Background: an optimization exercise with open tools, aiming at small area and a short achievable clock period. Do not read the settings as production practice.
The RTL was checked by simulation tests, not by an equivalence proof against the original design.
Some runs may be left out. An edit can pass the tests and still lose a function that they never use.

Run 1, sequential cells coloured by netlist name:
Other sequential cells in the stronger grey, the rest of the logic in the fainter grey.
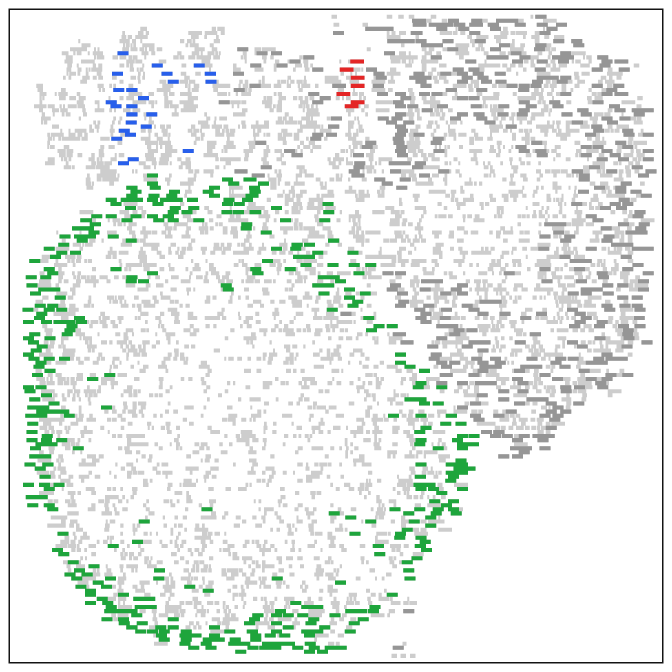
Run 1, top view of the die:
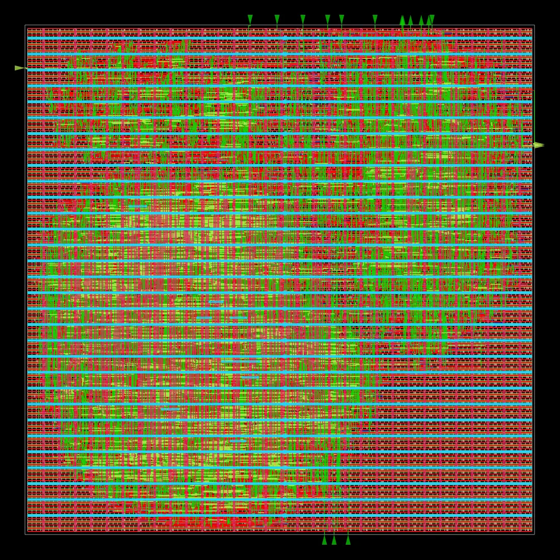
Run 1, the clock tree on the layout:
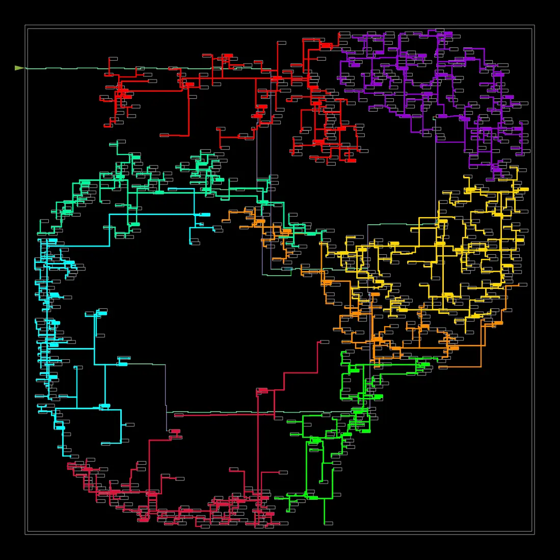
<file path="flow/design.v">
module ENIGMA(
	clk,
	rst_n,
	in_valid,
	in_valid_2,
	crypt_mode,
	code_in,
	out_code,
	out_valid
);
input clk;
input rst_n;
input in_valid;
input in_valid_2;
input crypt_mode;
input [5:0] code_in;
output reg out_valid;
output reg [5:0] out_code;
integer i, g, k;
function [2:0] grp_src;
	input [2:0] ty;
	input [2:0] p;
	begin
		case (ty)
			3'd1: grp_src = p ^ 3'd1;
			3'd2: grp_src = p ^ 3'd2;
			3'd3: grp_src = (p == 3'd0 || p == 3'd7) ? p : (p <= 3'd3 ? p + 3'd3 : p - 3'd3);
			3'd4: grp_src = p ^ 3'd4;
			3'd5: grp_src = (p == 3'd3 || p == 3'd4) ? p : (p <= 3'd2 ? p + 3'd5 : p - 3'd5);
			3'd6: case (p)
					3'd0: grp_src = 3'd6; 3'd1: grp_src = 3'd7; 3'd2: grp_src = 3'd3; 3'd3: grp_src = 3'd2;
					3'd4: grp_src = 3'd5; 3'd5: grp_src = 3'd4; 3'd6: grp_src = 3'd0; default: grp_src = 3'd1;
				  endcase
			3'd7: grp_src = 3'd7 - p;
			default: grp_src = p;
		endcase
	end
endfunction
reg iv, iv2;
reg cm;
reg [5:0] code;
always @(posedge clk or negedge rst_n) begin
	if (!rst_n) begin
		iv  <= 1'b0;
		iv2 <= 1'b0;
	end else begin
		iv  <= in_valid;
		iv2 <= in_valid_2;
	end
end
always @(posedge clk) begin
	cm   <= crypt_mode;
	code <= code_in;
end
reg [6:0] cnt;
reg mode;
always @(posedge clk or negedge rst_n) begin
	if (!rst_n) cnt <= 7'd0;
	else if (iv) cnt <= cnt + 7'd1;
	else cnt <= 7'd0;
end
always @(posedge clk or negedge rst_n) begin
	if (!rst_n) mode <= 1'b0;
	else if (iv && cnt == 7'd0) mode <= cm;
end
reg [5:0] ra [0:63];         
reg [5:0] rb [0:63];         
wire loadA = iv & ~cnt[6];
always @(posedge clk) begin
	for (i = 0; i < 63; i = i + 1)
		ra[i] <= ra[i + 1];
	ra[63] <= loadA ? code : ra[0];
end
always @(posedge clk) begin
	for (g = 0; g < 8; g = g + 1) begin
		for (k = 0; k < 7; k = k + 1)
			rb[8 * g + k] <= rb[8 * g + k + 1];
		rb[8 * g + 7] <= (iv && cnt[6] && cnt[5:3] == g) ? code : rb[8 * g];
	end
end
reg [5:0] ro_off;            
reg [2:0] pt [0:7];          
reg [2:0] qt [0:7];          
wire [5:0] slotA = code - ro_off;
wire [5:0] s2 = ra[slotA];
wire [2:0] bslot = pt[s2[2:0]];
wire [5:0] s3 = rb[{s2[5:3], bslot}];
wire [5:0] s4 = ~s3;
reg [7:0] hit_slot;
reg [7:0] hit_grp;
reg [2:0] s5lo;
always @(*) begin
	hit_slot = 8'd0;
	hit_grp  = 8'd0;
	for (g = 0; g < 8; g = g + 1)
		for (k = 0; k < 8; k = k + 1)
			if (rb[8 * g + k] == s4) begin
				hit_slot[k] = 1'b1;
				hit_grp[g]  = 1'b1;
			end
	s5lo = 3'd0;
	for (k = 0; k < 8; k = k + 1)
		s5lo = s5lo | ({3{hit_slot[k]}} & qt[k]);
end
wire [2:0] s5hi = {hit_grp[4] | hit_grp[5] | hit_grp[6] | hit_grp[7],
                   hit_grp[2] | hit_grp[3] | hit_grp[6] | hit_grp[7],
                   hit_grp[1] | hit_grp[3] | hit_grp[5] | hit_grp[7]};
wire [5:0] s5 = {s5hi, s5lo};
wire [1:0] sh = mode ? s5[1:0] : s2[1:0];
wire [2:0] ty = mode ? s4[2:0] : s3[2:0];
always @(posedge clk) begin
	if (iv) begin
		ro_off <= 6'd0;
		for (k = 0; k < 8; k = k + 1) begin
			pt[k] <= k;
			qt[k] <= k;
		end
	end else begin
		ro_off <= ro_off + 6'd1 + (iv2 ? {4'd0, sh} : 6'd0);
		for (k = 0; k < 8; k = k + 1) begin
			pt[k] <= (iv2 ? pt[grp_src(ty, k)] : pt[k]) - 3'd1;
			qt[k] <= iv2 ? grp_src(ty, qt[(k + 1) % 8]) : qt[(k + 1) % 8];
		end
	end
end
reg v2;
reg [5:0] s5_r;
reg [5:0] off_r;
always @(posedge clk or negedge rst_n) begin
	if (!rst_n) v2 <= 1'b0;
	else v2 <= iv2;
end
always @(posedge clk) begin
	s5_r  <= s5;
	off_r <= ro_off + 6'd1;
end
reg [5:0] hitA;
always @(*) begin
	hitA = 6'd0;
	for (k = 0; k < 64; k = k + 1)
		if (ra[k] == s5_r) hitA = hitA | k;
end
wire [5:0] s6 = hitA + off_r;
always @(posedge clk or negedge rst_n) begin
	if (!rst_n) begin
		out_valid <= 1'b0;
		out_code  <= 6'd0;
	end else begin
		out_valid <= v2;
		out_code  <= v2 ? s6 : 6'd0;
	end
end
endmodule
</file>
<file path="flow/run.sh">
#!/bin/bash
# synth_recipe.tcl (not shown) runs the flow's synth.tcl, then flattens the netlist and writes it again
# the make line also repeats each setting of config.mk as NAME=value (left out here)
make -C /OpenROAD-flow-scripts/flow DESIGN_CONFIG=/design/flow/config.mk WORK_HOME=/design/flow/orfs CLKGATE_MAP_FILE= SYNTH_SCRIPT=/design/flow/synth_recipe.tcl finish
</file>
<file path="flow/config.mk">
export PLATFORM = sky130hd
export DESIGN_NAME = ENIGMA
export DESIGN_NICKNAME = ENIGMA
export VERILOG_FILES = /design/flow/design.v
export SDC_FILE = /design/flow/constraint.sdc
export NUM_CORES = 4
export LEC_CHECK = 0
export CAP_MARGIN = 20
export CORE_MARGIN = 2
export CORE_UTILIZATION = 25
export PLACE_DENSITY = 0.4
export SLEW_MARGIN = 20
</file>
<file path="flow/constraint.sdc">
create_clock -name core_clock -period 15.0 [get_ports {clk}]
set_input_delay 3.0000 -clock core_clock [delete_from_list [all_inputs] [get_ports {clk}]]
set_output_delay 3.0000 -clock core_clock [all_outputs]
set_load 0.01 [all_outputs]
</file>
==> flow_metrics.py, run 1 <==
metrics = {
    "layout": {
        "diodes": 15,
        "clockBufferCount": 141,
        "area_dominant_class": "multi-input gates",
        "buf_share_pct": 4.11,
        "multi_input_area_share_pct": 50.9,
        "num-nonclk-inverters": 94,
        "layout_commonest_cell": "dfxtp_1",
    },
    "worst_setup_path": {
        "crit_family": "compound AO/OA/AOI/OAI gates",
        "r2r_cells": 39,
        "path_common_cell": "buf_4",
        "r2r_start": "code[0]",
        "crit_required_ns": 15.62,
        "critPathLaunchType": "flop",
    },
    "synth": {
        "synth_xor_area_share_pct": 11.3,
        "ys_warn_count": 5,
        "synth_top_family_by_area": "compound AO/OA/AOI/OAI gates",
        "synth_most_common_cell": "dfxtp_1",
        "synth_area_sq_um": 46600,
        "ys_ff_latch": 859,
        "synth_flop_cell": "dfxtp_1",
        "yosys-top-cells-area": "dfxtp_1, xnor2_1, xor2_1",
        "yosys.area_share.adder_pct": 2.25,
        "synth-edff-count": 0,
        "avgSynthCellArea_sq_um": 8.78,
        "ys_top_cells_by_count": "dfxtp_1, xnor2_1, nand2_1, a21oi_1, o21ai_0",
    },
    "drt": {
        "drtIter0Drc": 7135,
    },
    "timing": {
        "fin_worst_skew_ns": 0.0904,
        "clock.fmax_ghz": 0.0757,
        "slew_headroom_pct": 13.6,
        "finalSetupTns_ns": 0,
        "hold_violations": 0,
        "min_period_over_period_pct": 88.1,
        "final-setup-viol-count": 0,
    },
    "clocking": {
        "path_clk_slew_ns": 0.06,
        "root_buffer": "clkbuf_16",
        "clock_sinks": 859,
    },
    "outcome": {
        "status": "complete, no violations",
    },
    "job": {
        "drv_cap": 0,
    },
    "floorplan": {
        "coreArea_sq_um": 185000,
        "die_area_sq_um": 190000,
        "die_w_um": 436,
    },
    "placed_design": {
        "dpl-instance-area_sq_um": 50400,
        "gp_routability_congestion": 1.10,
    },
    "global_route": {
        "grt_max_degree": 75,
    },
}
## Picture notes: 'sequential cells coloured by netlist name'
Key: `cnt` = red [flops 7, where top middle]; `rb` = green [flops 384]; `qt` = blue [flops 24, where top left]

## Picture notes: 'top view of the die'
row count: 158
Ports: 18
Final Core Density: 29.1%
Die Ht: 436 um
total wire length: 313000 um

## Picture notes: 'the clock tree on the layout'
CTS buffer count: 99
H-tree Lvls: 3

[run 1: through the flow]
step / util (%) / setup slack (ns) / hold slack [ns]
detailed placement: 27.2 / 1.94 / 0.340
global route: 29.1 / 1.60 / 0.353
floorplan: - / 6.49 / 0.331
finish: 29.1 / 1.79 / 0.342
global placement: 27.2 / 1.45 / 0.340
CTS: 29.1 / 1.95 / 0.332
[run 1: per-layer routing]
metal / vias to the layer above / GRT usage [%] / wire length, um
met5: - / 0 / 118
met4: 16 / 21.2 / 25300
met3: 941 / 8.02 / 30200
met2: 3373 / 46.9 / 131000
met1: 24500 / 40.7 / 127000
li1: 19900 / - / -
[run 1: flip-flops by register name (all words and copies together), names as in the netlist]
name	flops
qt	24
rb	384
pt	24
off_r	6
v2	1
mode	1
s5_r	6
ro_off	6
ra	384
cm	1
iv2	1
cnt	7
out_code	6
out_valid	1
iv	1
code	6
## Run 2: what changed since run 1
--- a/flow/config.mk
+++ b/flow/config.mk
@@ -5,8 +5,10 @@
 export SDC_FILE = /design/flow/constraint.sdc
 export NUM_CORES = 4
 export LEC_CHECK = 0
+export ABC_AREA = 1
 export CAP_MARGIN = 20
 export CORE_MARGIN = 2
 export CORE_UTILIZATION = 25
 export PLACE_DENSITY = 0.4
+export SETUP_SLACK_MARGIN = 5
 export SLEW_MARGIN = 20
==> run 2 against run 1 <==
Critical endpoint is now ro_off[5]. Non-clock buffer count fell by 154. Via count fell by 10%. Routed wire length fell by 31%. Critical path type unchanged. Largest cell class unchanged. Clock-buffer cell count rose by 18. Worst hold slack improved by 0.019 ns. Fmax rose by 37%. Final cell count rose by 12%. Worst setup slack improved by 3.6 ns.
==> flow_metrics.py, run 2 <==
metrics = {
    "outcome": {
        "status": "complete, no violations",
    },
    "placed_design": {
        "numPortBuffers": 17,
        "pre_cts_ws_ns": 3.55,
        "post-dp-hpwl_um": 158000,
        "dpl-instance-area_sq_um": 46500,
        "gp_routability_congestion": 0.972,
        "dp_cells": 8554,
    },
    "clocking": {
        "numCtsBuffers": 106,
        "htree_levels": 3,
        "clockBufferDepth": 3,
        "clock_sinks": 859,
        "root_buffer": "clkbuf_16",
        "path_clk_slew_ns": 0.06,
        "cts_tree": "built",
    },
    "timing": {
        "hold_violations": 0,
        "clock.fmax_ghz": 0.104,
        "slew_headroom_pct": 30.7,
        "finalSetupTns_ns": 0,
        "fin_worst_skew_ns": 0.0315,
        "hold_ws_ns": 0.362,
        "final-setup-viol-count": 0,
        "min_period_over_period_pct": 64.3,
        "finalCriticalPeriod_ns": 9.65,
        "tightest_slew_ns": 1.04,
        "layout_setup_ws_ns": 5.35,
    },
    "synth": {
        "ys_top_cells_by_count": "nand2_1, dfxtp_1, nand3_1, nor2_1, inv_1",
        "synth_xor_area_share_pct": 4.63,
        "yosys-top-cells-area": "dfxtp_1, nand2_1, nand3_1",
        "avgSynthCellArea_sq_um": 6.85,
        "synth_flop_cell": "dfxtp_1",
        "synth-simple-area-share_pct": 36.5,
        "yosys.area_share.adder_pct": 2.39,
        "synth_cell_types": 62,
        "yosys.area.top_type_share_pct": 38.4,
        "synth_area_sq_um": 43900,
        "syn_nets": 6498,
        "synth_top_family_by_area": "simple AND/OR/NAND/NOR gates",
        "synth-edff-count": 0,
        "ys_warn_count": 5,
        "synthMuxAreaShare_pct": 0.0228,
        "yosysTopAreaCell": "dfxtp_1",
        "synth_most_common_cell": "nand2_1",
        "async_flop_share_pct": 2.10,
        "ys_ff_latch": 859,
        "synth_compound_area_share_pct": 8.99,
    },
    "floorplan": {
        "ios": 18,
        "die_w_um": 423,
        "initial_core_util_pct": 25.2,
        "coreArea_sq_um": 174000,
        "row_count": 153,
    },
    "worst_setup_path": {
        "critPathLaunchType": "flop",
        "r2r_start": "code[0]",
        "path_depth": 54,
        "critPathLaunch": "code[0]",
        "crit_family": "simple AND/OR/NAND/NOR gates",
        "crit_required_ns": 15.67,
        "cp_slowest_stage_delay_ns": 0.50,
        "path_common_cell": "nand2_1",
        "r2r_cells": 54,
    },
    "global_route": {
        "grt_first_pass_wirelength_um": 309000,
        "antenna_found_initial": 8,
        "use_met3_pct": 3.42,
        "gr-usage-met2_pct": 38.2,
        "grt_max_degree": 86,
        "grt_overflow": 0,
        "top_usage_layer": "met2",
        "met1_usage_pct": 31.4,
    },
    "min_path": {
        "hold_end": "ra[29][4]",
        "whs_path_depth": 0,
    },
    "drt": {
        "wl_per_cell_um": 24.8,
        "drt_pass1_iterations": 6,
        "highest_layer": "met5",
        "routed_wl_um": 217000,
        "drtIter0Drc": 4257,
        "wl_met3_um": 13800,
        "wl_met2_um": 98800,
        "drt-met1-wl_um": 95300,
    },
    "layout": {
        "num-fill-cells": 19000,
        "top_regs": "ra: 384 flops, rb: 384 flops",
        "layout_commonest_cell": "nand2_1",
        "syn2layout_area_growth_pct": 15.5,
    },
    "job": {
        "drv_cap": 0,
    },
}
-- run 2: changes by cell type in the layout (fill, tap and decap cells not counted), moves of 75 or more --
cell | previous run | this run
o21ai_0 | 279 | 191
nor2_1 | 249 | 593
nor3_1 | 145 | 27
nand2_1 | 301 | 1898
a22oi_1 | 109 | 34
xnor2_1 | 401 | 91
a31oi_1 | 99 | 13
nand3_1 | 204 | 754
a21oi_1 | 284 | 139
inv_1 | 94 | 582
nor4_1 | 128 | 32
nand3b_1 | 9 | 122
buf_4 | 248 | 86
mux2i_1 | 99 | 1
-- run 2: timing repair --
action | in CTS | in global routing
cloned | 1 | 1
hold buffers | 0 | 0
buffers inserted | 3 | 16
resized for setup | 38 | 63
setup endpoints to repair | 60 | 26
pin swaps | 2 | 11
-- run 2: layout make-up --
| class | instances | area (sq um) | area share (%) |
|---|---|---|---|
| tap | 2325 | 2910 | 5.74 |
| sequential | 859 | 17300 | 34.2 |
| multi-input combinational | 4657 | 23500 | 46.4 |
| clock buffer | 159 | 3230 | 6.37 |
| timing repair buffer | 121 | 1070 | 2.11 |
| clock inverter | 33 | 349 | 0.689 |
| inverter | 613 | 2310 | 4.56 |
| antenna | 2 | 5.00 | 0.00988 |
Run 2, sequential cells coloured by netlist name:
Other sequential cells in the stronger grey, the rest of the logic in the fainter grey.
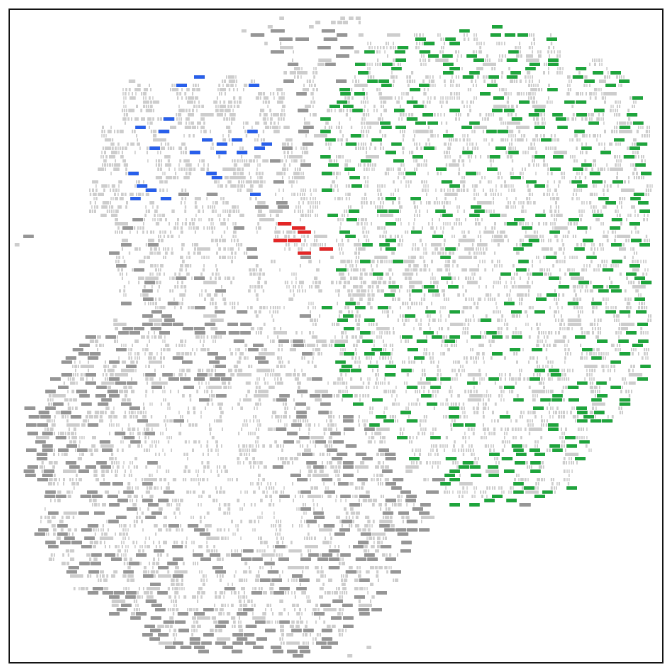
Key: `rb` = green [flops 384]; `cnt` = red [flops 7]; `qt` = blue [flops 24]

Run 2, top view of the die:
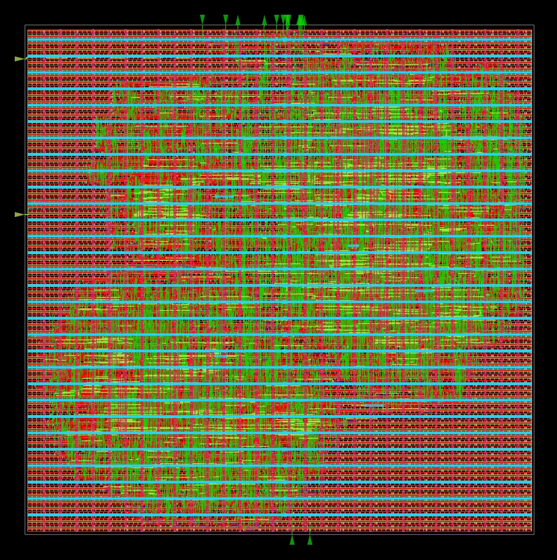
Finished Cell Area: 50700 sq um
non-filler instance count after layout: 8769
Final Core Density: 29.1%
Die Ht: 423 um
DIE AREA: 179000 sq um

Run 2, clock network drawn from the DEF:
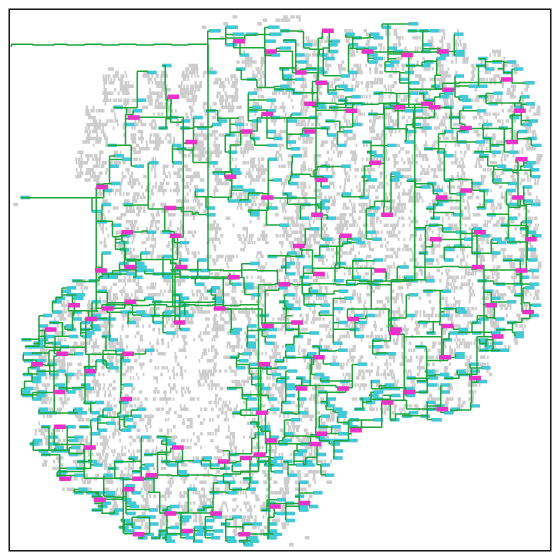
Key: flip-flops = cyan [count 859]; clock wires = green [length 14000 um]; clock-net drivers = magenta [count 106]
Position of the flops: widely spread. There are 107 routed clock nets.

Run 2, cell classes on the final placement:
Bar = 100 um.
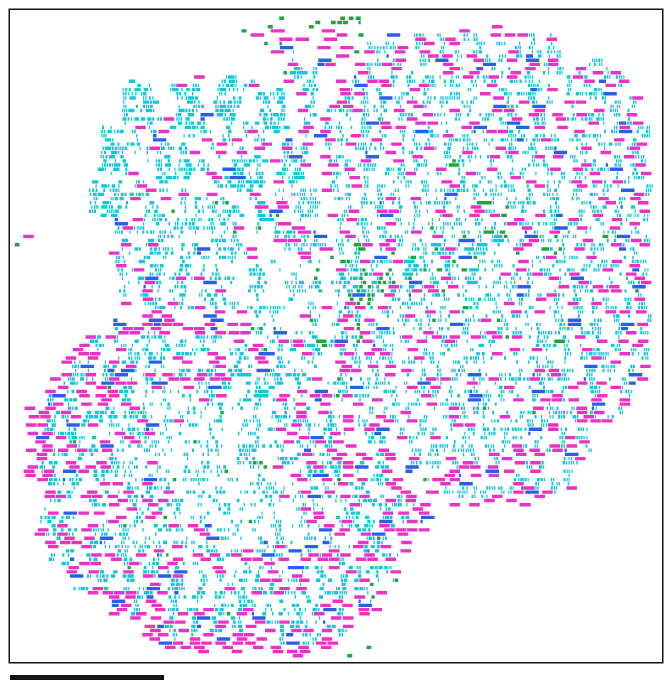
Key: registers = magenta [cells 859]; remaining logic cells = cyan [cells 5270]; remaining buffers and delay cells = green [cells 121]; clock drivers and dummy loads = blue [cells 192]

## Run 3: what changed since run 2
==> flow/flow/run.sh (new file) <==
#!/bin/bash
set -euo pipefail
bash standard.sh finish SETUP_SLACK_MARGIN=9 > make_finish.log 2>&1
==> flow/standard.sh (new file) <==
#!/bin/bash
# synth_recipe.tcl (not shown) runs the flow's synth.tcl, then flattens the netlist and writes it again
# the make line also repeats each setting of config.mk as NAME=value (left out here)
make -C /OpenROAD-flow-scripts/flow DESIGN_CONFIG=/design/flow/config.mk WORK_HOME=/design/flow/orfs CLKGATE_MAP_FILE= SYNTH_SCRIPT=/design/flow/synth_recipe.tcl "${@:-finish}"
--- a/flow/config.mk
+++ b/flow/config.mk
@@ -10,5 +10,4 @@
 export CORE_MARGIN = 2
 export CORE_UTILIZATION = 25
 export PLACE_DENSITY = 0.4
-export SETUP_SLACK_MARGIN = 5
 export SLEW_MARGIN = 20
removed: flow/run.sh
Run 3, sequential cells coloured by netlist name:
Other sequential cells in the stronger grey, the rest of the logic in the fainter grey.
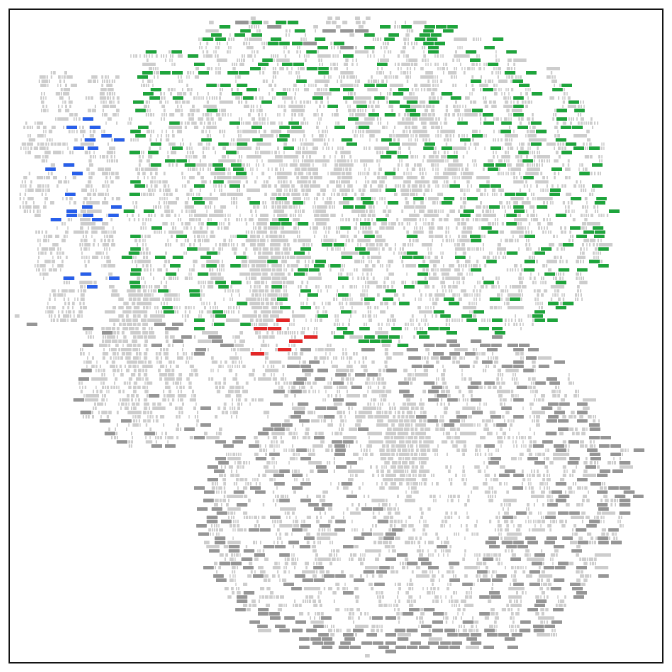
Key: `rb` = green [flops 384]; `cnt` = red [flops 7, where middle]; `qt` = blue [flops 24]
Another 444 sequential cells are not coloured.

Run 3, cell classes on the final placement:
Bar = 100 um.
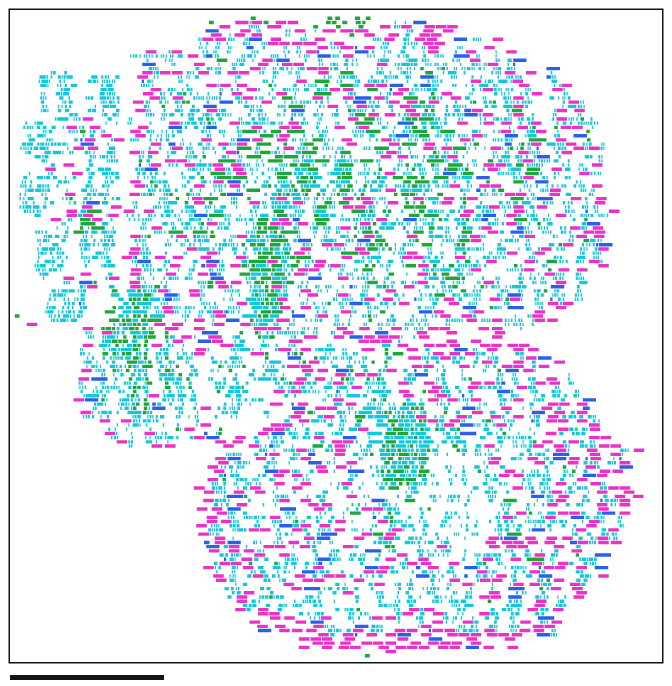
Key: remaining logic cells = cyan [cells 5290]; remaining buffers and delay cells = green [cells 523]; clock drivers and dummy loads = blue [cells 189]; registers = magenta [cells 859]

Run 3, top view of the die:
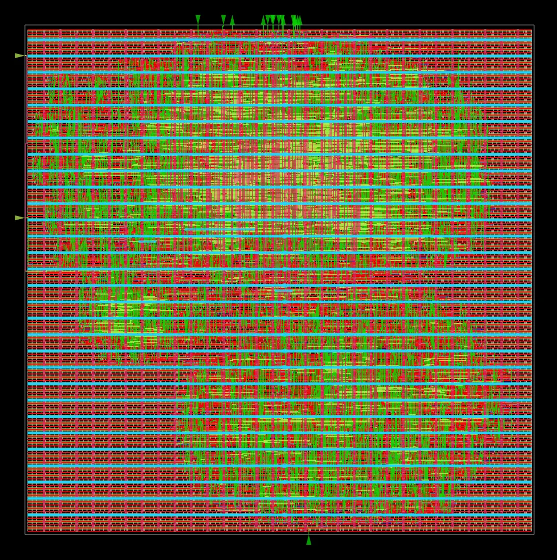
non-filler instance count after layout: 9208
Die X: 423 um
row count: 153
Final Core Density: 34.6%

Run 3, clock network drawn from the DEF:
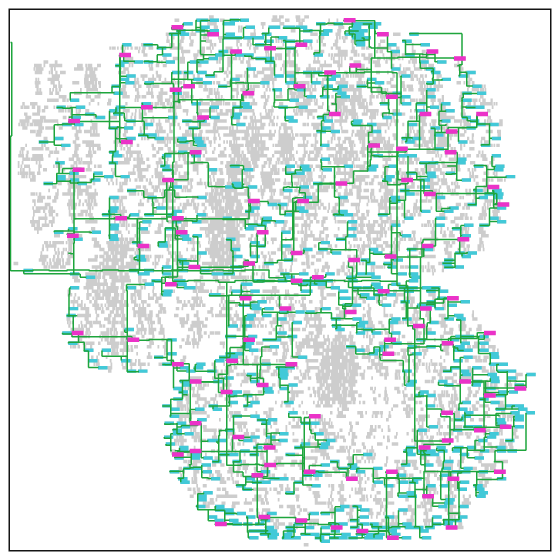
Key: clock wires = green [length 13500 um]; flip-flops = cyan [count 859]; clock-net drivers = magenta [count 103]
There are 104 routed clock nets.

==> run 3 against run 2 <==
Final area increased by 19%. Critical endpoint is now ro_off[4]. Clock skew rose by 0.0033 ns. Via count up 9.5%. Register-to-register slack better by 1.7 ns.
==> flow_metrics.py, run 3 <==
metrics = {
    "outcome": {
        "status": "complete, no violations",
    },
    "clocking": {
        "clock_sinks": 859,
        "root_buffer": "clkbuf_16",
        "path_clk_slew_ns": 0.06,
        "numCtsBuffers": 103,
        "hold_buffers": 0,
        "htree_levels": 3,
        "cts_tree": "built",
    },
    "synth": {
        "synth_flop_cell": "dfxtp_1",
        "synth_top_family_by_area": "simple AND/OR/NAND/NOR gates",
        "synth_area_sq_um": 43900,
        "yosys.area.top_type_share_pct": 38.4,
        "synth-simple-area-share_pct": 36.5,
        "ys_warn_count": 5,
        "syn_nets": 6498,
        "synth_compound_area_share_pct": 8.99,
        "yosys-top-cells-area": "dfxtp_1, nand2_1, nand3_1",
        "yosysTopAreaCell": "dfxtp_1",
        "synth_cell_types": 62,
        "ys_top_cells_by_count": "nand2_1, dfxtp_1, nand3_1, nor2_1, inv_1",
    },
    "placed_design": {
        "gp_routability_congestion": 0.988,
        "dpl-instance-area_sq_um": 46500,
        "pre_cts_ws_ns": 3.78,
        "post-dp-hpwl_um": 160000,
        "numPortBuffers": 17,
        "dp_cells": 8547,
    },
    "layout": {
        "layout_commonest_cell": "nand2_1",
        "num-fill-cells": 18300,
        "diodes": 22,
        "design.seq.count": 859,
        "stdcell_area_sq_um": 60300,
        "num-nonclk-buffers": 523,
        "multi_input_cells": 4675,
        "final-seq-area_sq_um": 17300,
        "clockBufferCount": 132,
        "num-nonclk-inverters": 615,
        "top_regs": "ra: 384 flops, rb: 384 flops",
        "area_dominant_class": "multi-input gates",
        "syn2layout_area_growth_pct": 37.4,
    },
    "timing": {
        "fin_worst_skew_ns": 0.0348,
        "hold_violations": 0,
        "slew_headroom_pct": 24.8,
        "tightest_slew_ns": 1.13,
        "finalCriticalPeriod_ns": 7.91,
        "clock.fmax_ghz": 0.126,
        "layout_setup_ws_ns": 7.09,
        "hold_ws_ns": 0.358,
    },
    "floorplan": {
        "die_area_sq_um": 179000,
        "initial_core_util_pct": 25.2,
        "coreArea_sq_um": 174000,
        "ios": 18,
    },
    "global_route": {
        "top_usage_layer": "met2",
        "grt_max_degree": 70,
        "antenna_found_initial": 11,
        "met1_usage_pct": 36.3,
        "gr-usage-met2_pct": 38.2,
        "use_met3_pct": 6.01,
        "grt_first_pass_wirelength_um": 339000,
    },
    "job": {
        "drv_cap": 0,
    },
    "min_path": {
        "hold_end": "ra[34][3]",
    },
    "drt": {
        "routed_wl_um": 247000,
        "wl_met2_um": 102000,
        "wl_per_cell_um": 26.9,
        "drt_pass1_iterations": 8,
        "highest_layer": "met5",
    },
    "worst_setup_path": {
        "r2r_cells": 59,
    },
}
run 3: cell families after synthesis:
group / Yosys count
fa+ha+maj: 82
simple gates: 3703
mux: 1
flops: 859
compound gates: 642
buf+inv: 891
xor+xnor: 227
run 3: worst max path at each step:
stage | start | to | slack (ns) | depth (start not counted)
after floorplan | code[0] | ro_off[4] | 8.88 | 52
after global placement | code[0] | ro_off[4] | 3.76 | 53
after detailed placement | code[0] | ro_off[5] | 3.78 | 57
after CTS | code[0] | ro_off[4] | 7.42 | 58
after global routing | code[0] | ro_off[4] | 6.82 | 58
final | code[0] | ro_off[4] | 7.09 | 59
run 3: what timing repair did:
action                                  CTS  global route
cloned                                   59            20
endpoints found under the setup margin   60            60
buffers inserted                        266           104
pin swaps                               246           149
gates resized for setup                 967           261
Run 3, the clock tree on the layout:
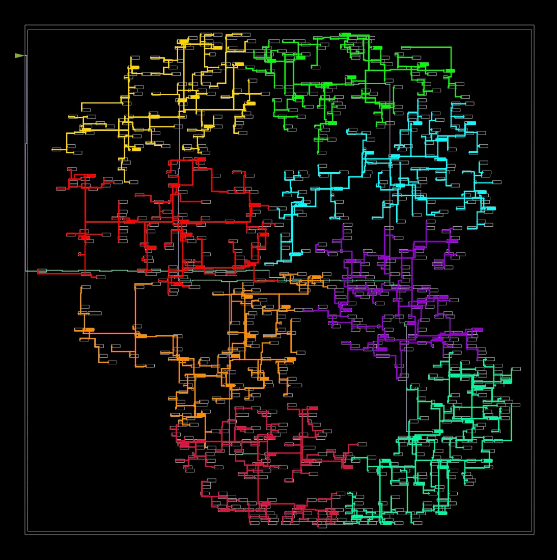

## Run 4: what changed since run 3
==> flow/flow/run.sh (replaced) <==
#!/bin/bash
set -euo pipefail
bash standard.sh finish SETUP_SLACK_MARGIN=11 > make_finish.log 2>&1
Run 4, the clock tree on the layout:
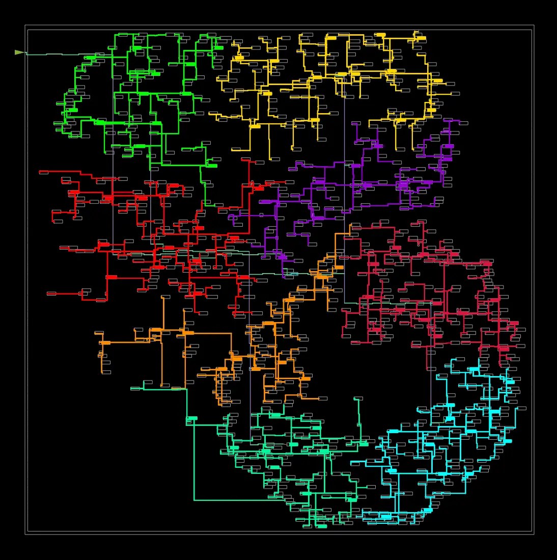
CTS buffer count: 106
Num Clock Sinks: 859
Root Buffer: clkbuf_16
Seq Cell Count: 859

Run 4, cell classes on the final placement:
Bar = 100 um.
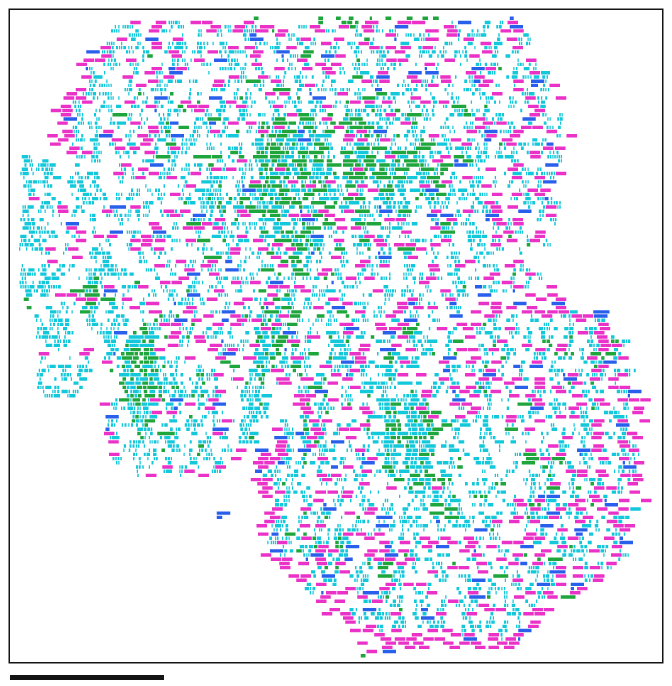
Key: remaining logic cells = cyan [cells 5299]; clock drivers and dummy loads = blue [cells 191]; registers = magenta [cells 859]; remaining buffers and delay cells = green [cells 548]

Run 4, top view of the die:
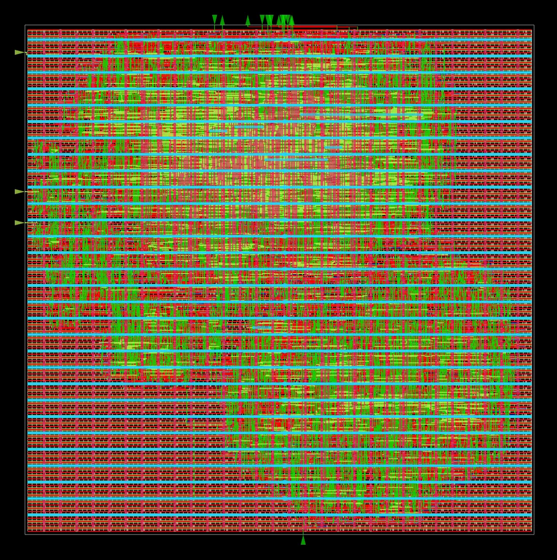
Final Core Density: 35.4%
non-filler instance count after layout: 9233
Finished Cell Area: 61600 sq um

Run 4, sequential cells coloured by netlist name:
Other sequential cells in the stronger grey, the rest of the logic in the fainter grey.
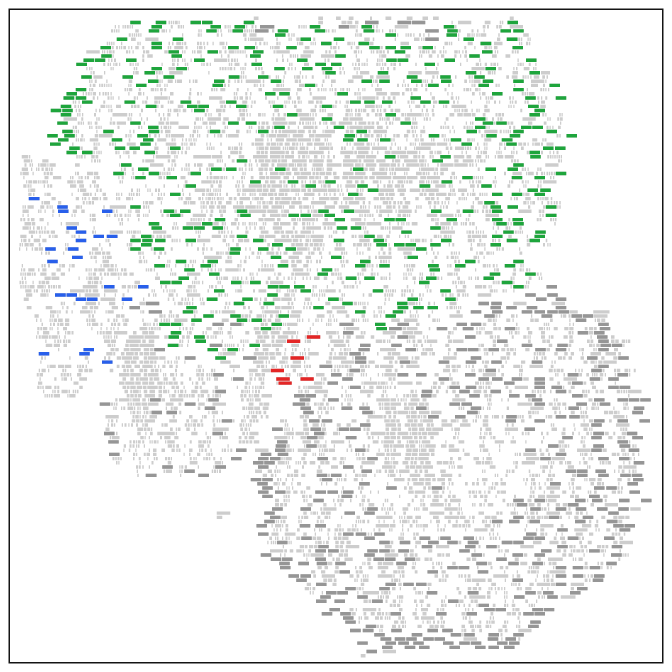
Key: `rb` = green [flops 384]; `qt` = blue [flops 24]; `cnt` = red [flops 7, where middle]

==> run 4 against run 3 <==
Non-clock buffer count increased by 25. Critical path type unchanged. Clock skew increased by 0.00091 ns. Sequential share of layout area decreased by 0.62 points. Clock-buffer cell count increased by 25. Still clean on timing, DRC and antenna. Via count increased by 2.1%. Worst setup slack improved by 0.028 ns. Core utilization increased by 0.77 points. Highest routed layer unchanged. Die area unchanged.
==> flow_metrics.py, run 4 <==
metrics = {
    "outcome": {
        "status": "complete, no violations",
    },
    "layout": {
        "area_dominant_class": "multi-input gates",
        "top_regs": "ra: 384 flops, rb: 384 flops",
        "num-fill-cells": 18100,
        "layout_commonest_cell": "nand2_1",
        "syn2layout_area_growth_pct": 40.4,
        "clock_area_share_pct": 5.85,
        "num-nonclk-inverters": 617,
        "multi_input_cells": 4682,
        "num-nonclk-buffers": 548,
        "clockBufferCount": 157,
        "diodes": 11,
        "final-seq-area_sq_um": 17300,
    },
    "synth": {
        "ys_warn_count": 5,
        "yosys-top-cells-area": "dfxtp_1, nand2_1, nand3_1",
        "yosysTopAreaCell": "dfxtp_1",
        "ys_top_cells_by_count": "nand2_1, dfxtp_1, nand3_1, nor2_1, inv_1",
        "yosys.area.top_type_share_pct": 38.4,
        "synth_most_common_cell": "nand2_1",
        "synth_cell_types": 62,
        "syn_nets": 6498,
        "synth_flop_cell": "dfxtp_1",
        "synth_area_sq_um": 43900,
        "ys_ff_latch": 859,
    },
    "timing": {
        "fin_worst_skew_ns": 0.0357,
        "hold_violations": 0,
        "tightest_slew_ns": 1.11,
        "slew_headroom_pct": 26.0,
        "finalSetupTns_ns": 0,
        "clock.fmax_ghz": 0.127,
        "finalCriticalPeriod_ns": 7.89,
        "layout_setup_ws_ns": 7.11,
        "hold_ws_ns": 0.361,
    },
    "clocking": {
        "hold_buffers": 0,
        "cts_tree": "built",
        "htree_levels": 3,
        "path_clk_slew_ns": 0.06,
    },
    "global_route": {
        "top_usage_layer": "met2",
        "antenna_found_initial": 13,
        "grt_max_degree": 63,
        "use_met3_pct": 6.85,
        "grt_usage_pct": 27.1,
        "grt_first_pass_wirelength_um": 348000,
        "gr-usage-met2_pct": 39.3,
    },
    "placed_design": {
        "post-dp-hpwl_um": 162000,
        "gp_routability_congestion": 0.985,
        "dpl-instance-area_sq_um": 46900,
        "dp_cells": 8548,
        "pre_cts_ws_ns": 3.56,
        "numPortBuffers": 17,
    },
    "floorplan": {
        "row_count": 153,
        "initial_core_util_pct": 25.2,
        "die_w_um": 423,
        "ios": 18,
        "coreArea_sq_um": 174000,
        "die_area_sq_um": 179000,
    },
    "drt": {
        "wl_per_cell_um": 28.4,
        "drt_pass1_iterations": 6,
        "wl_met2_um": 106000,
        "avgViaCountPerCell": 5.31,
        "highest_layer": "met5",
        "routed_wl_um": 262000,
    },
    "worst_setup_path": {
        "setup.worst_path.end_class": "flop",
        "critPathLaunch": "code[0]",
        "critPathLaunchType": "flop",
        "regToRegSetupSlack_ns": 7.11,
        "cp_slowest_stage_delay_ns": 0.39,
    },
    "job": {
        "drv_cap": 0,
    },
}
[run 4: cell count changes in the layout (fill, tap and decap cells not counted), moves of 22 or more]
cell	previous run	this run
nand2_1	1728	1694
nand2_2	110	146
nand3_1	674	649
nand3_2	59	81
nor2_4	148	173
[run 4: critical path: cells and delay by family (launching register included)]
kind,cells,cell delay (ns)
and+or+nand+nor,34,4.56
adders and majority gates,4,1.00
xor gates and xnor gates,1,0.19
AOI/OAI and AO/OA,3,0.42
DFF,1,0.36
buffers and inverters,10,1.19
[run 4: final timing paths]
check / to / cells after the start
min in group asynchronous: out_code[0] / 2
worst min-delay path: rb[59][4] / 0
max in group asynchronous: out_code[5] / 2
worst min register to register: rb[59][4] / 0
worst max-delay path: ro_off[4] / 52
worst max register to register: ro_off[4] / 52
[run 4: logic make-up after synthesis]
kind of cell / share of synthesized area, %
compound gates: 8.99
fa+ha+maj: 2.39
mux: 0.0228
buf+inv: 8.05
simple gates: 36.5
flops: 39.4
xor+xnor: 4.63
[run 4: timing repair]
action | in CTS | in global routing
endpoints found under the setup margin | 73 | 71
gates cloned | 60 | 35
resized for setup | 962 | 427
pin swaps | 181 | 302
setup buffers | 269 | 119
Run 4, clock network drawn from the DEF:
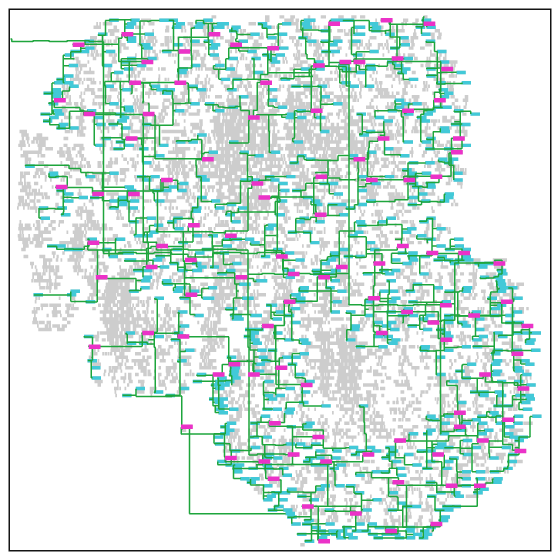

## Run 5: what changed since run 4
--- a/flow/design.v
+++ b/flow/design.v
@@ -78,26 +78,59 @@
 		rb[8 * g + 7] <= (iv && cnt[6] && cnt[5:3] == g) ? code : rb[8 * g];
 	end
 end
-reg [5:0] ro_off;            
+reg [5:0] ro_lag;
+reg [1:0] sh_r;
 reg [2:0] pt [0:7];          
 reg [2:0] qt [0:7];          
-wire [5:0] slotA = code - ro_off;
-wire [5:0] s2 = ra[slotA];
-wire [2:0] bslot = pt[s2[2:0]];
-wire [5:0] s3 = rb[{s2[5:3], bslot}];
+wire [5:0] ro_off = ro_lag + 6'd1 + {4'd0, sh_r};
+reg v1;
+always @(posedge clk or negedge rst_n) begin
+	if (!rst_n) v1 <= 1'b0;
+	else v1 <= iv2;
+end
+wire [5:0] w = code - ro_off;
+wire [3:0] wb = w[5:2];
+wire [3:0] wb1 = w[5:2] - 4'd1;
+reg [5:0] win [0:7];         
+reg [5:0] cand [0:3];        
+always @(*) begin
+	for (k = 0; k < 4; k = k + 1) begin
+		win[4 + k] = ra[{wb, k[1:0]}];
+		win[k]     = ra[{wb1, k[1:0]}];
+	end
+end
+always @(posedge clk) begin
+	for (k = 0; k < 4; k = k + 1)
+		cand[k] <= win[{1'b1, w[1:0]} - k];
+end
+wire [5:0] s2 = cand[sh_r];
+reg [5:0] bg [0:7];
+always @(*) begin
+	for (k = 0; k < 8; k = k + 1)
+		bg[k] = rb[{s2[5:3], k[2:0]}];
+end
+reg [2:0] bs [0:3];
+always @(*) begin
+	for (k = 0; k < 4; k = k + 1)
+		bs[k] = pt[cand[k][2:0]];
+end
+wire [2:0] bslot = bs[sh_r];
+wire [5:0] s3 = bg[bslot];
 wire [5:0] s4 = ~s3;
+wire [63:0] hit;
+genvar gi;
+generate for (gi = 0; gi < 64; gi = gi + 1) begin : cam_b
+	assign hit[gi] = (rb[gi] == s4);
+end endgenerate
 reg [7:0] hit_slot;
 reg [7:0] hit_grp;
 reg [2:0] s5lo;
 always @(*) begin
-	hit_slot = 8'd0;
-	hit_grp  = 8'd0;
-	for (g = 0; g < 8; g = g + 1)
-		for (k = 0; k < 8; k = k + 1)
-			if (rb[8 * g + k] == s4) begin
-				hit_slot[k] = 1'b1;
-				hit_grp[g]  = 1'b1;
-			end
+	for (k = 0; k < 8; k = k + 1) begin
+		hit_slot[k] = hit[k] | hit[8 + k] | hit[16 + k] | hit[24 + k] |
+		              hit[32 + k] | hit[40 + k] | hit[48 + k] | hit[56 + k];
+		hit_grp[k]  = |hit[8 * k +: 8];
+	end
 	s5lo = 3'd0;
 	for (k = 0; k < 8; k = k + 1)
 		s5lo = s5lo | ({3{hit_slot[k]}} & qt[k]);
@@ -110,16 +143,18 @@
 wire [2:0] ty = mode ? s4[2:0] : s3[2:0];
 always @(posedge clk) begin
 	if (iv) begin
-		ro_off <= 6'd0;
+		ro_lag <= 6'd63;
+		sh_r   <= 2'd0;
 		for (k = 0; k < 8; k = k + 1) begin
 			pt[k] <= k;
 			qt[k] <= k;
 		end
 	end else begin
-		ro_off <= ro_off + 6'd1 + (iv2 ? {4'd0, sh} : 6'd0);
+		ro_lag <= ro_off;
+		sh_r   <= v1 ? sh : 2'd0;
 		for (k = 0; k < 8; k = k + 1) begin
-			pt[k] <= (iv2 ? pt[grp_src(ty, k)] : pt[k]) - 3'd1;
-			qt[k] <= iv2 ? grp_src(ty, qt[(k + 1) % 8]) : qt[(k + 1) % 8];
+			pt[k] <= (v1 ? pt[grp_src(ty, k)] : pt[k]) - 3'd1;
+			qt[k] <= v1 ? grp_src(ty, qt[(k + 1) % 8]) : qt[(k + 1) % 8];
 		end
 	end
 end
@@ -128,7 +163,7 @@
 reg [5:0] off_r;
 always @(posedge clk or negedge rst_n) begin
 	if (!rst_n) v2 <= 1'b0;
-	else v2 <= iv2;
+	else v2 <= v1;
 end
 always @(posedge clk) begin
 	s5_r  <= s5;
==> flow/run.sh (new file) <==
#!/bin/bash
# synth_recipe.tcl (not shown) runs the flow's synth.tcl, then flattens the netlist and writes it again
# the make line also repeats each setting of config.mk as NAME=value (left out here)
make -C /OpenROAD-flow-scripts/flow DESIGN_CONFIG=/design/flow/config.mk WORK_HOME=/design/flow/orfs CLKGATE_MAP_FILE= SYNTH_SCRIPT=/design/flow/synth_recipe.tcl finish
--- a/flow/config.mk
+++ b/flow/config.mk
@@ -5,9 +5,9 @@
 export SDC_FILE = /design/flow/constraint.sdc
 export NUM_CORES = 4
 export LEC_CHECK = 0
-export ABC_AREA = 1
 export CAP_MARGIN = 20
 export CORE_MARGIN = 2
 export CORE_UTILIZATION = 25
 export PLACE_DENSITY = 0.4
+export SETUP_SLACK_MARGIN = 5
 export SLEW_MARGIN = 20
removed: flow/flow/run.sh
removed: flow/standard.sh
Run 5, clock network drawn from the DEF:
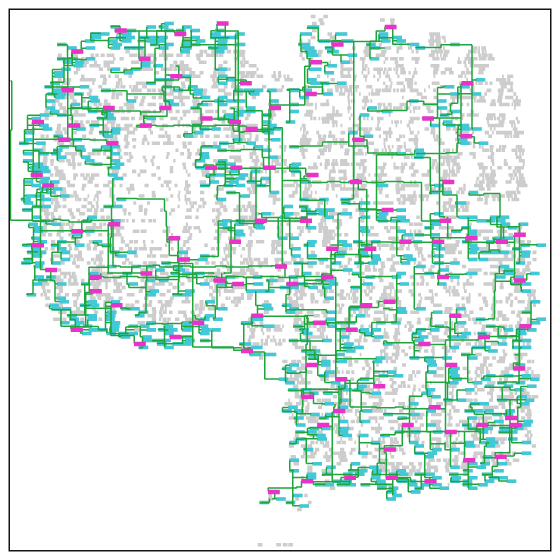
Key: clock wires = green [length 13000 um]; clock-net drivers = magenta [count 100]; flip-flops = cyan [count 886]
There are 101 routed clock nets.

Run 5, the clock tree on the layout:
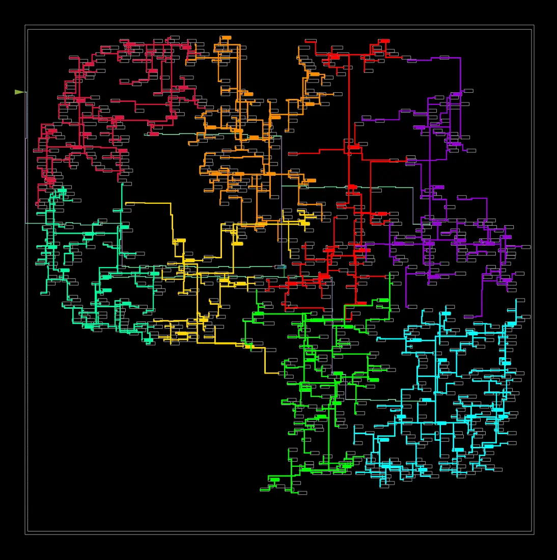
CTS buffer count: 100
Num Clock Sinks: 886

==> run 5 against run 4 <==
Final cell count decreased by 29%. Highest routed layer unchanged. Largest cell class unchanged. Routed wire length shrank 22%. Clock-buffer cell count shrank 21. Register-to-register slack got worse by 0.10 ns. Synthesized cell count down 32%. Sequential share of layout area increased by 8.5 points.
==> flow_metrics.py, run 5 <==
metrics = {
    "synth": {
        "syn_nets": 4445,
        "ys_warn_count": 9,
        "synth_most_common_cell": "dfxtp_1",
        "yosysTopAreaCell": "dfxtp_1",
        "synthMuxAreaShare_pct": 6.63,
        "synth_cell_types": 89,
        "synth_top_family_by_area": "compound AO/OA/AOI/OAI gates",
        "yosys.area_share.adder_pct": 2.46,
        "synth_area_sq_um": 42600,
        "synth-simple-area-share_pct": 11.7,
        "yosys.area.top_type_share_pct": 40.7,
        "ys_ff_latch": 886,
        "synth_flop_cell": "dfxtp_1",
        "yosys-top-cells-area": "dfxtp_1, xor2_1, xnor2_1",
    },
    "timing": {
        "finalSetupTns_ns": 0,
        "layout_setup_ws_ns": 7.01,
        "slew_headroom_pct": 17.6,
        "hold_violations": 0,
        "clock.fmax_ghz": 0.125,
        "fin_worst_skew_ns": 0.0584,
        "finalCriticalPeriod_ns": 7.99,
        "tightest_slew_ns": 1.22,
    },
    "min_path": {
        "whs_path_depth": 0,
    },
    "worst_setup_path": {
        "r2r_cells": 19,
        "critPathLaunch": "sh_r[0]",
        "crit_family": "simple AND/OR/NAND/NOR gates",
        "regToRegSetupSlack_ns": 7.01,
        "worstSetupEndpoint": "pt[4][2]",
        "cp_slowest_stage_delay_ns": 0.97,
        "setup.worst_path.end_class": "flop",
    },
    "drt": {
        "routed_wl_um": 204000,
        "avgViaCountPerCell": 5.47,
        "drt_pass1_iterations": 9,
        "wl_per_cell_um": 31.1,
    },
    "floorplan": {
        "ios": 18,
        "coreArea_sq_um": 169000,
        "die_w_um": 417,
    },
    "clocking": {
        "hold_buffers": 0,
        "cts_resized": 0,
        "cts_tree": "built",
        "htree_levels": 3,
    },
    "outcome": {
        "status": "complete, no violations",
    },
    "layout": {
        "multi_input_cells": 3094,
        "syn2layout_area_growth_pct": 14.4,
        "design.seq.count": 886,
        "num-nonclk-inverters": 60,
        "layout_commonest_cell": "dfxtp_1",
        "final-seq-area_sq_um": 17900,
        "area_dominant_class": "multi-input gates",
        "top_regs": "ra: 384 flops, rb: 384 flops",
        "num-nonclk-buffers": 95,
        "clock_area_share_pct": 7.61,
        "diodes": 6,
    },
    "global_route": {
        "antenna_found_initial": 15,
        "grt_usage_pct": 22.7,
        "grt_first_pass_wirelength_um": 283000,
    },
    "placed_design": {
        "gp_routability_congestion": 1.01,
        "numPortBuffers": 17,
    },
    "job": {
        "drv_cap": 0,
    },
}
Run 5, top view of the die:
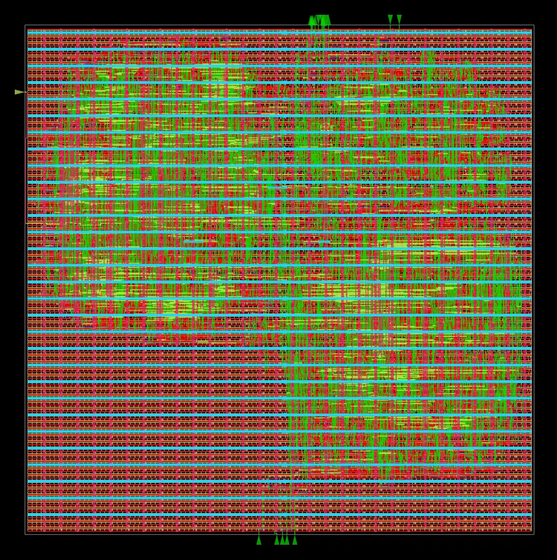
non-filler instance count after layout: 6548
row count: 151
DIE AREA: 174000 sq um

Run 5, cell classes on the final placement:
Bar = 100 um.
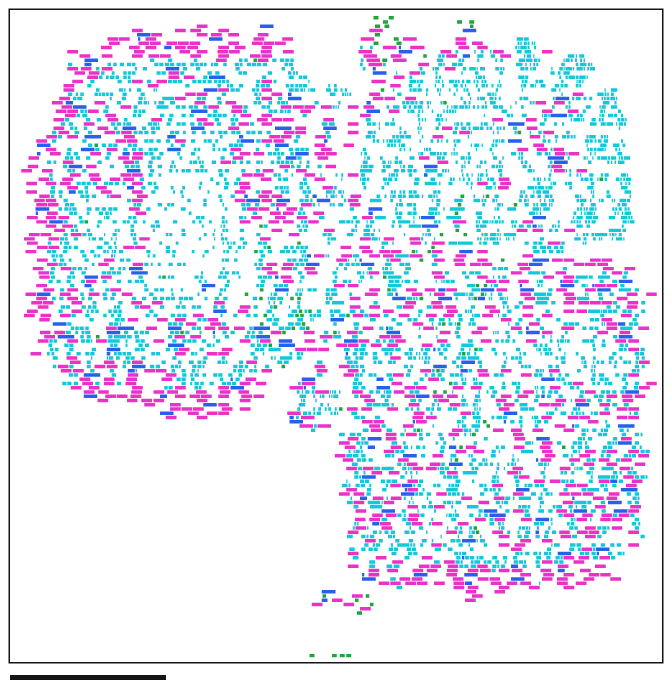
Key: remaining logic cells = cyan [cells 3154]; clock drivers and dummy loads = blue [cells 189]; remaining buffers and delay cells = green [cells 95]; registers = magenta [cells 886]

[run 5: changes by cell type after synthesis, moves of 99 or more]
cell and delta:
nand2_1 -1701, nand3_1 -640, inv_1 -525, nor2_1 -430, xor2_1 +315, xnor2_1 +274, a22oi_1 +166, nand3b_1 -117
mux2i_1 +99
[run 5: kinds of logic (layout without fill, tap and decap cells)]
kind of cell	after synthesis	after routing
adder cells (fa/ha/maj)	82	82
AO/OA/AOI/OAI	991	991
multiplexers	222	222
AND/OR/NAND/NOR	987	987
buffers and inverters	372	344
XOR/XNOR	812	812
other	0	6
flip-flops	886	886
[run 5: metal layers]
metal | track usage (%) | wire [um] | vias up
met4 | 9.84 | 10200 | 6
met5 | 0 | 34 | -
met1 | 30.4 | 87100 | 17900
li1 | - | - | 15700
met2 | 35.8 | 91100 | 1825
met3 | 3.93 | 15100 | 405
## Run 6: what changed since run 5
==> flow/flow/run.sh (new file) <==
#!/bin/bash
set -euo pipefail
bash standard.sh finish SETUP_SLACK_MARGIN=10.5 > make_finish.log 2>&1
==> flow/standard.sh (new file) <==
#!/bin/bash
# synth_recipe.tcl (not shown) runs the flow's synth.tcl, then flattens the netlist and writes it again
# the make line also repeats each setting of config.mk as NAME=value (left out here)
make -C /OpenROAD-flow-scripts/flow DESIGN_CONFIG=/design/flow/config.mk WORK_HOME=/design/flow/orfs CLKGATE_MAP_FILE= SYNTH_SCRIPT=/design/flow/synth_recipe.tcl "${@:-finish}"
--- a/flow/config.mk
+++ b/flow/config.mk
@@ -9,5 +9,5 @@
 export CORE_MARGIN = 2
 export CORE_UTILIZATION = 25
 export PLACE_DENSITY = 0.4
-export SETUP_SLACK_MARGIN = 5
 export SLEW_MARGIN = 20
+export TNS_END_PERCENT = 1
removed: flow/run.sh
Run 6, cell classes on the final placement:
Bar = 100 um.
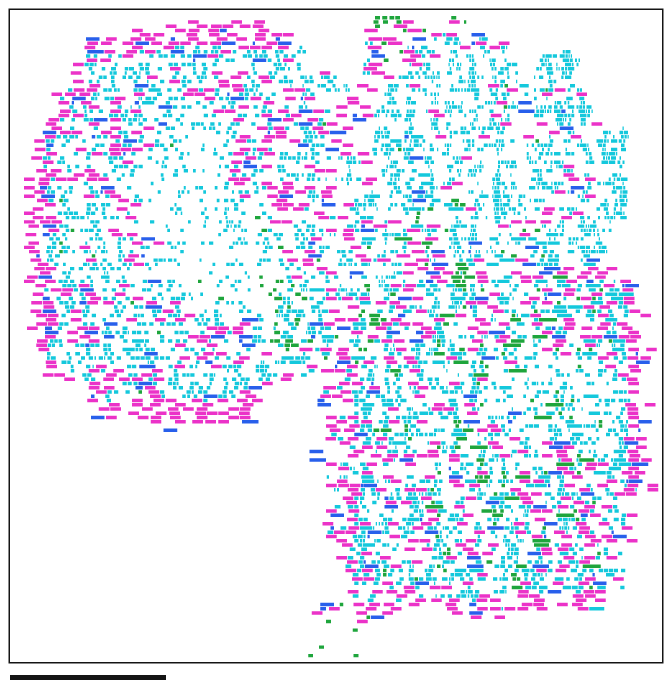
Key: remaining logic cells = cyan [cells 3158]; clock drivers and dummy loads = blue [cells 195]; registers = magenta [cells 886]; remaining buffers and delay cells = green [cells 222]

Run 6, sequential cells coloured by netlist name:
Other sequential cells in the stronger grey, the rest of the logic in the fainter grey.
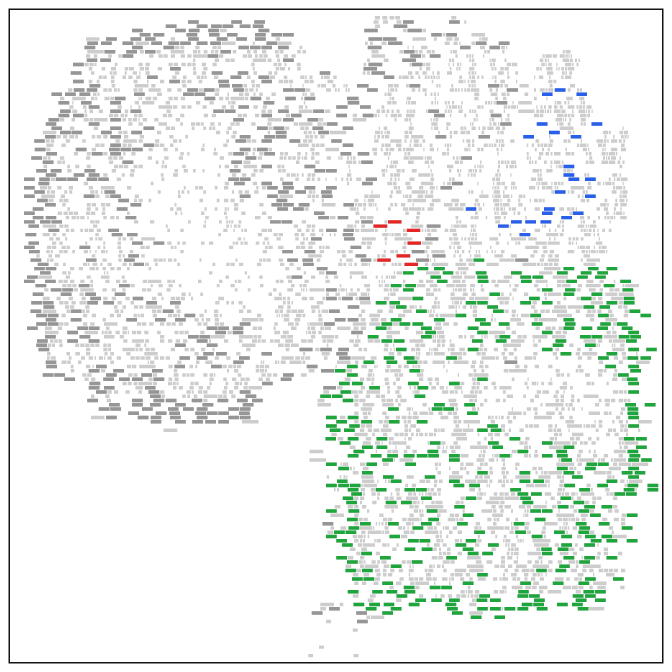
Key: `rb` = green [flops 384]; `qt` = blue [flops 24, where top right]; `cnt` = red [flops 7]
Another 471 sequential cells are not coloured.

Run 6, top view of the die:
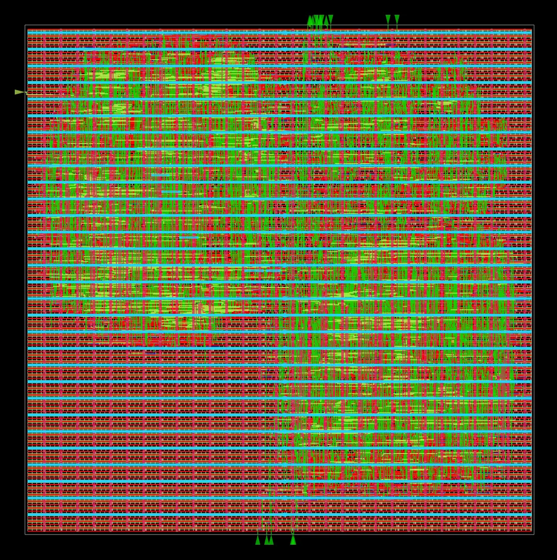
Die Ht: 417 um
non-filler instance count after layout: 6681

Run 6, the clock tree on the layout:
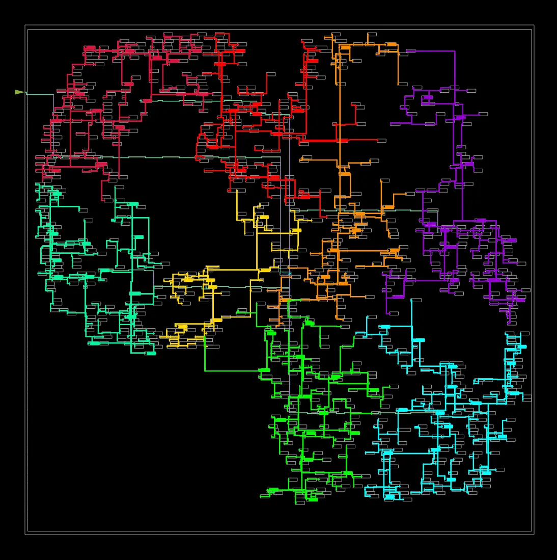
CTS buffer count: 104
Seq Cell Count: 886

==> run 6 against run 5 <==
Fmax increased by 47%. Critical path depth decreased by 1. Register-to-register slack improved by 2.6 ns. Final cell count up 2.0%. Global-route usage rose by 1.7 points. Core utilization increased by 1.7 points. Highest routed layer unchanged. Sequential cell count is the same. Sequential share of layout area decreased by 2.0 points. Non-clock buffer count increased by 127. Synthesized cell count stayed put.
==> flow_metrics.py, run 6 <==
metrics = {
    "layout": {
        "drive_above_1_share_pct": 16.0,
        "fin_nets": 4465,
        "top_regs": "ra: 384 flops, rb: 384 flops",
        "fin_util_pct": 30.5,
        "syn2layout_area_growth_pct": 21.2,
        "layout_commonest_cell": "dfxtp_1",
        "mostFrequentLayoutCells": "dfxtp_1, xor2_1, xnor2_1",
        "num-fill-cells": 17500,
    },
    "synth": {
        "yosys.area.top_type_share_pct": 40.7,
        "synthMuxAreaShare_pct": 6.63,
        "yosys-top-cells-area": "dfxtp_1, xor2_1, xnor2_1",
        "synth-simple-area-share_pct": 11.7,
        "yosys.area_share.adder_pct": 2.46,
        "synth_compound_area_share_pct": 16.8,
        "synth_cell_types": 89,
        "ys_top_cells_by_count": "dfxtp_1, xor2_1, xnor2_1, nand2_1, nor2_1",
        "synth_area_sq_um": 42600,
        "ys_warn_count": 9,
        "synth_xor_area_share_pct": 16.7,
        "syn_nets": 4445,
        "yosysTopAreaCell": "dfxtp_1",
        "async_flop_share_pct": 2.14,
        "synth_flop_cell": "dfxtp_1",
        "ys_ff_latch": 886,
        "synth_top_family_by_area": "compound AO/OA/AOI/OAI gates",
        "syn_inst": 4352,
        "synth_most_common_cell": "dfxtp_1",
        "avgSynthCellArea_sq_um": 9.80,
    },
    "worst_setup_path": {
        "crit_family": "simple AND/OR/NAND/NOR gates",
        "critPathLaunch": "sh_r[1]",
        "r2r_cells": 18,
        "critPathLaunchType": "flop",
        "path_max_fanout": 26,
        "r2r_end": "sh_r[1]",
        "criticalPathCategory": "flop to flop",
        "cp_cell_sequence": "mux4_4 -> buf_12 -> buf_16 -> mux4_2 -> mux2i_1 -> o211ai_1 -> nand4_1 -> a31oi_4 -> buf_12 -> buf_16 -> xor2_1 -> nand3_2 -> nor4_4 -> or4_1 -> or4b_4 -> a22o_1 -> nor4_4 -> o21ai_1",
        "cp_slowest_stage_delay_ns": 0.71,
        "regToRegSetupSlack_ns": 9.58,
        "path_depth": 18,
        "setup.worst_path.end_class": "flop",
        "cpMaxStageDelayCell": "mux4_4",
        "worstSetupEndpoint": "sh_r[1]",
    },
    "outcome": {
        "status": "complete, no violations",
    },
    "drt": {
        "highest_layer": "met5",
        "routed_wl_um": 218000,
        "wl_met3_um": 15400,
        "drt-met1-wl_um": 91700,
        "wl_met2_um": 101000,
        "avgViaCountPerCell": 5.54,
        "drt_pass1_iterations": 7,
        "wl_per_cell_um": 32.7,
    },
    "global_route": {
        "antenna_found_initial": 22,
        "grt_usage_pct": 24.4,
        "grt_overflow": 0,
        "use_met3_pct": 4.01,
        "top_usage_layer": "met2",
        "met1_usage_pct": 31.8,
        "gr-usage-met2_pct": 39.8,
        "grt_first_pass_wirelength_um": 300000,
        "grt_max_degree": 63,
    },
    "floorplan": {
        "ios": 18,
        "die_area_sq_um": 174000,
        "row_count": 151,
        "initial_core_util_pct": 25.2,
        "coreArea_sq_um": 169000,
        "die_w_um": 417,
    },
    "placed_design": {
        "gp_routability_congestion": 1.02,
        "pre_cts_ws_ns": 7.11,
        "dpl-instance-area_sq_um": 45100,
        "post-dp-hpwl_um": 158000,
        "numPortBuffers": 17,
    },
    "timing": {
        "min_period_over_period_pct": 36.1,
        "clock.fmax_ghz": 0.184,
        "finalCriticalPeriod_ns": 5.42,
        "hold_ws_ns": 0.344,
        "hold_violations": 0,
        "slew_headroom_pct": 18.1,
        "fin_worst_skew_ns": 0.0800,
        "tightest_slew_ns": 1.22,
        "layout_setup_ws_ns": 9.58,
        "finalSetupTns_ns": 0,
    },
    "min_path": {
        "whs_path_depth": 0,
        "hold_end": "ra[1][1]",
    },
    "clocking": {
        "hold_buffers": 0,
        "clkLatencyLatePin_ns": 0.77,
        "htree_levels": 3,
        "clockBufferDepth": 3,
        "cts_resized": 231,
        "cts_tree": "built",
        "clock_sinks": 886,
    },
    "job": {
        "drv_cap": 0,
    },
}
## run 6: cell count changes in the layout (fill, tap and decap cells not counted), moves of 14 or more
cell / previous run / this run
buf_12: 0 / 19
buf_4: 78 / 130
buf_6: 0 / 26
dfxtp_1: 861 / 840
dfxtp_2: 0 / 18
nor4_1: 98 / 84
xor2_1: 444 / 426
## run 6: cell type report
type	instances	area, sq um	area share (%)
antenna	2	5.00	0.00968
clock buffer	138	2960	5.73
clock inverter	57	821	1.59
inverter	60	225	0.436
multi-input combinational	3098	24400	47.3
sequential	886	17900	34.6
tap	2218	2780	5.37
timing repair buffer	222	2590	5.00
## run 6: cells by family after synthesis
| group | count (synthesis) |
|---|---|
| flops | 886 |
| mux | 222 |
| xor+xnor | 812 |
| buf+inv | 372 |
| fa+ha+maj | 82 |
| simple gates | 987 |
| compound gates | 991 |
## Run 7: what changed since run 6
==> flow/flow/run.sh (replaced) <==
#!/bin/bash
set -euo pipefail
bash standard.sh finish SETUP_SLACK_MARGIN=11.5 > make_finish.log 2>&1
--- a/flow/config.mk
+++ b/flow/config.mk
@@ -10,4 +10,3 @@
 export CORE_UTILIZATION = 25
 export PLACE_DENSITY = 0.4
 export SLEW_MARGIN = 20
-export TNS_END_PERCENT = 1
Run 7, sequential cells coloured by netlist name:
Other sequential cells in the stronger grey, the rest of the logic in the fainter grey.
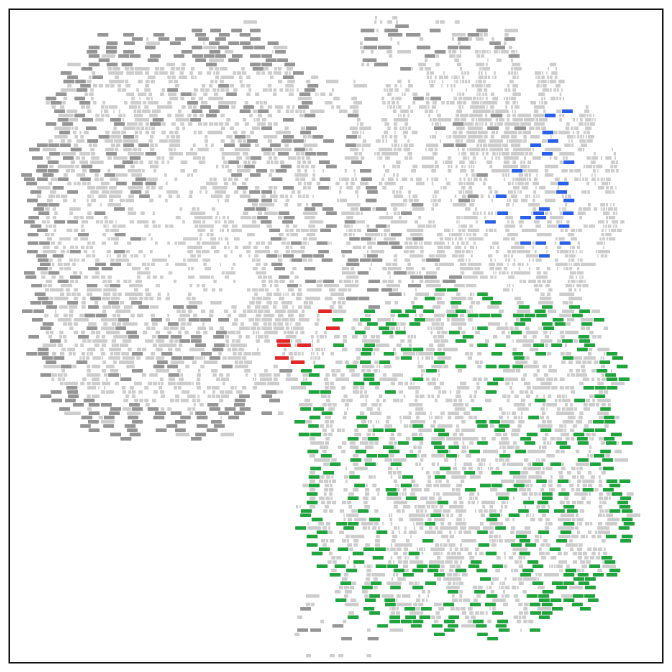
Key: `cnt` = red [flops 7, where middle]; `rb` = green [flops 384]; `qt` = blue [flops 24]
Another 471 sequential cells are not coloured.

Run 7, top view of the die:
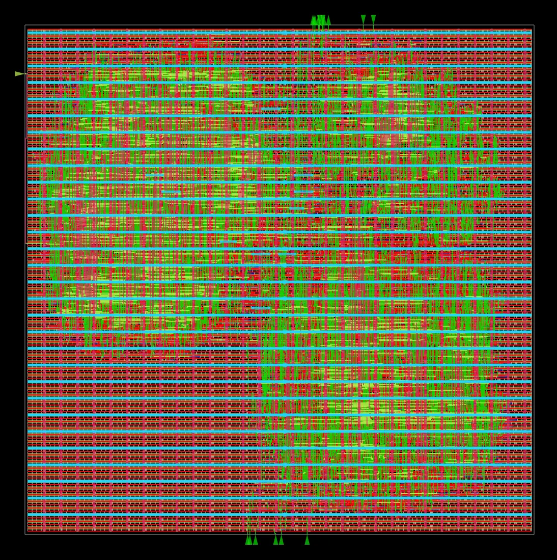
Finished Cell Area: 58400 sq um
Die X: 417 um
total wire length: 236000 um
Final Core Density: 34.5%

Run 7, the clock tree on the layout:
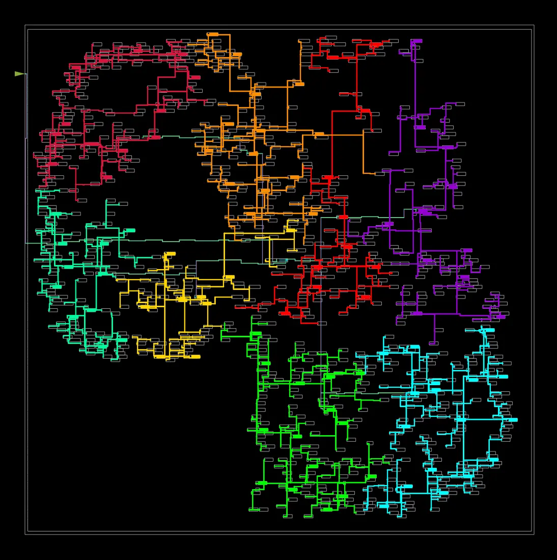
CTS buffer count: 103

Run 7, cell classes on the final placement:
Bar = 100 um.
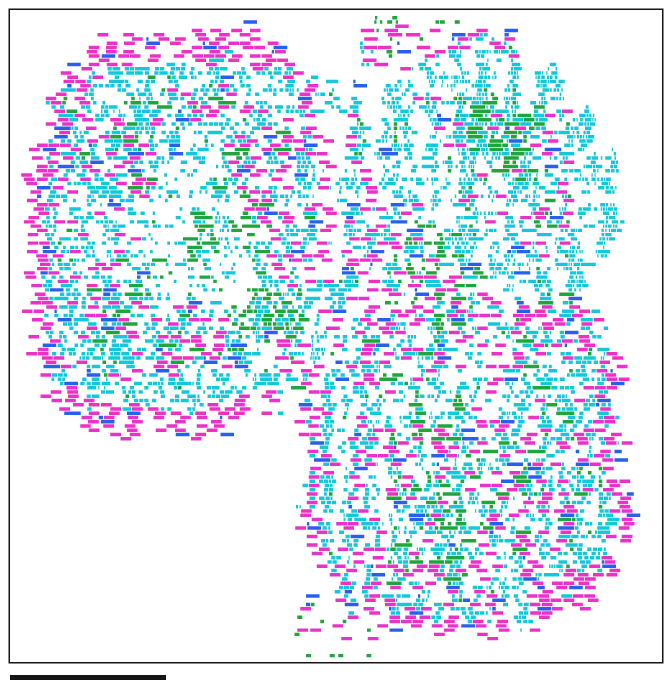
Key: remaining buffers and delay cells = green [cells 462]; remaining logic cells = cyan [cells 3160]; clock drivers and dummy loads = blue [cells 195]; registers = magenta [cells 886]

==> run 7 against run 6 <==
Register-to-register slack better by 0.02 ns. Global-route usage grew 1.4 points. Final cell count increased by 3.7%. Sequential share of layout area is 4.0 points lower.
==> flow_metrics.py, run 7 <==
metrics = {
    "outcome": {
        "status": "complete, no violations",
    },
    "drt": {
        "drt_pass1_iterations": 9,
        "wl_per_cell_um": 34.1,
        "avgViaCountPerCell": 5.63,
    },
    "clocking": {
        "clockBufferDepth": 3,
        "cts_tree": "built",
        "htree_levels": 3,
        "clkLatencyLatePin_ns": 0.76,
        "clock_sinks": 886,
        "hold_buffers": 0,
    },
    "synth": {
        "synth_area_sq_um": 42600,
        "yosysTopAreaCell": "dfxtp_1",
        "async_flop_share_pct": 2.14,
        "syn_inst": 4352,
        "synth_flop_cell": "dfxtp_1",
        "ys_top_cells_by_count": "dfxtp_1, xor2_1, xnor2_1, nand2_1, nor2_1",
    },
    "layout": {
        "mostFrequentLayoutCells": "dfxtp_1, xor2_1, xnor2_1",
        "num-fill-cells": 16800,
        "top_regs": "ra: 384 flops, rb: 384 flops",
        "multiInputGateArea_sq_um": 27400,
        "multi_input_cells": 3100,
        "fin_nets": 4706,
        "drive_above_1_share_pct": 28.2,
        "design.seq.count": 886,
        "final-seq-area_sq_um": 17900,
        "num-nonclk-inverters": 60,
        "clockBufferCount": 142,
        "diodes": 4,
        "num-nonclk-buffers": 462,
        "fin_cells": 6925,
        "seqAreaFraction_pct": 30.6,
        "syn2layout_area_growth_pct": 37.0,
    },
    "floorplan": {
        "initial_core_util_pct": 25.2,
        "ios": 18,
        "nWellTaps": 2218,
        "row_count": 151,
    },
    "global_route": {
        "antenna_found_initial": 16,
        "grt_max_degree": 56,
        "grt_first_pass_wirelength_um": 317000,
        "grt_overflow": 0,
    },
    "worst_setup_path": {
        "cp_cell_sequence": "mux4_4 -> buf_16 -> buf_12 -> nor2b_4 -> buf_4 -> a222oi_1 -> o22ai_1 -> o221ai_1 -> a31o_2 -> a21oi_4 -> buf_12 -> buf_12 -> xor2_1 -> nand4_1 -> nand4_1 -> or4_1 -> a22o_1 -> nor4_4 -> inv_1",
        "r2r_end": "s5_r[1]",
        "path_depth": 19,
        "critPathLaunchType": "flop",
        "cpMaxStageDelayCell": "mux4_4",
        "r2r_cells": 19,
        "criticalPathCategory": "flop to flop",
        "crit_family": "compound AO/OA/AOI/OAI gates",
    },
    "timing": {
        "hold_violations": 0,
        "finalSetupTns_ns": 0,
        "min_period_over_period_pct": 36.0,
        "layout_setup_ws_ns": 9.60,
        "fin_worst_skew_ns": 0.0531,
        "finalCriticalPeriod_ns": 5.40,
        "slew_headroom_pct": 29.3,
        "tightest_slew_ns": 1.05,
        "clock.fmax_ghz": 0.185,
    },
    "placed_design": {
        "post-dp-hpwl_um": 157000,
        "pre_cts_ws_ns": 7.18,
        "dpl-instance-area_sq_um": 45800,
    },
    "job": {
        "drv_cap": 0,
    },
}
run 7: how the worst min path moves through the flow:
stage,to,slack [ns],depth (start not counted)
3_5_place_dp,v1,0.34,0
2_1_floorplan,rb[17][5],0.33,0
5_1_grt,rb[33][3],0.36,0
3_3_place_gp,rb[33][3],0.34,0
6_report,v1,0.35,0
4_1_cts,rb[33][3],0.35,0
run 7: kinds of logic (layout without fill, tap and decap cells):
logic type / count (synthesis) / in the layout / synth area share [%]
AO/OA/AOI/OAI: 991 / 992 / 16.8
AND/OR/NAND/NOR: 987 / 990 / 11.7
flip-flops: 886 / 886 / 41.8
XOR/XNOR: 812 / 812 / 16.7
buffers and inverters: 372 / 717 / 3.93
multiplexers: 222 / 224 / 6.63
adder cells (fa/ha/maj): 82 / 82 / 2.46
other: 0 / 4 / 0
run 7: repair_timing:
action                     in CTS  in global routing
setup endpoints to repair      93                 92
pin swaps                     116                159
setup buffers                 170                122
cloned                         57                 21
gates resized for setup       584                279
run 7: per-layer routing:
metal  global-route usage [%]  up-vias  part of all wire [%]
met5                        0        -                 0.055
met4                     11.8       20                   6.2
met3                     5.06      651                   8.5
met2                     41.1     2250                    44
met1                     33.6    19600                    41
li1                         -    16500                     -
## Run 8: what changed since run 7
==> flow/flow/run.sh (replaced) <==
#!/bin/bash
set -euo pipefail
bash standard.sh finish SETUP_SLACK_MARGIN=10 > make_finish.log 2>&1
--- a/flow/config.mk
+++ b/flow/config.mk
@@ -10,3 +10,4 @@
 export CORE_UTILIZATION = 25
 export PLACE_DENSITY = 0.4
 export SLEW_MARGIN = 20
+export TNS_END_PERCENT = 5
Run 8, cell classes on the final placement:
Bar = 100 um.
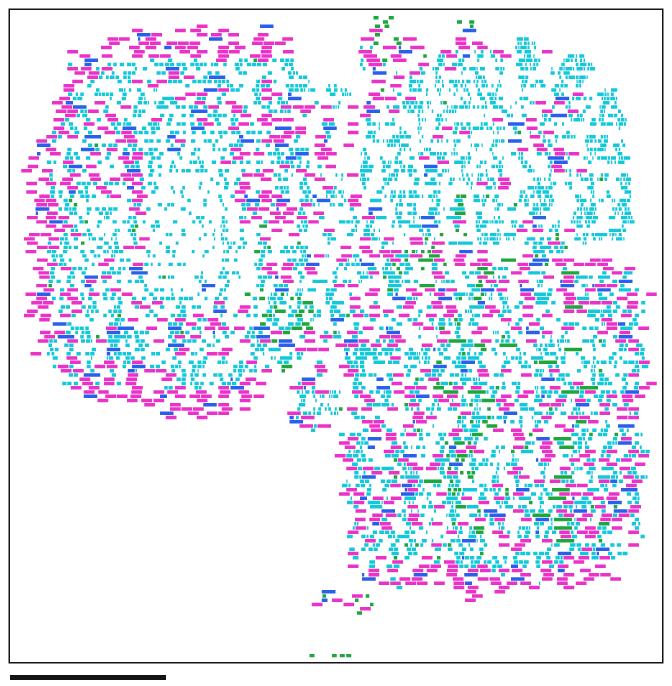
Key: remaining logic cells = cyan [cells 3158]; remaining buffers and delay cells = green [cells 200]; registers = magenta [cells 886]; clock drivers and dummy loads = blue [cells 189]

Run 8, top view of the die:
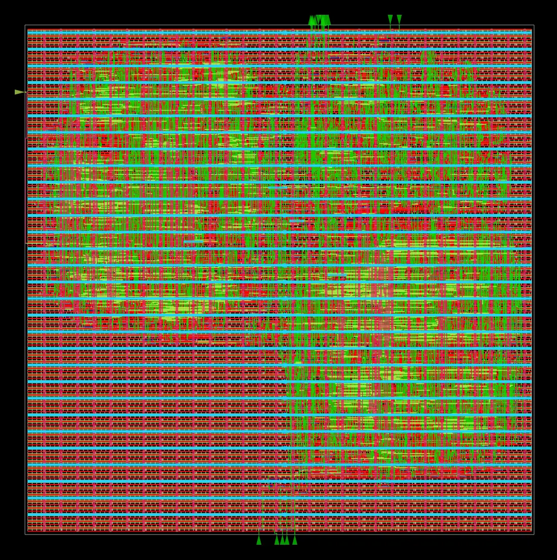
Finished Cell Area: 51300 sq um
Final Core Density: 30.3%
total wire length: 212000 um

Run 8, clock network drawn from the DEF:
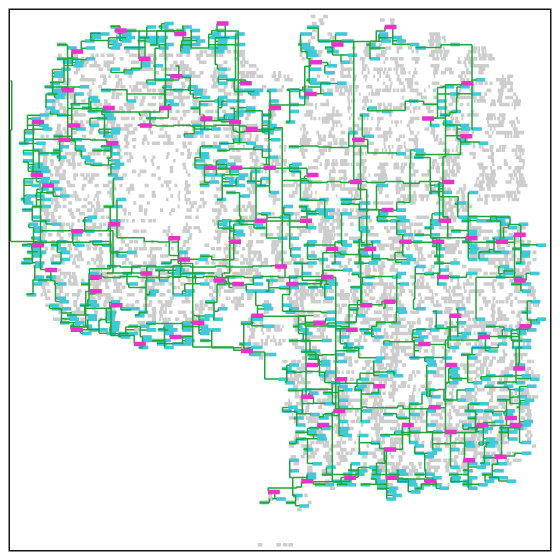
Key: clock wires = green [length 13100 um]; flip-flops = cyan [count 886]; clock-net drivers = magenta [count 100]
There are 101 routed clock nets.

Run 8, sequential cells coloured by netlist name:
Other sequential cells in the stronger grey, the rest of the logic in the fainter grey.
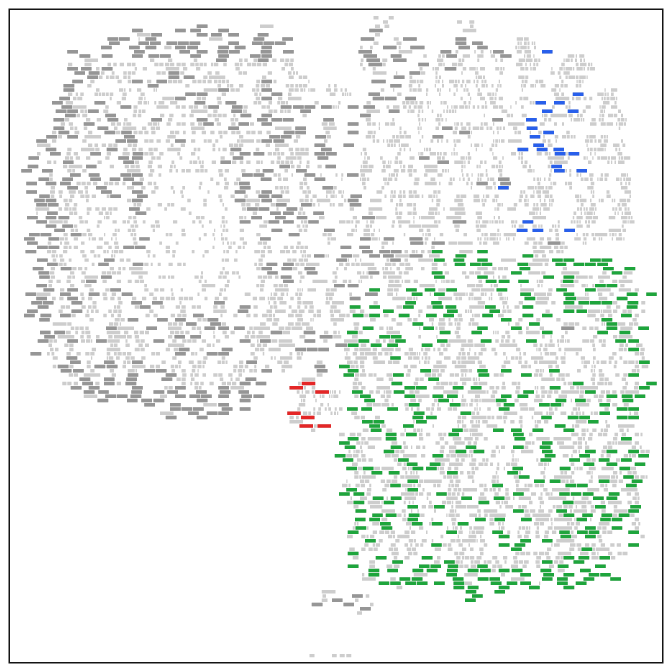
Key: `cnt` = red [flops 7]; `qt` = blue [flops 24, where top right]; `rb` = green [flops 384]
Another 471 sequential cells are not coloured.

==> run 8 against run 7 <==
Routed wire length is 10% lower. Still clean on timing, DRC and antenna. Via count is 5.7% lower. Critical path depth is 3 lower. Sequential cell count stayed put. Fmax is 0.33% lower. Critical path type unchanged.
==> flow_metrics.py, run 8 <==
metrics = {
    "drt": {
        "wl_per_cell_um": 31.9,
        "drt_pass1_iterations": 8,
        "avgViaCountPerCell": 5.53,
    },
    "layout": {
        "multiInputGateArea_sq_um": 24300,
        "syn2layout_area_growth_pct": 20.4,
        "num-nonclk-buffers": 200,
        "diodes": 3,
        "num-fill-cells": 17500,
        "final-seq-area_sq_um": 17900,
        "drive_above_1_share_pct": 15.3,
        "multi_input_cells": 3098,
        "clockBufferCount": 136,
        "seqAreaFraction_pct": 34.8,
        "top_regs": "ra: 384 flops, rb: 384 flops",
        "mostFrequentLayoutCells": "dfxtp_1, xor2_1, xnor2_1",
    },
    "worst_setup_path": {
        "crit_family": "simple AND/OR/NAND/NOR gates",
        "r2r_cells": 16,
        "criticalPathCategory": "flop to flop",
        "critPathLaunchType": "flop",
    },
    "synth": {
        "async_flop_share_pct": 2.14,
        "yosys.area_share.adder_pct": 2.46,
        "synthMuxAreaShare_pct": 6.63,
        "yosysTopAreaCell": "dfxtp_1",
        "synth_area_sq_um": 42600,
        "synth-simple-area-share_pct": 11.7,
        "synth_top_family_by_area": "compound AO/OA/AOI/OAI gates",
        "synth_flop_cell": "dfxtp_1",
    },
    "outcome": {
        "status": "complete, no violations",
    },
    "timing": {
        "fin_worst_skew_ns": 0.0594,
        "layout_setup_ws_ns": 9.58,
        "min_period_over_period_pct": 36.1,
        "hold_violations": 0,
        "clock.fmax_ghz": 0.185,
        "tightest_slew_ns": 1.15,
        "finalSetupTns_ns": 0,
    },
    "clocking": {
        "postCtsSetupBuffers": 63,
        "cts_tree": "built",
        "numCtsBuffers": 100,
        "clkLatencyLatePin_ns": 0.75,
        "cts_resized": 180,
        "hold_buffers": 0,
        "htree_levels": 3,
    },
    "global_route": {
        "grt_first_pass_wirelength_um": 292000,
        "grt_max_degree": 53,
        "grt_overflow": 0,
    },
    "floorplan": {
        "row_count": 151,
        "initial_core_util_pct": 25.2,
    },
    "job": {
        "drv_cap": 0,
    },
    "placed_design": {
        "dpl-instance-area_sq_um": 45100,
    },
}
## run 8: cell count changes in the layout (fill, tap and decap cells not counted), moves of 24 or more
cell / change
a21oi_2: -30
a221oi_2: -51
xor2_1: +40
o21ai_0: +33
buf_6: -41
buf_12: -41
a221oi_1: +56
xnor2_1: +31
clkbuf_16: -24
a21oi_1: +34
xor2_2: -29
buf_4: -108
buf_16: -39
## run 8: logic make-up after synthesis
| group | Yosys count |
|---|---|
| AO/OA/AOI/OAI | 991 |
| XOR/XNOR | 812 |
| adder cells (fa/ha/maj) | 82 |
| buffers and inverters | 372 |
| flip-flops | 886 |
| multiplexers | 222 |
| AND/OR/NAND/NOR | 987 |
## run 8: worst max-delay path by stage
stage,startpoint,cells past startpoint,to
after CTS,sh_r[0],18,sh_r[0]
after floorplan,sh_r[1],23,pt[2][2]
final,sh_r[0],16,sh_r[1]
after global placement,sh_r[0],19,pt[3][2]
after global routing,sh_r[0],19,s5_r[4]
after detailed placement,sh_r[0],19,pt[3][2]
## run 8: layer usage
metal  up-vias  wire (um)  GRT usage, %
met5         -         51             0
met4         8      10700          10.1
met3       442      16700          4.11
met2      2008      94100          37.0
met1     18400      90600          31.6
li1      15900          -             -
## Run 9: what changed since run 8
--- a/flow/config.mk
+++ b/flow/config.mk
@@ -7,7 +7,7 @@
 export LEC_CHECK = 0
 export CAP_MARGIN = 20
 export CORE_MARGIN = 2
-export CORE_UTILIZATION = 25
-export PLACE_DENSITY = 0.4
+export CORE_UTILIZATION = 45
+export PLACE_DENSITY = 0.6
 export SLEW_MARGIN = 20
 export TNS_END_PERCENT = 5
Run 9, logic cells by family:
Bar = 100 um.
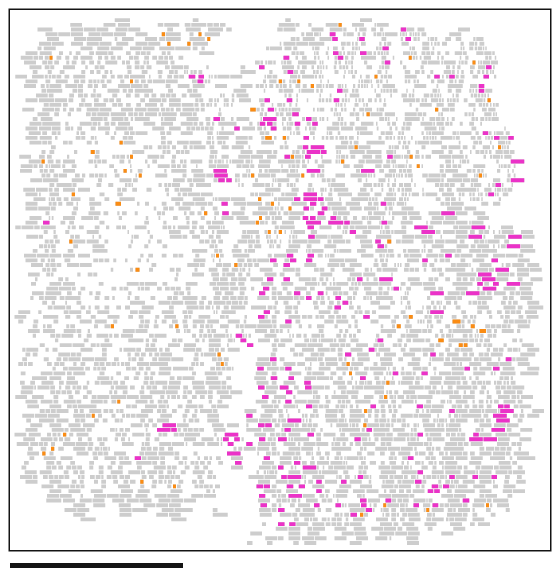
Key: mux cells = magenta [cells 225]; and/or cells = orange [cells 79, where widely spread]

Run 9, sequential cells coloured by netlist name:
Other sequential cells in the stronger grey, the rest of the logic in the fainter grey.
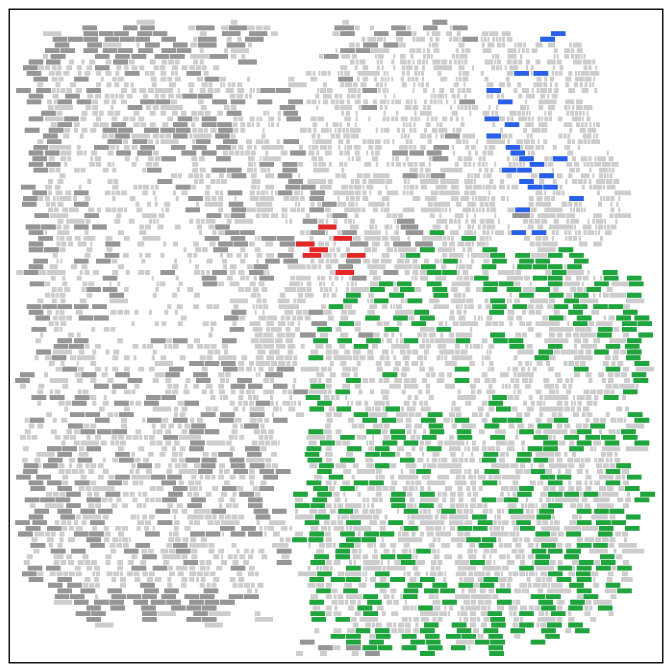
Key: `qt` = blue [flops 24, where top right]; `rb` = green [flops 384]; `cnt` = red [flops 7]
Another 471 sequential cells are not coloured.

==> run 9 against run 8 <==
Highest routed layer unchanged. Clock-buffer cell count down 19. Global-route usage up 15 points. Via count up 1.9%. Synthesized area unchanged. Worst setup slack better by 0.061 ns. Synthesized cell count unchanged. Critical path depth unchanged. Worst hold slack worse by 0.0026 ns. Final cell count down 15%. Non-clock buffer count down 41.
==> flow_metrics.py, run 9 <==
metrics = {
    "outcome": {
        "status": "complete, no violations",
    },
    "synth": {
        "synth_top_family_by_area": "compound AO/OA/AOI/OAI gates",
        "synth_area_sq_um": 42600,
        "synth_flop_cell": "dfxtp_1",
        "yosys.area_share.adder_pct": 2.46,
        "synthMuxAreaShare_pct": 6.63,
        "yosysTopAreaCell": "dfxtp_1",
        "synth-simple-area-share_pct": 11.7,
    },
    "layout": {
        "stdcell_area_sq_um": 49000,
        "num-fill-cells": 8519,
        "drive_above_1_share_pct": 13.5,
        "top_regs": "ra: 384 flops, rb: 384 flops",
        "mostFrequentLayoutCells": "dfxtp_1, xor2_1, xnor2_1",
        "multiInputGateArea_sq_um": 24100,
        "syn2layout_area_growth_pct": 15.0,
        "fin_util_pct": 52.4,
    },
    "clocking": {
        "postCtsSetupBuffers": 59,
        "hold_buffers": 0,
        "clkLatencyLatePin_ns": 0.71,
        "cts_resized": 169,
        "htree_levels": 3,
        "cts_tree": "built",
        "numCtsBuffers": 95,
    },
    "drt": {
        "routed_wl_um": 195000,
        "wl_per_cell_um": 34.6,
    },
    "worst_setup_path": {
        "crit_family": "simple AND/OR/NAND/NOR gates",
        "critPathLaunchType": "flop",
        "criticalPathCategory": "flop to flop",
        "r2r_cells": 16,
        "path_depth": 16,
    },
    "job": {
        "drv_cap": 0,
    },
    "placed_design": {
        "dpl-instance-area_sq_um": 43800,
    },
    "global_route": {
        "grt_overflow": 0,
        "grt_first_pass_wirelength_um": 272000,
        "grt_max_degree": 68,
    },
    "timing": {
        "finalSetupTns_ns": 0,
        "tightest_slew_ns": 1.32,
        "clock.fmax_ghz": 0.187,
        "hold_violations": 0,
    },
}
Run 9, top view of the die:
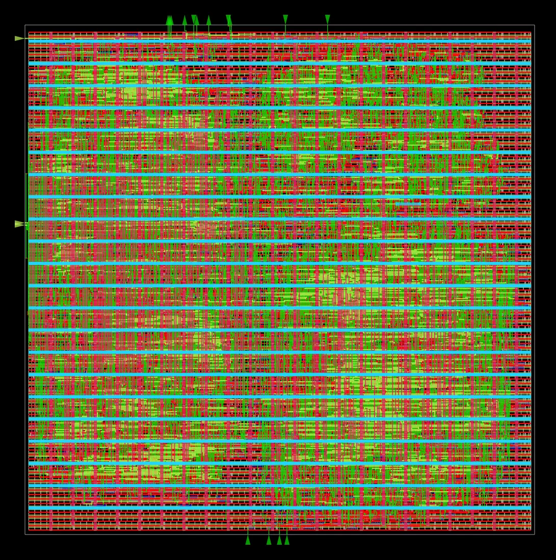
Die Ht: 312 um
row count: 112

Run 9, clock network drawn from the DEF:
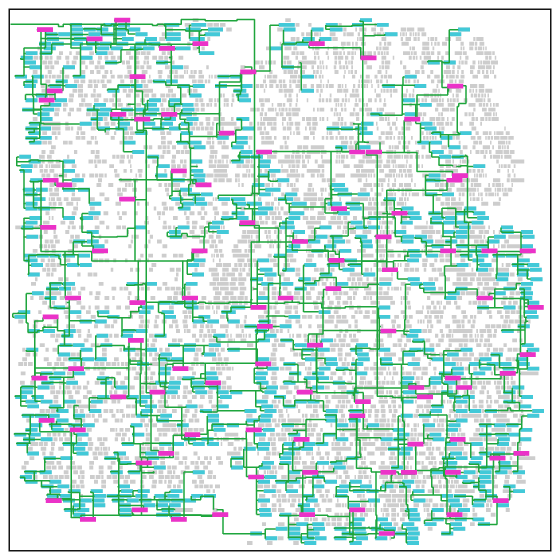
Key: flip-flops = cyan [count 886]; clock wires = green [length 11200 um]; clock-net drivers = magenta [count 95]
Position of the flops: widely spread.

[run 9: worst paths after layout]
path	from	to	slack (ns)
setup / recovery	s5_r[4]	out_code[5]	9.64
hold / removal	iv2	v1	0.35
setup reg to reg	s5_r[4]	out_code[5]	9.64
hold reg to reg	iv2	v1	0.35
max in group asynchronous	rst_n	iv	11.46
min in group asynchronous	rst_n	v1	2.86
[run 9: per-layer routing]
metal | track usage (%) | vias to the layer above | routed length (um)
met1 | 47.3 | 18100 | 71400
met4 | 30.8 | 2 | 18800
li1 | - | 15900 | -
met2 | 59.2 | 2775 | 84900
met3 | 8.71 | 734 | 19900
met5 | 0 | - | 13
[run 9: layout make-up]
| class | instances | share of cell area, % |
|---|---|---|
| clock inverters | 56 | 1.38 |
| well taps | 1254 | 3.20 |
| inverters | 60 | 0.459 |
| diodes | 8 | 0.0408 |
| multi-input cells | 3100 | 49.2 |
| repair buffers | 159 | 3.98 |
| clock buffers | 117 | 5.31 |
| flip-flops and latches | 886 | 36.5 |
## Run 10: what changed since run 9
--- a/flow/config.mk
+++ b/flow/config.mk
@@ -8,6 +8,7 @@
 export CAP_MARGIN = 20
 export CORE_MARGIN = 2
 export CORE_UTILIZATION = 45
+export CTS_BUF_LIST = sky130_fd_sc_hd__clkbuf_8 sky130_fd_sc_hd__clkbuf_4
 export PLACE_DENSITY = 0.6
 export SLEW_MARGIN = 20
 export TNS_END_PERCENT = 5
Run 10, top view of the die:
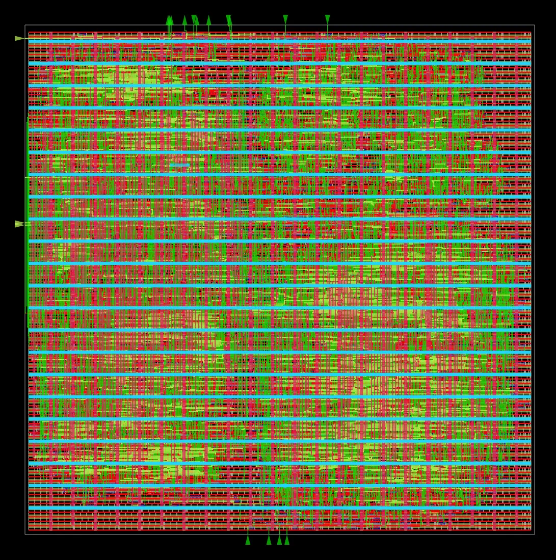
total wire length: 198000 um
Die X: 312 um

Run 10, cell classes on the final placement:
Bar = 100 um.
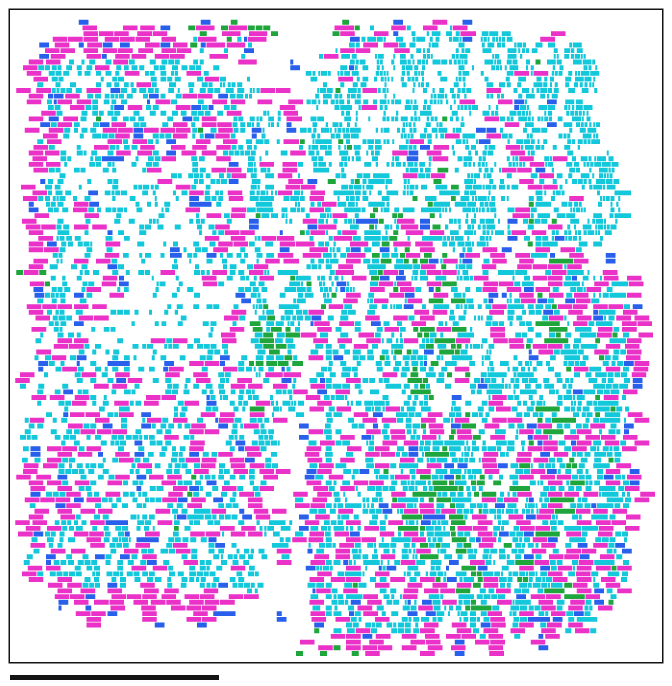
Key: registers = magenta [cells 886]; remaining logic cells = cyan [cells 3161]; remaining buffers and delay cells = green [cells 211]; clock drivers and dummy loads = blue [cells 278]

Run 10, the clock tree on the layout:
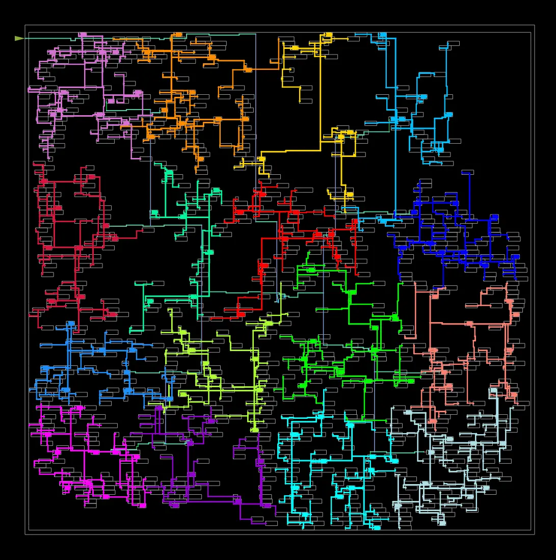
CTS buffer count: 152
Root Buffer: clkbuf_8
H-tree Lvls: 4

Run 10, logic cells by family:
Bar = 100 um.
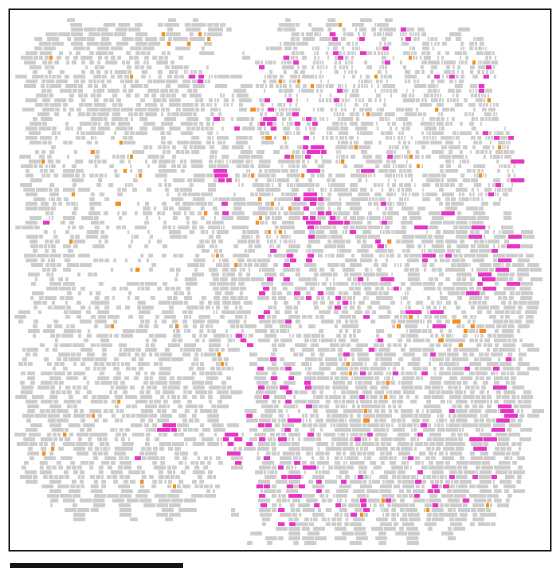
Key: and/or cells = orange [cells 79, where widely spread]; mux cells = magenta [cells 226]

==> run 10 against run 9 <==
Clock-buffer cell count rose by 119. Worst hold slack improved by 0.0017 ns. Non-clock buffer count increased by 52. Sequential share of layout area down 0.96 points. Critical path depth is the same. Register-to-register slack worse by 0.03 ns. Critical path type unchanged. Critical endpoint unchanged.
==> flow_metrics.py, run 10 <==
metrics = {
    "clocking": {
        "cts_tree": "built",
        "path_clk_slew_ns": 0.06,
        "clkLatencyLatePin_ns": 0.88,
        "hold_buffers": 0,
        "clockBufferDepth": 3,
    },
    "layout": {
        "seqAreaFraction_pct": 35.5,
        "area_dominant_class": "multi-input gates",
        "syn2layout_area_growth_pct": 18.1,
        "num-nonclk-buffers": 211,
        "layout_commonest_cell": "dfxtp_1",
        "clock_area_share_pct": 6.99,
        "fin_util_pct": 53.8,
        "diodes": 8,
        "buf_share_pct": 5.13,
        "top_regs": "ra: 384 flops, rb: 384 flops",
        "fin_nets": 4505,
        "stdcell_area_sq_um": 50400,
        "final-seq-area_sq_um": 17900,
        "num-nonclk-inverters": 60,
        "clockBufferCount": 236,
        "multi_input_area_share_pct": 48.8,
        "num-fill-cells": 8394,
        "mostFrequentLayoutCells": "dfxtp_1, xor2_1, xnor2_1",
        "multiInputGateArea_sq_um": 24600,
        "multi_input_cells": 3101,
        "design.seq.count": 886,
        "drive_above_1_share_pct": 17.8,
    },
    "synth": {
        "yosys-top-cells-area": "dfxtp_1, xor2_1, xnor2_1",
        "synth_flop_cell": "dfxtp_1",
        "avgSynthCellArea_sq_um": 9.80,
        "async_flop_share_pct": 2.14,
        "syn_inst": 4352,
        "ys_ff_latch": 886,
        "yosysTopAreaCell": "dfxtp_1",
        "synth_area_sq_um": 42600,
        "ys_seq_area_share_pct": 41.8,
    },
    "timing": {
        "hold_violations": 0,
        "slew_headroom_pct": 11.4,
        "tightest_slew_ns": 1.32,
        "fin_worst_skew_ns": 0.0458,
        "clock.fmax_ghz": 0.186,
        "drv_slew": 0,
        "finalSetupTns_ns": 0,
        "min_period_over_period_pct": 35.9,
        "grt_setup_unrepaired": "yes",
    },
    "drt": {
        "wl_per_cell_um": 34.1,
        "post-route-drc-count": 0,
        "wl_met3_um": 20900,
        "vias": 38300,
        "avgViaCountPerCell": 6.60,
        "wl_met2_um": 85400,
        "drt-met1-wl_um": 72000,
        "highest_layer": "met5",
    },
    "floorplan": {
        "die_area_sq_um": 97300,
        "ios": 18,
        "row_count": 112,
        "coreArea_sq_um": 93600,
        "initial_core_util_pct": 45.6,
        "nWellTaps": 1254,
    },
    "placed_design": {
        "dpl-instance-area_sq_um": 43800,
        "pre_cts_ws_ns": 7.10,
        "dp_cells": 5378,
    },
    "worst_setup_path": {
        "cp_cell_sequence": "buf_4 -> xor2_1 -> nor4_1 -> nand3_1 -> o31ai_1 -> nor3_1 -> nand3_1 -> or3_1 -> ha_1 -> a21o_1 -> a21oi_1 -> o21bai_1 -> a21oi_1 -> xnor2_1 -> xnor2_1 -> and2_1",
        "criticalPathCategory": "flop to flop",
        "crit_family": "simple AND/OR/NAND/NOR gates",
        "path_max_fanout": 43,
        "r2r_end": "out_code[5]",
        "arrival_ns": 6.14,
        "critPathBufInv": 1,
        "crit_required_ns": 15.76,
        "r2r_cells": 16,
        "regToRegSetupSlack_ns": 9.61,
        "critPathLaunchType": "flop",
        "r2r_start": "s5_r[4]",
    },
    "global_route": {
        "gr-usage-met2_pct": 59.5,
        "grt_first_pass_wirelength_um": 275000,
        "met1_usage_pct": 46.9,
        "top_usage_layer": "met2",
        "use_met3_pct": 9.98,
        "grt_max_degree": 68,
        "grt_usage_pct": 39.3,
        "grt_overflow": 0,
    },
    "min_path": {
        "hold_end": "rb[33][3]",
        "hp-class": "flop to flop",
        "min_from": "rb[34][3]",
        "whs_path_depth": 0,
    },
    "outcome": {
        "status": "complete, no violations",
    },
    "job": {
        "drv_cap": 0,
    },
}
==> run 10: cell families after synthesis <==
logic type	share of synthesized area, %
mux	6.63
xor+xnor	16.7
compound gates	16.8
fa+ha+maj	2.46
buf+inv	3.93
simple gates	11.7
flops	41.8
==> run 10: worst max-delay path by stage <==
stage | start | endpoint | slack (ns) | cells after the start
after CTS | sh_r[0] | cand[2][4] | 9.87 | 17
final | s5_r[4] | out_code[5] | 9.61 | 16
after detailed placement | sh_r[0] | sh_r[1] | 7.10 | 19
after global routing | s5_r[4] | out_code[5] | 9.63 | 16
after floorplan | sh_r[1] | pt[2][2] | 10.29 | 23
after global placement | sh_r[0] | sh_r[1] | 7.19 | 19
==> run 10: what timing repair did <==
item                       4_1_cts  5_1_grt
pin swaps                       41       27
gates cloned                    23        5
setup endpoints to repair       81       79
setup buffers                   76       29
resized for setup              197      124
## Run 11: what changed since run 10
--- a/flow/design.v
+++ b/flow/design.v
@@ -79,9 +79,10 @@
 	end
 end
 reg [5:0] ro_lag;
-reg [1:0] sh_r;
+reg [3:0] shh;
 reg [2:0] pt [0:7];          
 reg [2:0] qt [0:7];          
+wire [1:0] sh_r = {shh[2] | shh[3], shh[1] | shh[3]};
 wire [5:0] ro_off = ro_lag + 6'd1 + {4'd0, sh_r};
 reg v1;
 always @(posedge clk or negedge rst_n) begin
@@ -103,18 +104,26 @@
 	for (k = 0; k < 4; k = k + 1)
 		cand[k] <= win[{1'b1, w[1:0]} - k];
 end
-wire [5:0] s2 = cand[sh_r];
+reg [5:0] s2;
+reg [2:0] bslot;
+reg [3:0] s2lo;              
+integer c;
+always @(*) begin
+	s2 = 6'd0;
+	bslot = 3'd0;
+	s2lo = 4'd0;
+	for (c = 0; c < 4; c = c + 1) begin
+		s2 = s2 | ({6{shh[c]}} & cand[c]);
+		bslot = bslot | ({3{shh[c]}} & pt[cand[c][2:0]]);
+		for (k = 0; k < 4; k = k + 1)
+			s2lo[k] = s2lo[k] | (shh[c] & (cand[c][1:0] == k));
+	end
+end
 reg [5:0] bg [0:7];
 always @(*) begin
 	for (k = 0; k < 8; k = k + 1)
 		bg[k] = rb[{s2[5:3], k[2:0]}];
 end
-reg [2:0] bs [0:3];
-always @(*) begin
-	for (k = 0; k < 4; k = k + 1)
-		bs[k] = pt[cand[k][2:0]];
-end
-wire [2:0] bslot = bs[sh_r];
 wire [5:0] s3 = bg[bslot];
 wire [5:0] s4 = ~s3;
 wire [63:0] hit;
@@ -125,6 +134,7 @@
 reg [7:0] hit_slot;
 reg [7:0] hit_grp;
 reg [2:0] s5lo;
+reg [3:0] s5q;               
 always @(*) begin
 	for (k = 0; k < 8; k = k + 1) begin
 		hit_slot[k] = hit[k] | hit[8 + k] | hit[16 + k] | hit[24 + k] |
@@ -132,28 +142,37 @@
 		hit_grp[k]  = |hit[8 * k +: 8];
 	end
 	s5lo = 3'd0;
-	for (k = 0; k < 8; k = k + 1)
+	s5q = 4'd0;
+	for (k = 0; k < 8; k = k + 1) begin
 		s5lo = s5lo | ({3{hit_slot[k]}} & qt[k]);
+		for (c = 0; c < 4; c = c + 1)
+			s5q[c] = s5q[c] | (hit_slot[k] & (qt[k][1:0] == c));
+	end
 end
 wire [2:0] s5hi = {hit_grp[4] | hit_grp[5] | hit_grp[6] | hit_grp[7],
                    hit_grp[2] | hit_grp[3] | hit_grp[6] | hit_grp[7],
                    hit_grp[1] | hit_grp[3] | hit_grp[5] | hit_grp[7]};
 wire [5:0] s5 = {s5hi, s5lo};
-wire [1:0] sh = mode ? s5[1:0] : s2[1:0];
-wire [2:0] ty = mode ? s4[2:0] : s3[2:0];
+wire [3:0] shn = mode ? s5q : s2lo;
+wire [2:0] ty = s3[2:0] ^ {3{mode}};
+reg [2:0] ptd [0:7];
+always @(*) begin
+	for (k = 0; k < 8; k = k + 1)
+		ptd[k] = pt[k] - 3'd1;
+end
 always @(posedge clk) begin
 	if (iv) begin
 		ro_lag <= 6'd63;
-		sh_r   <= 2'd0;
+		shh    <= 4'b0001;
 		for (k = 0; k < 8; k = k + 1) begin
 			pt[k] <= k;
 			qt[k] <= k;
 		end
 	end else begin
 		ro_lag <= ro_off;
-		sh_r   <= v1 ? sh : 2'd0;
+		shh    <= v1 ? shn : 4'b0001;
 		for (k = 0; k < 8; k = k + 1) begin
-			pt[k] <= (v1 ? pt[grp_src(ty, k)] : pt[k]) - 3'd1;
+			pt[k] <= v1 ? ptd[grp_src(ty, k)] : ptd[k];
 			qt[k] <= v1 ? grp_src(ty, qt[(k + 1) % 8]) : qt[(k + 1) % 8];
 		end
 	end
--- a/flow/config.mk
+++ b/flow/config.mk
@@ -7,8 +7,7 @@
 export LEC_CHECK = 0
 export CAP_MARGIN = 20
 export CORE_MARGIN = 2
-export CORE_UTILIZATION = 45
-export CTS_BUF_LIST = sky130_fd_sc_hd__clkbuf_8 sky130_fd_sc_hd__clkbuf_4
-export PLACE_DENSITY = 0.6
+export CORE_UTILIZATION = 25
+export PLACE_DENSITY = 0.4
 export SLEW_MARGIN = 20
 export TNS_END_PERCENT = 5
Run 11, top view of the die:
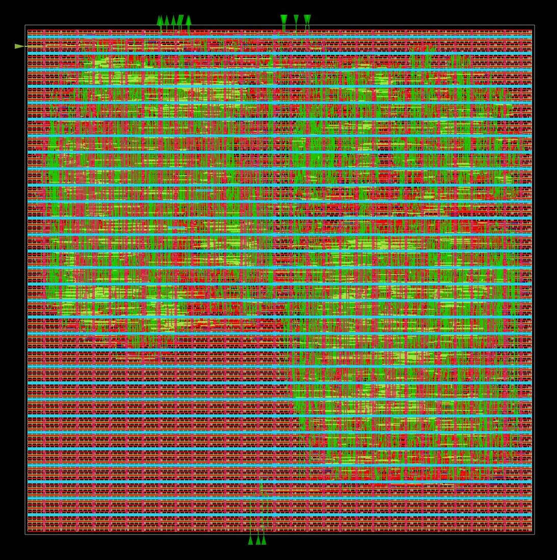
DIE AREA: 177000 sq um
row count: 152

Run 11, cell classes on the final placement:
Bar = 100 um.
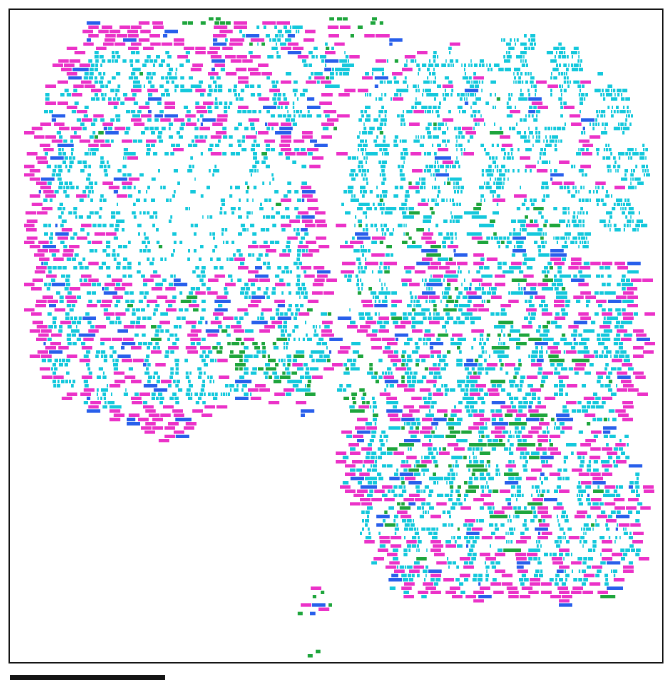
Key: clock drivers and dummy loads = blue [cells 187]; remaining logic cells = cyan [cells 3274]; remaining buffers and delay cells = green [cells 243]; registers = magenta [cells 888]

Run 11, sequential cells coloured by netlist name:
Other sequential cells in the stronger grey, the rest of the logic in the fainter grey.
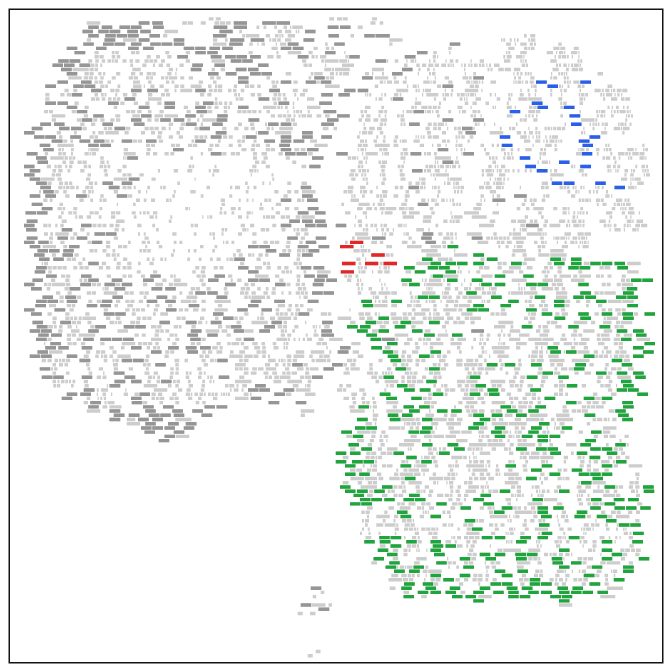
Key: `rb` = green [flops 384]; `qt` = blue [flops 24, where top right]; `cnt` = red [flops 7, where middle]
Another 473 sequential cells are not coloured.

Run 11, clock network drawn from the DEF:
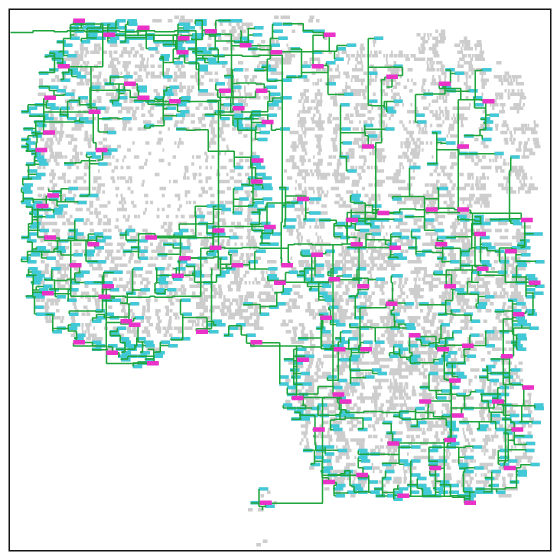
Key: clock wires = green [length 12900 um]; flip-flops = cyan [count 888]; clock-net drivers = magenta [count 100]
There are 101 routed clock nets. Position of the flops: widely spread.

==> run 11 against run 10 <==
Highest routed layer unchanged. Still clean. Non-clock buffer count is 32 higher. Synthesized cell count grew 2.6%. Register-to-register slack better by 0.29 ns.
==> flow_metrics.py, run 11 <==
metrics = {
    "synth": {
        "synth_top_family_by_area": "compound AO/OA/AOI/OAI gates",
        "syn_inst": 4467,
        "synthMuxAreaShare_pct": 5.14,
        "synth_xor_area_share_pct": 16.4,
        "yosysTopAreaCell": "dfxtp_1",
        "synth-simple-area-share_pct": 12.3,
        "yosys.area_share.adder_pct": 2.42,
        "synth_compound_area_share_pct": 18.5,
    },
    "layout": {
        "clock_area_share_pct": 6.96,
        "design.seq.count": 888,
        "drive_above_1_share_pct": 17.9,
        "fin_nets": 4600,
        "top_regs": "ra: 384 flops, rb: 384 flops",
        "multiInputGateArea_sq_um": 25500,
        "layout_commonest_cell": "dfxtp_1",
        "multi_input_area_share_pct": 47.8,
        "mostFrequentLayoutCells": "dfxtp_1, xor2_1, xnor2_1",
        "seqAreaFraction_pct": 33.6,
        "diodes": 5,
        "clockBufferCount": 130,
        "num-nonclk-inverters": 73,
        "final-seq-area_sq_um": 17900,
    },
    "clocking": {
        "hold_buffers": 0,
        "clkLatencyLatePin_ns": 0.78,
        "htree_levels": 3,
        "cts_resized": 307,
        "numCtsBuffers": 100,
        "root_buffer": "clkbuf_16",
        "postCtsSetupBuffers": 62,
    },
    "worst_setup_path": {
        "path_max_fanout": 15,
        "criticalPathCategory": "flop to flop",
        "critPathLaunch": "shh[3]",
    },
    "drt": {
        "avgViaCountPerCell": 5.63,
        "routed_wl_um": 232000,
        "vias": 38900,
        "wl_met2_um": 103000,
        "wl_per_cell_um": 33.5,
        "wl_met3_um": 17200,
    },
    "timing": {
        "hold_violations": 0,
        "grt_setup_unrepaired": "yes",
        "drv_slew": 0,
        "min_period_over_period_pct": 34.0,
        "slew_headroom_pct": 16.5,
    },
    "floorplan": {
        "coreArea_sq_um": 172000,
        "nWellTaps": 2310,
        "die_w_um": 421,
        "initial_core_util_pct": 25.2,
    },
    "min_path": {
        "hp-class": "flop to flop",
        "whs_path_depth": 0,
    },
    "global_route": {
        "use_met3_pct": 3.83,
        "grt_overflow": 0,
        "top_usage_layer": "met2",
        "grt_first_pass_wirelength_um": 316000,
        "gr-usage-met2_pct": 39.7,
        "grt_usage_pct": 25.3,
        "met1_usage_pct": 33.5,
    },
    "placed_design": {
        "dpl-instance-area_sq_um": 46000,
        "dp_cells": 6592,
        "pre_cts_ws_ns": 7.62,
    },
    "outcome": {
        "status": "complete, no violations",
    },
}
==> run 11: cell types whose count changed after synthesis, sizes merged, moves of 24 or more <==
cell,before,now
a21oi,157,133
xor2,447,522
mux4,40,15
nor4,102,140
a22oi,201,232
nand3,114,155
xnor2,365,287
nor2b,33,9
==> run 11: cell families (layout without fill, tap and decap cells) <==
family          count (synthesis)  in the layout
flops                         888            888
compound gates               1090           1090
other cells                     0              5
fa+ha+maj                      82             82
buf+inv                       381            503
xor+xnor                      809            809
mux                           192            192
simple gates                 1025           1028
==> run 11: worst max-delay path, cell delays in order (launching register included) <==
cell and delay (ns):
dfxtp_1 0.34, buf_6 0.18, a22o_4 0.29, o21ai_0 0.74, a21o_1 0.25, a21oi_1 0.07, o32a_1 0.31, a22oi_2 0.34
o2111ai_4 0.31, bufbuf_16 0.40, xor2_1 0.15, nand3_1 0.22, nor4_2 0.12, nor4_2 0.30, nand2_2 0.21, a222oi_1 0.42
a41oi_2 0.21
==> run 11: final timing paths <==
path / endpoint / slack (ns)
worst min-delay path: v1 / 0.35
worst max register to register: shh[1] / 9.90
max in group asynchronous: cnt[4] / 12.10
worst min register to register: v1 / 0.35
worst max-delay path: shh[1] / 9.90
min in group asynchronous: iv2 / 2.62

==> gallery <==
The clock tree on the layout.
Plate I
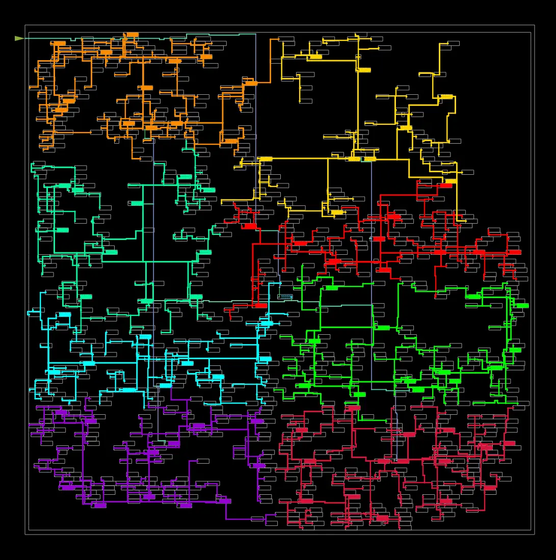
Plate II
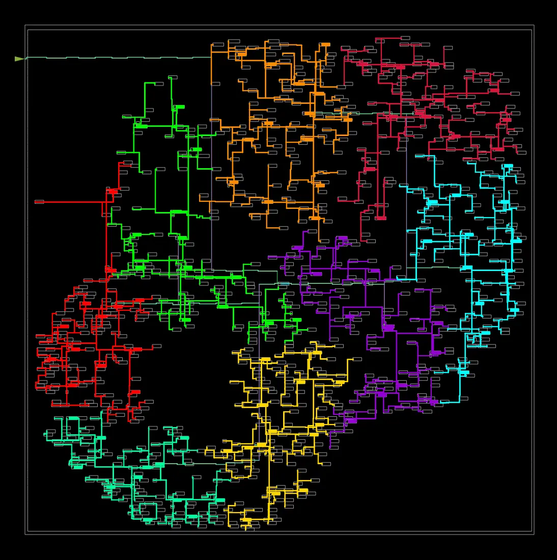
Plate III
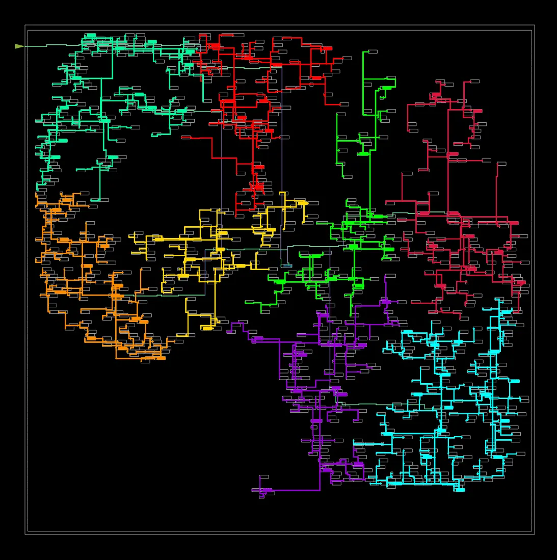
Plate IV
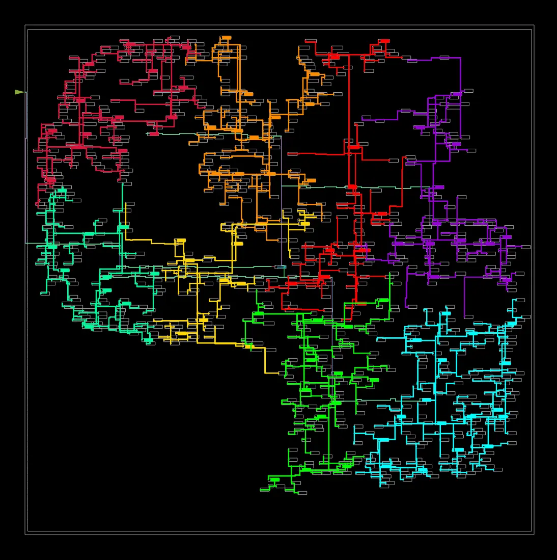
Plate II is run 2.
Plate IV is run 8.
Plate III is run 11.
Plate I is run 9.


## Gallery

Clock network drawn from the DEF.
image #1
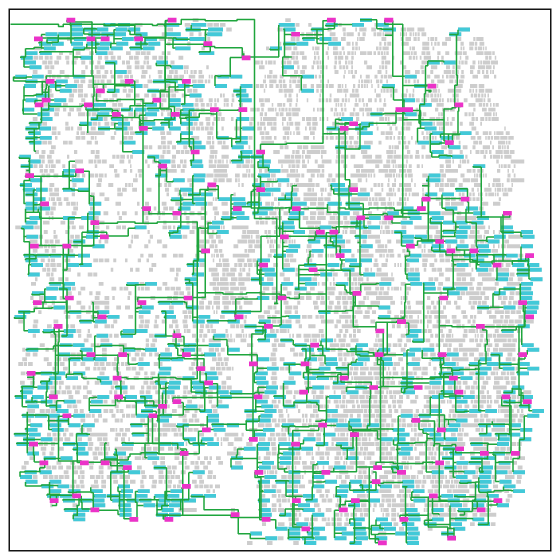
image #2
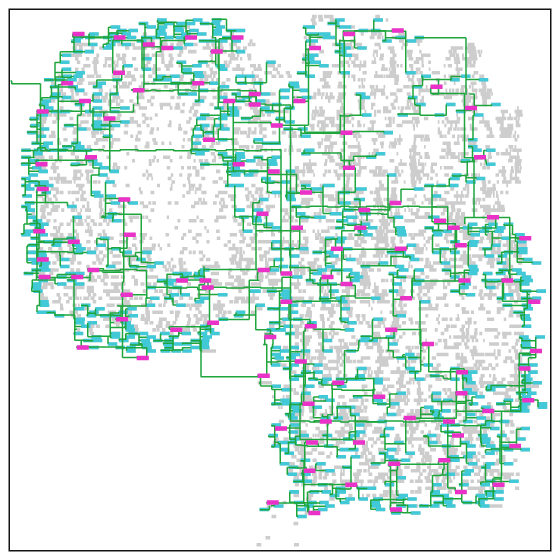
image #3
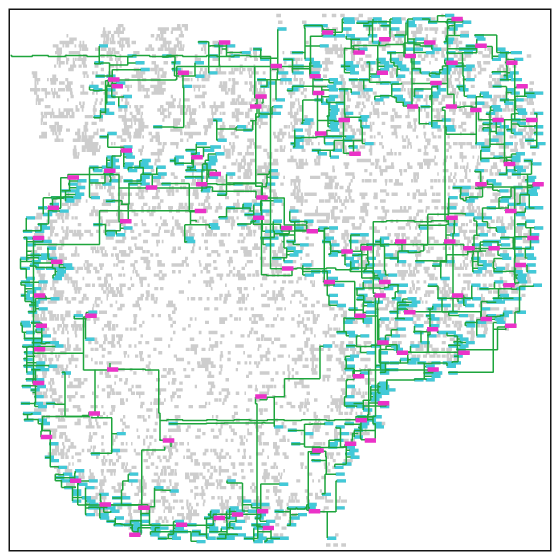
image #4
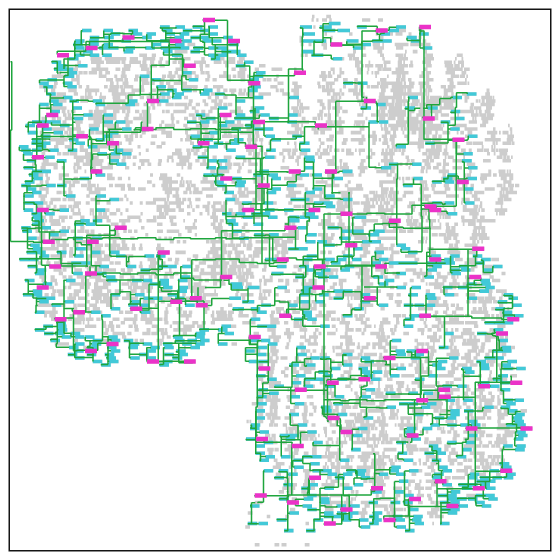
- run 1 = image #3
- run 6 = image #2
- run 7 = image #4
- run 10 = image #1

Key to image #4:
Key: clock-net drivers = magenta [count 103]; flip-flops = cyan [count 886]; clock wires = green [length 13100 um]
Position of the flops: widely spread. There are 104 routed clock nets.

what the ideal ports hide:
In the flow no input, the clock included, has a driving cell. The finished layouts below were timed again as built, in two steps. Step 1 (the two cells are an assumption about what drives the block):
set clk [get_ports {clk}]
set_driving_cell -lib_cell sky130_fd_sc_hd__clkbuf_16 $clk
set_driving_cell -lib_cell sky130_fd_sc_hd__buf_2 [delete_from_list [all_inputs] $clk]
Step 2, shift: input delay + t, output delay - t, t = (earliest + latest rising clock arrival at the registers) / 2. This alone moves slack from input paths to output paths. a / b / c = ideal / step 1 / step 2; a / b = the first two.
| run | t (ns) | slack for setup (ns) | worst setup path at the end | worst slew at a driven data input, ns | pins driven straight from the clock port |
|---|---|---|---|---|---|
| run 1 | 0.839 | 1.789 / 1.789 / 1.789 | register to register | 0.05 | 1 |
| run 2 | 0.816 | 5.350 / 5.350 / 5.350 | register to register | 0.04 | 1 |
| run 3 | 0.822 | 7.087 / 7.087 / 7.087 | register to register | 0.05 | 1 |
| run 4 | 0.838 | 7.115 / 7.115 / 7.115 | register to register | 0.06 | 1 |
| run 5 | 0.802 | 7.011 / 7.011 / 7.011 | register to register | 0.04 | 1 |
| run 6 | 0.809 | 9.578 / 9.578 / 9.578 | register to register | 0.04 | 1 |
| run 7 | 0.809 | 9.599 / 9.599 / 9.599 | register to register | 0.04 | 1 |
| run 8 | 0.803 | 9.581 / 9.581 / 9.581 | register to register | 0.04 | 1 |
| run 9 | 0.770 | 9.643 / 9.643 / 9.643 | register to register | 0.05 | 1 |
| run 10 | 0.931 | 9.613 / 9.613 / 9.613 | register to register | 0.05 | 1 |
| run 11 | 0.824 | 9.900 / 9.900 / 9.900 | register to register | 0.04 | 1 |
After both steps setup and hold are still met in every run listed.
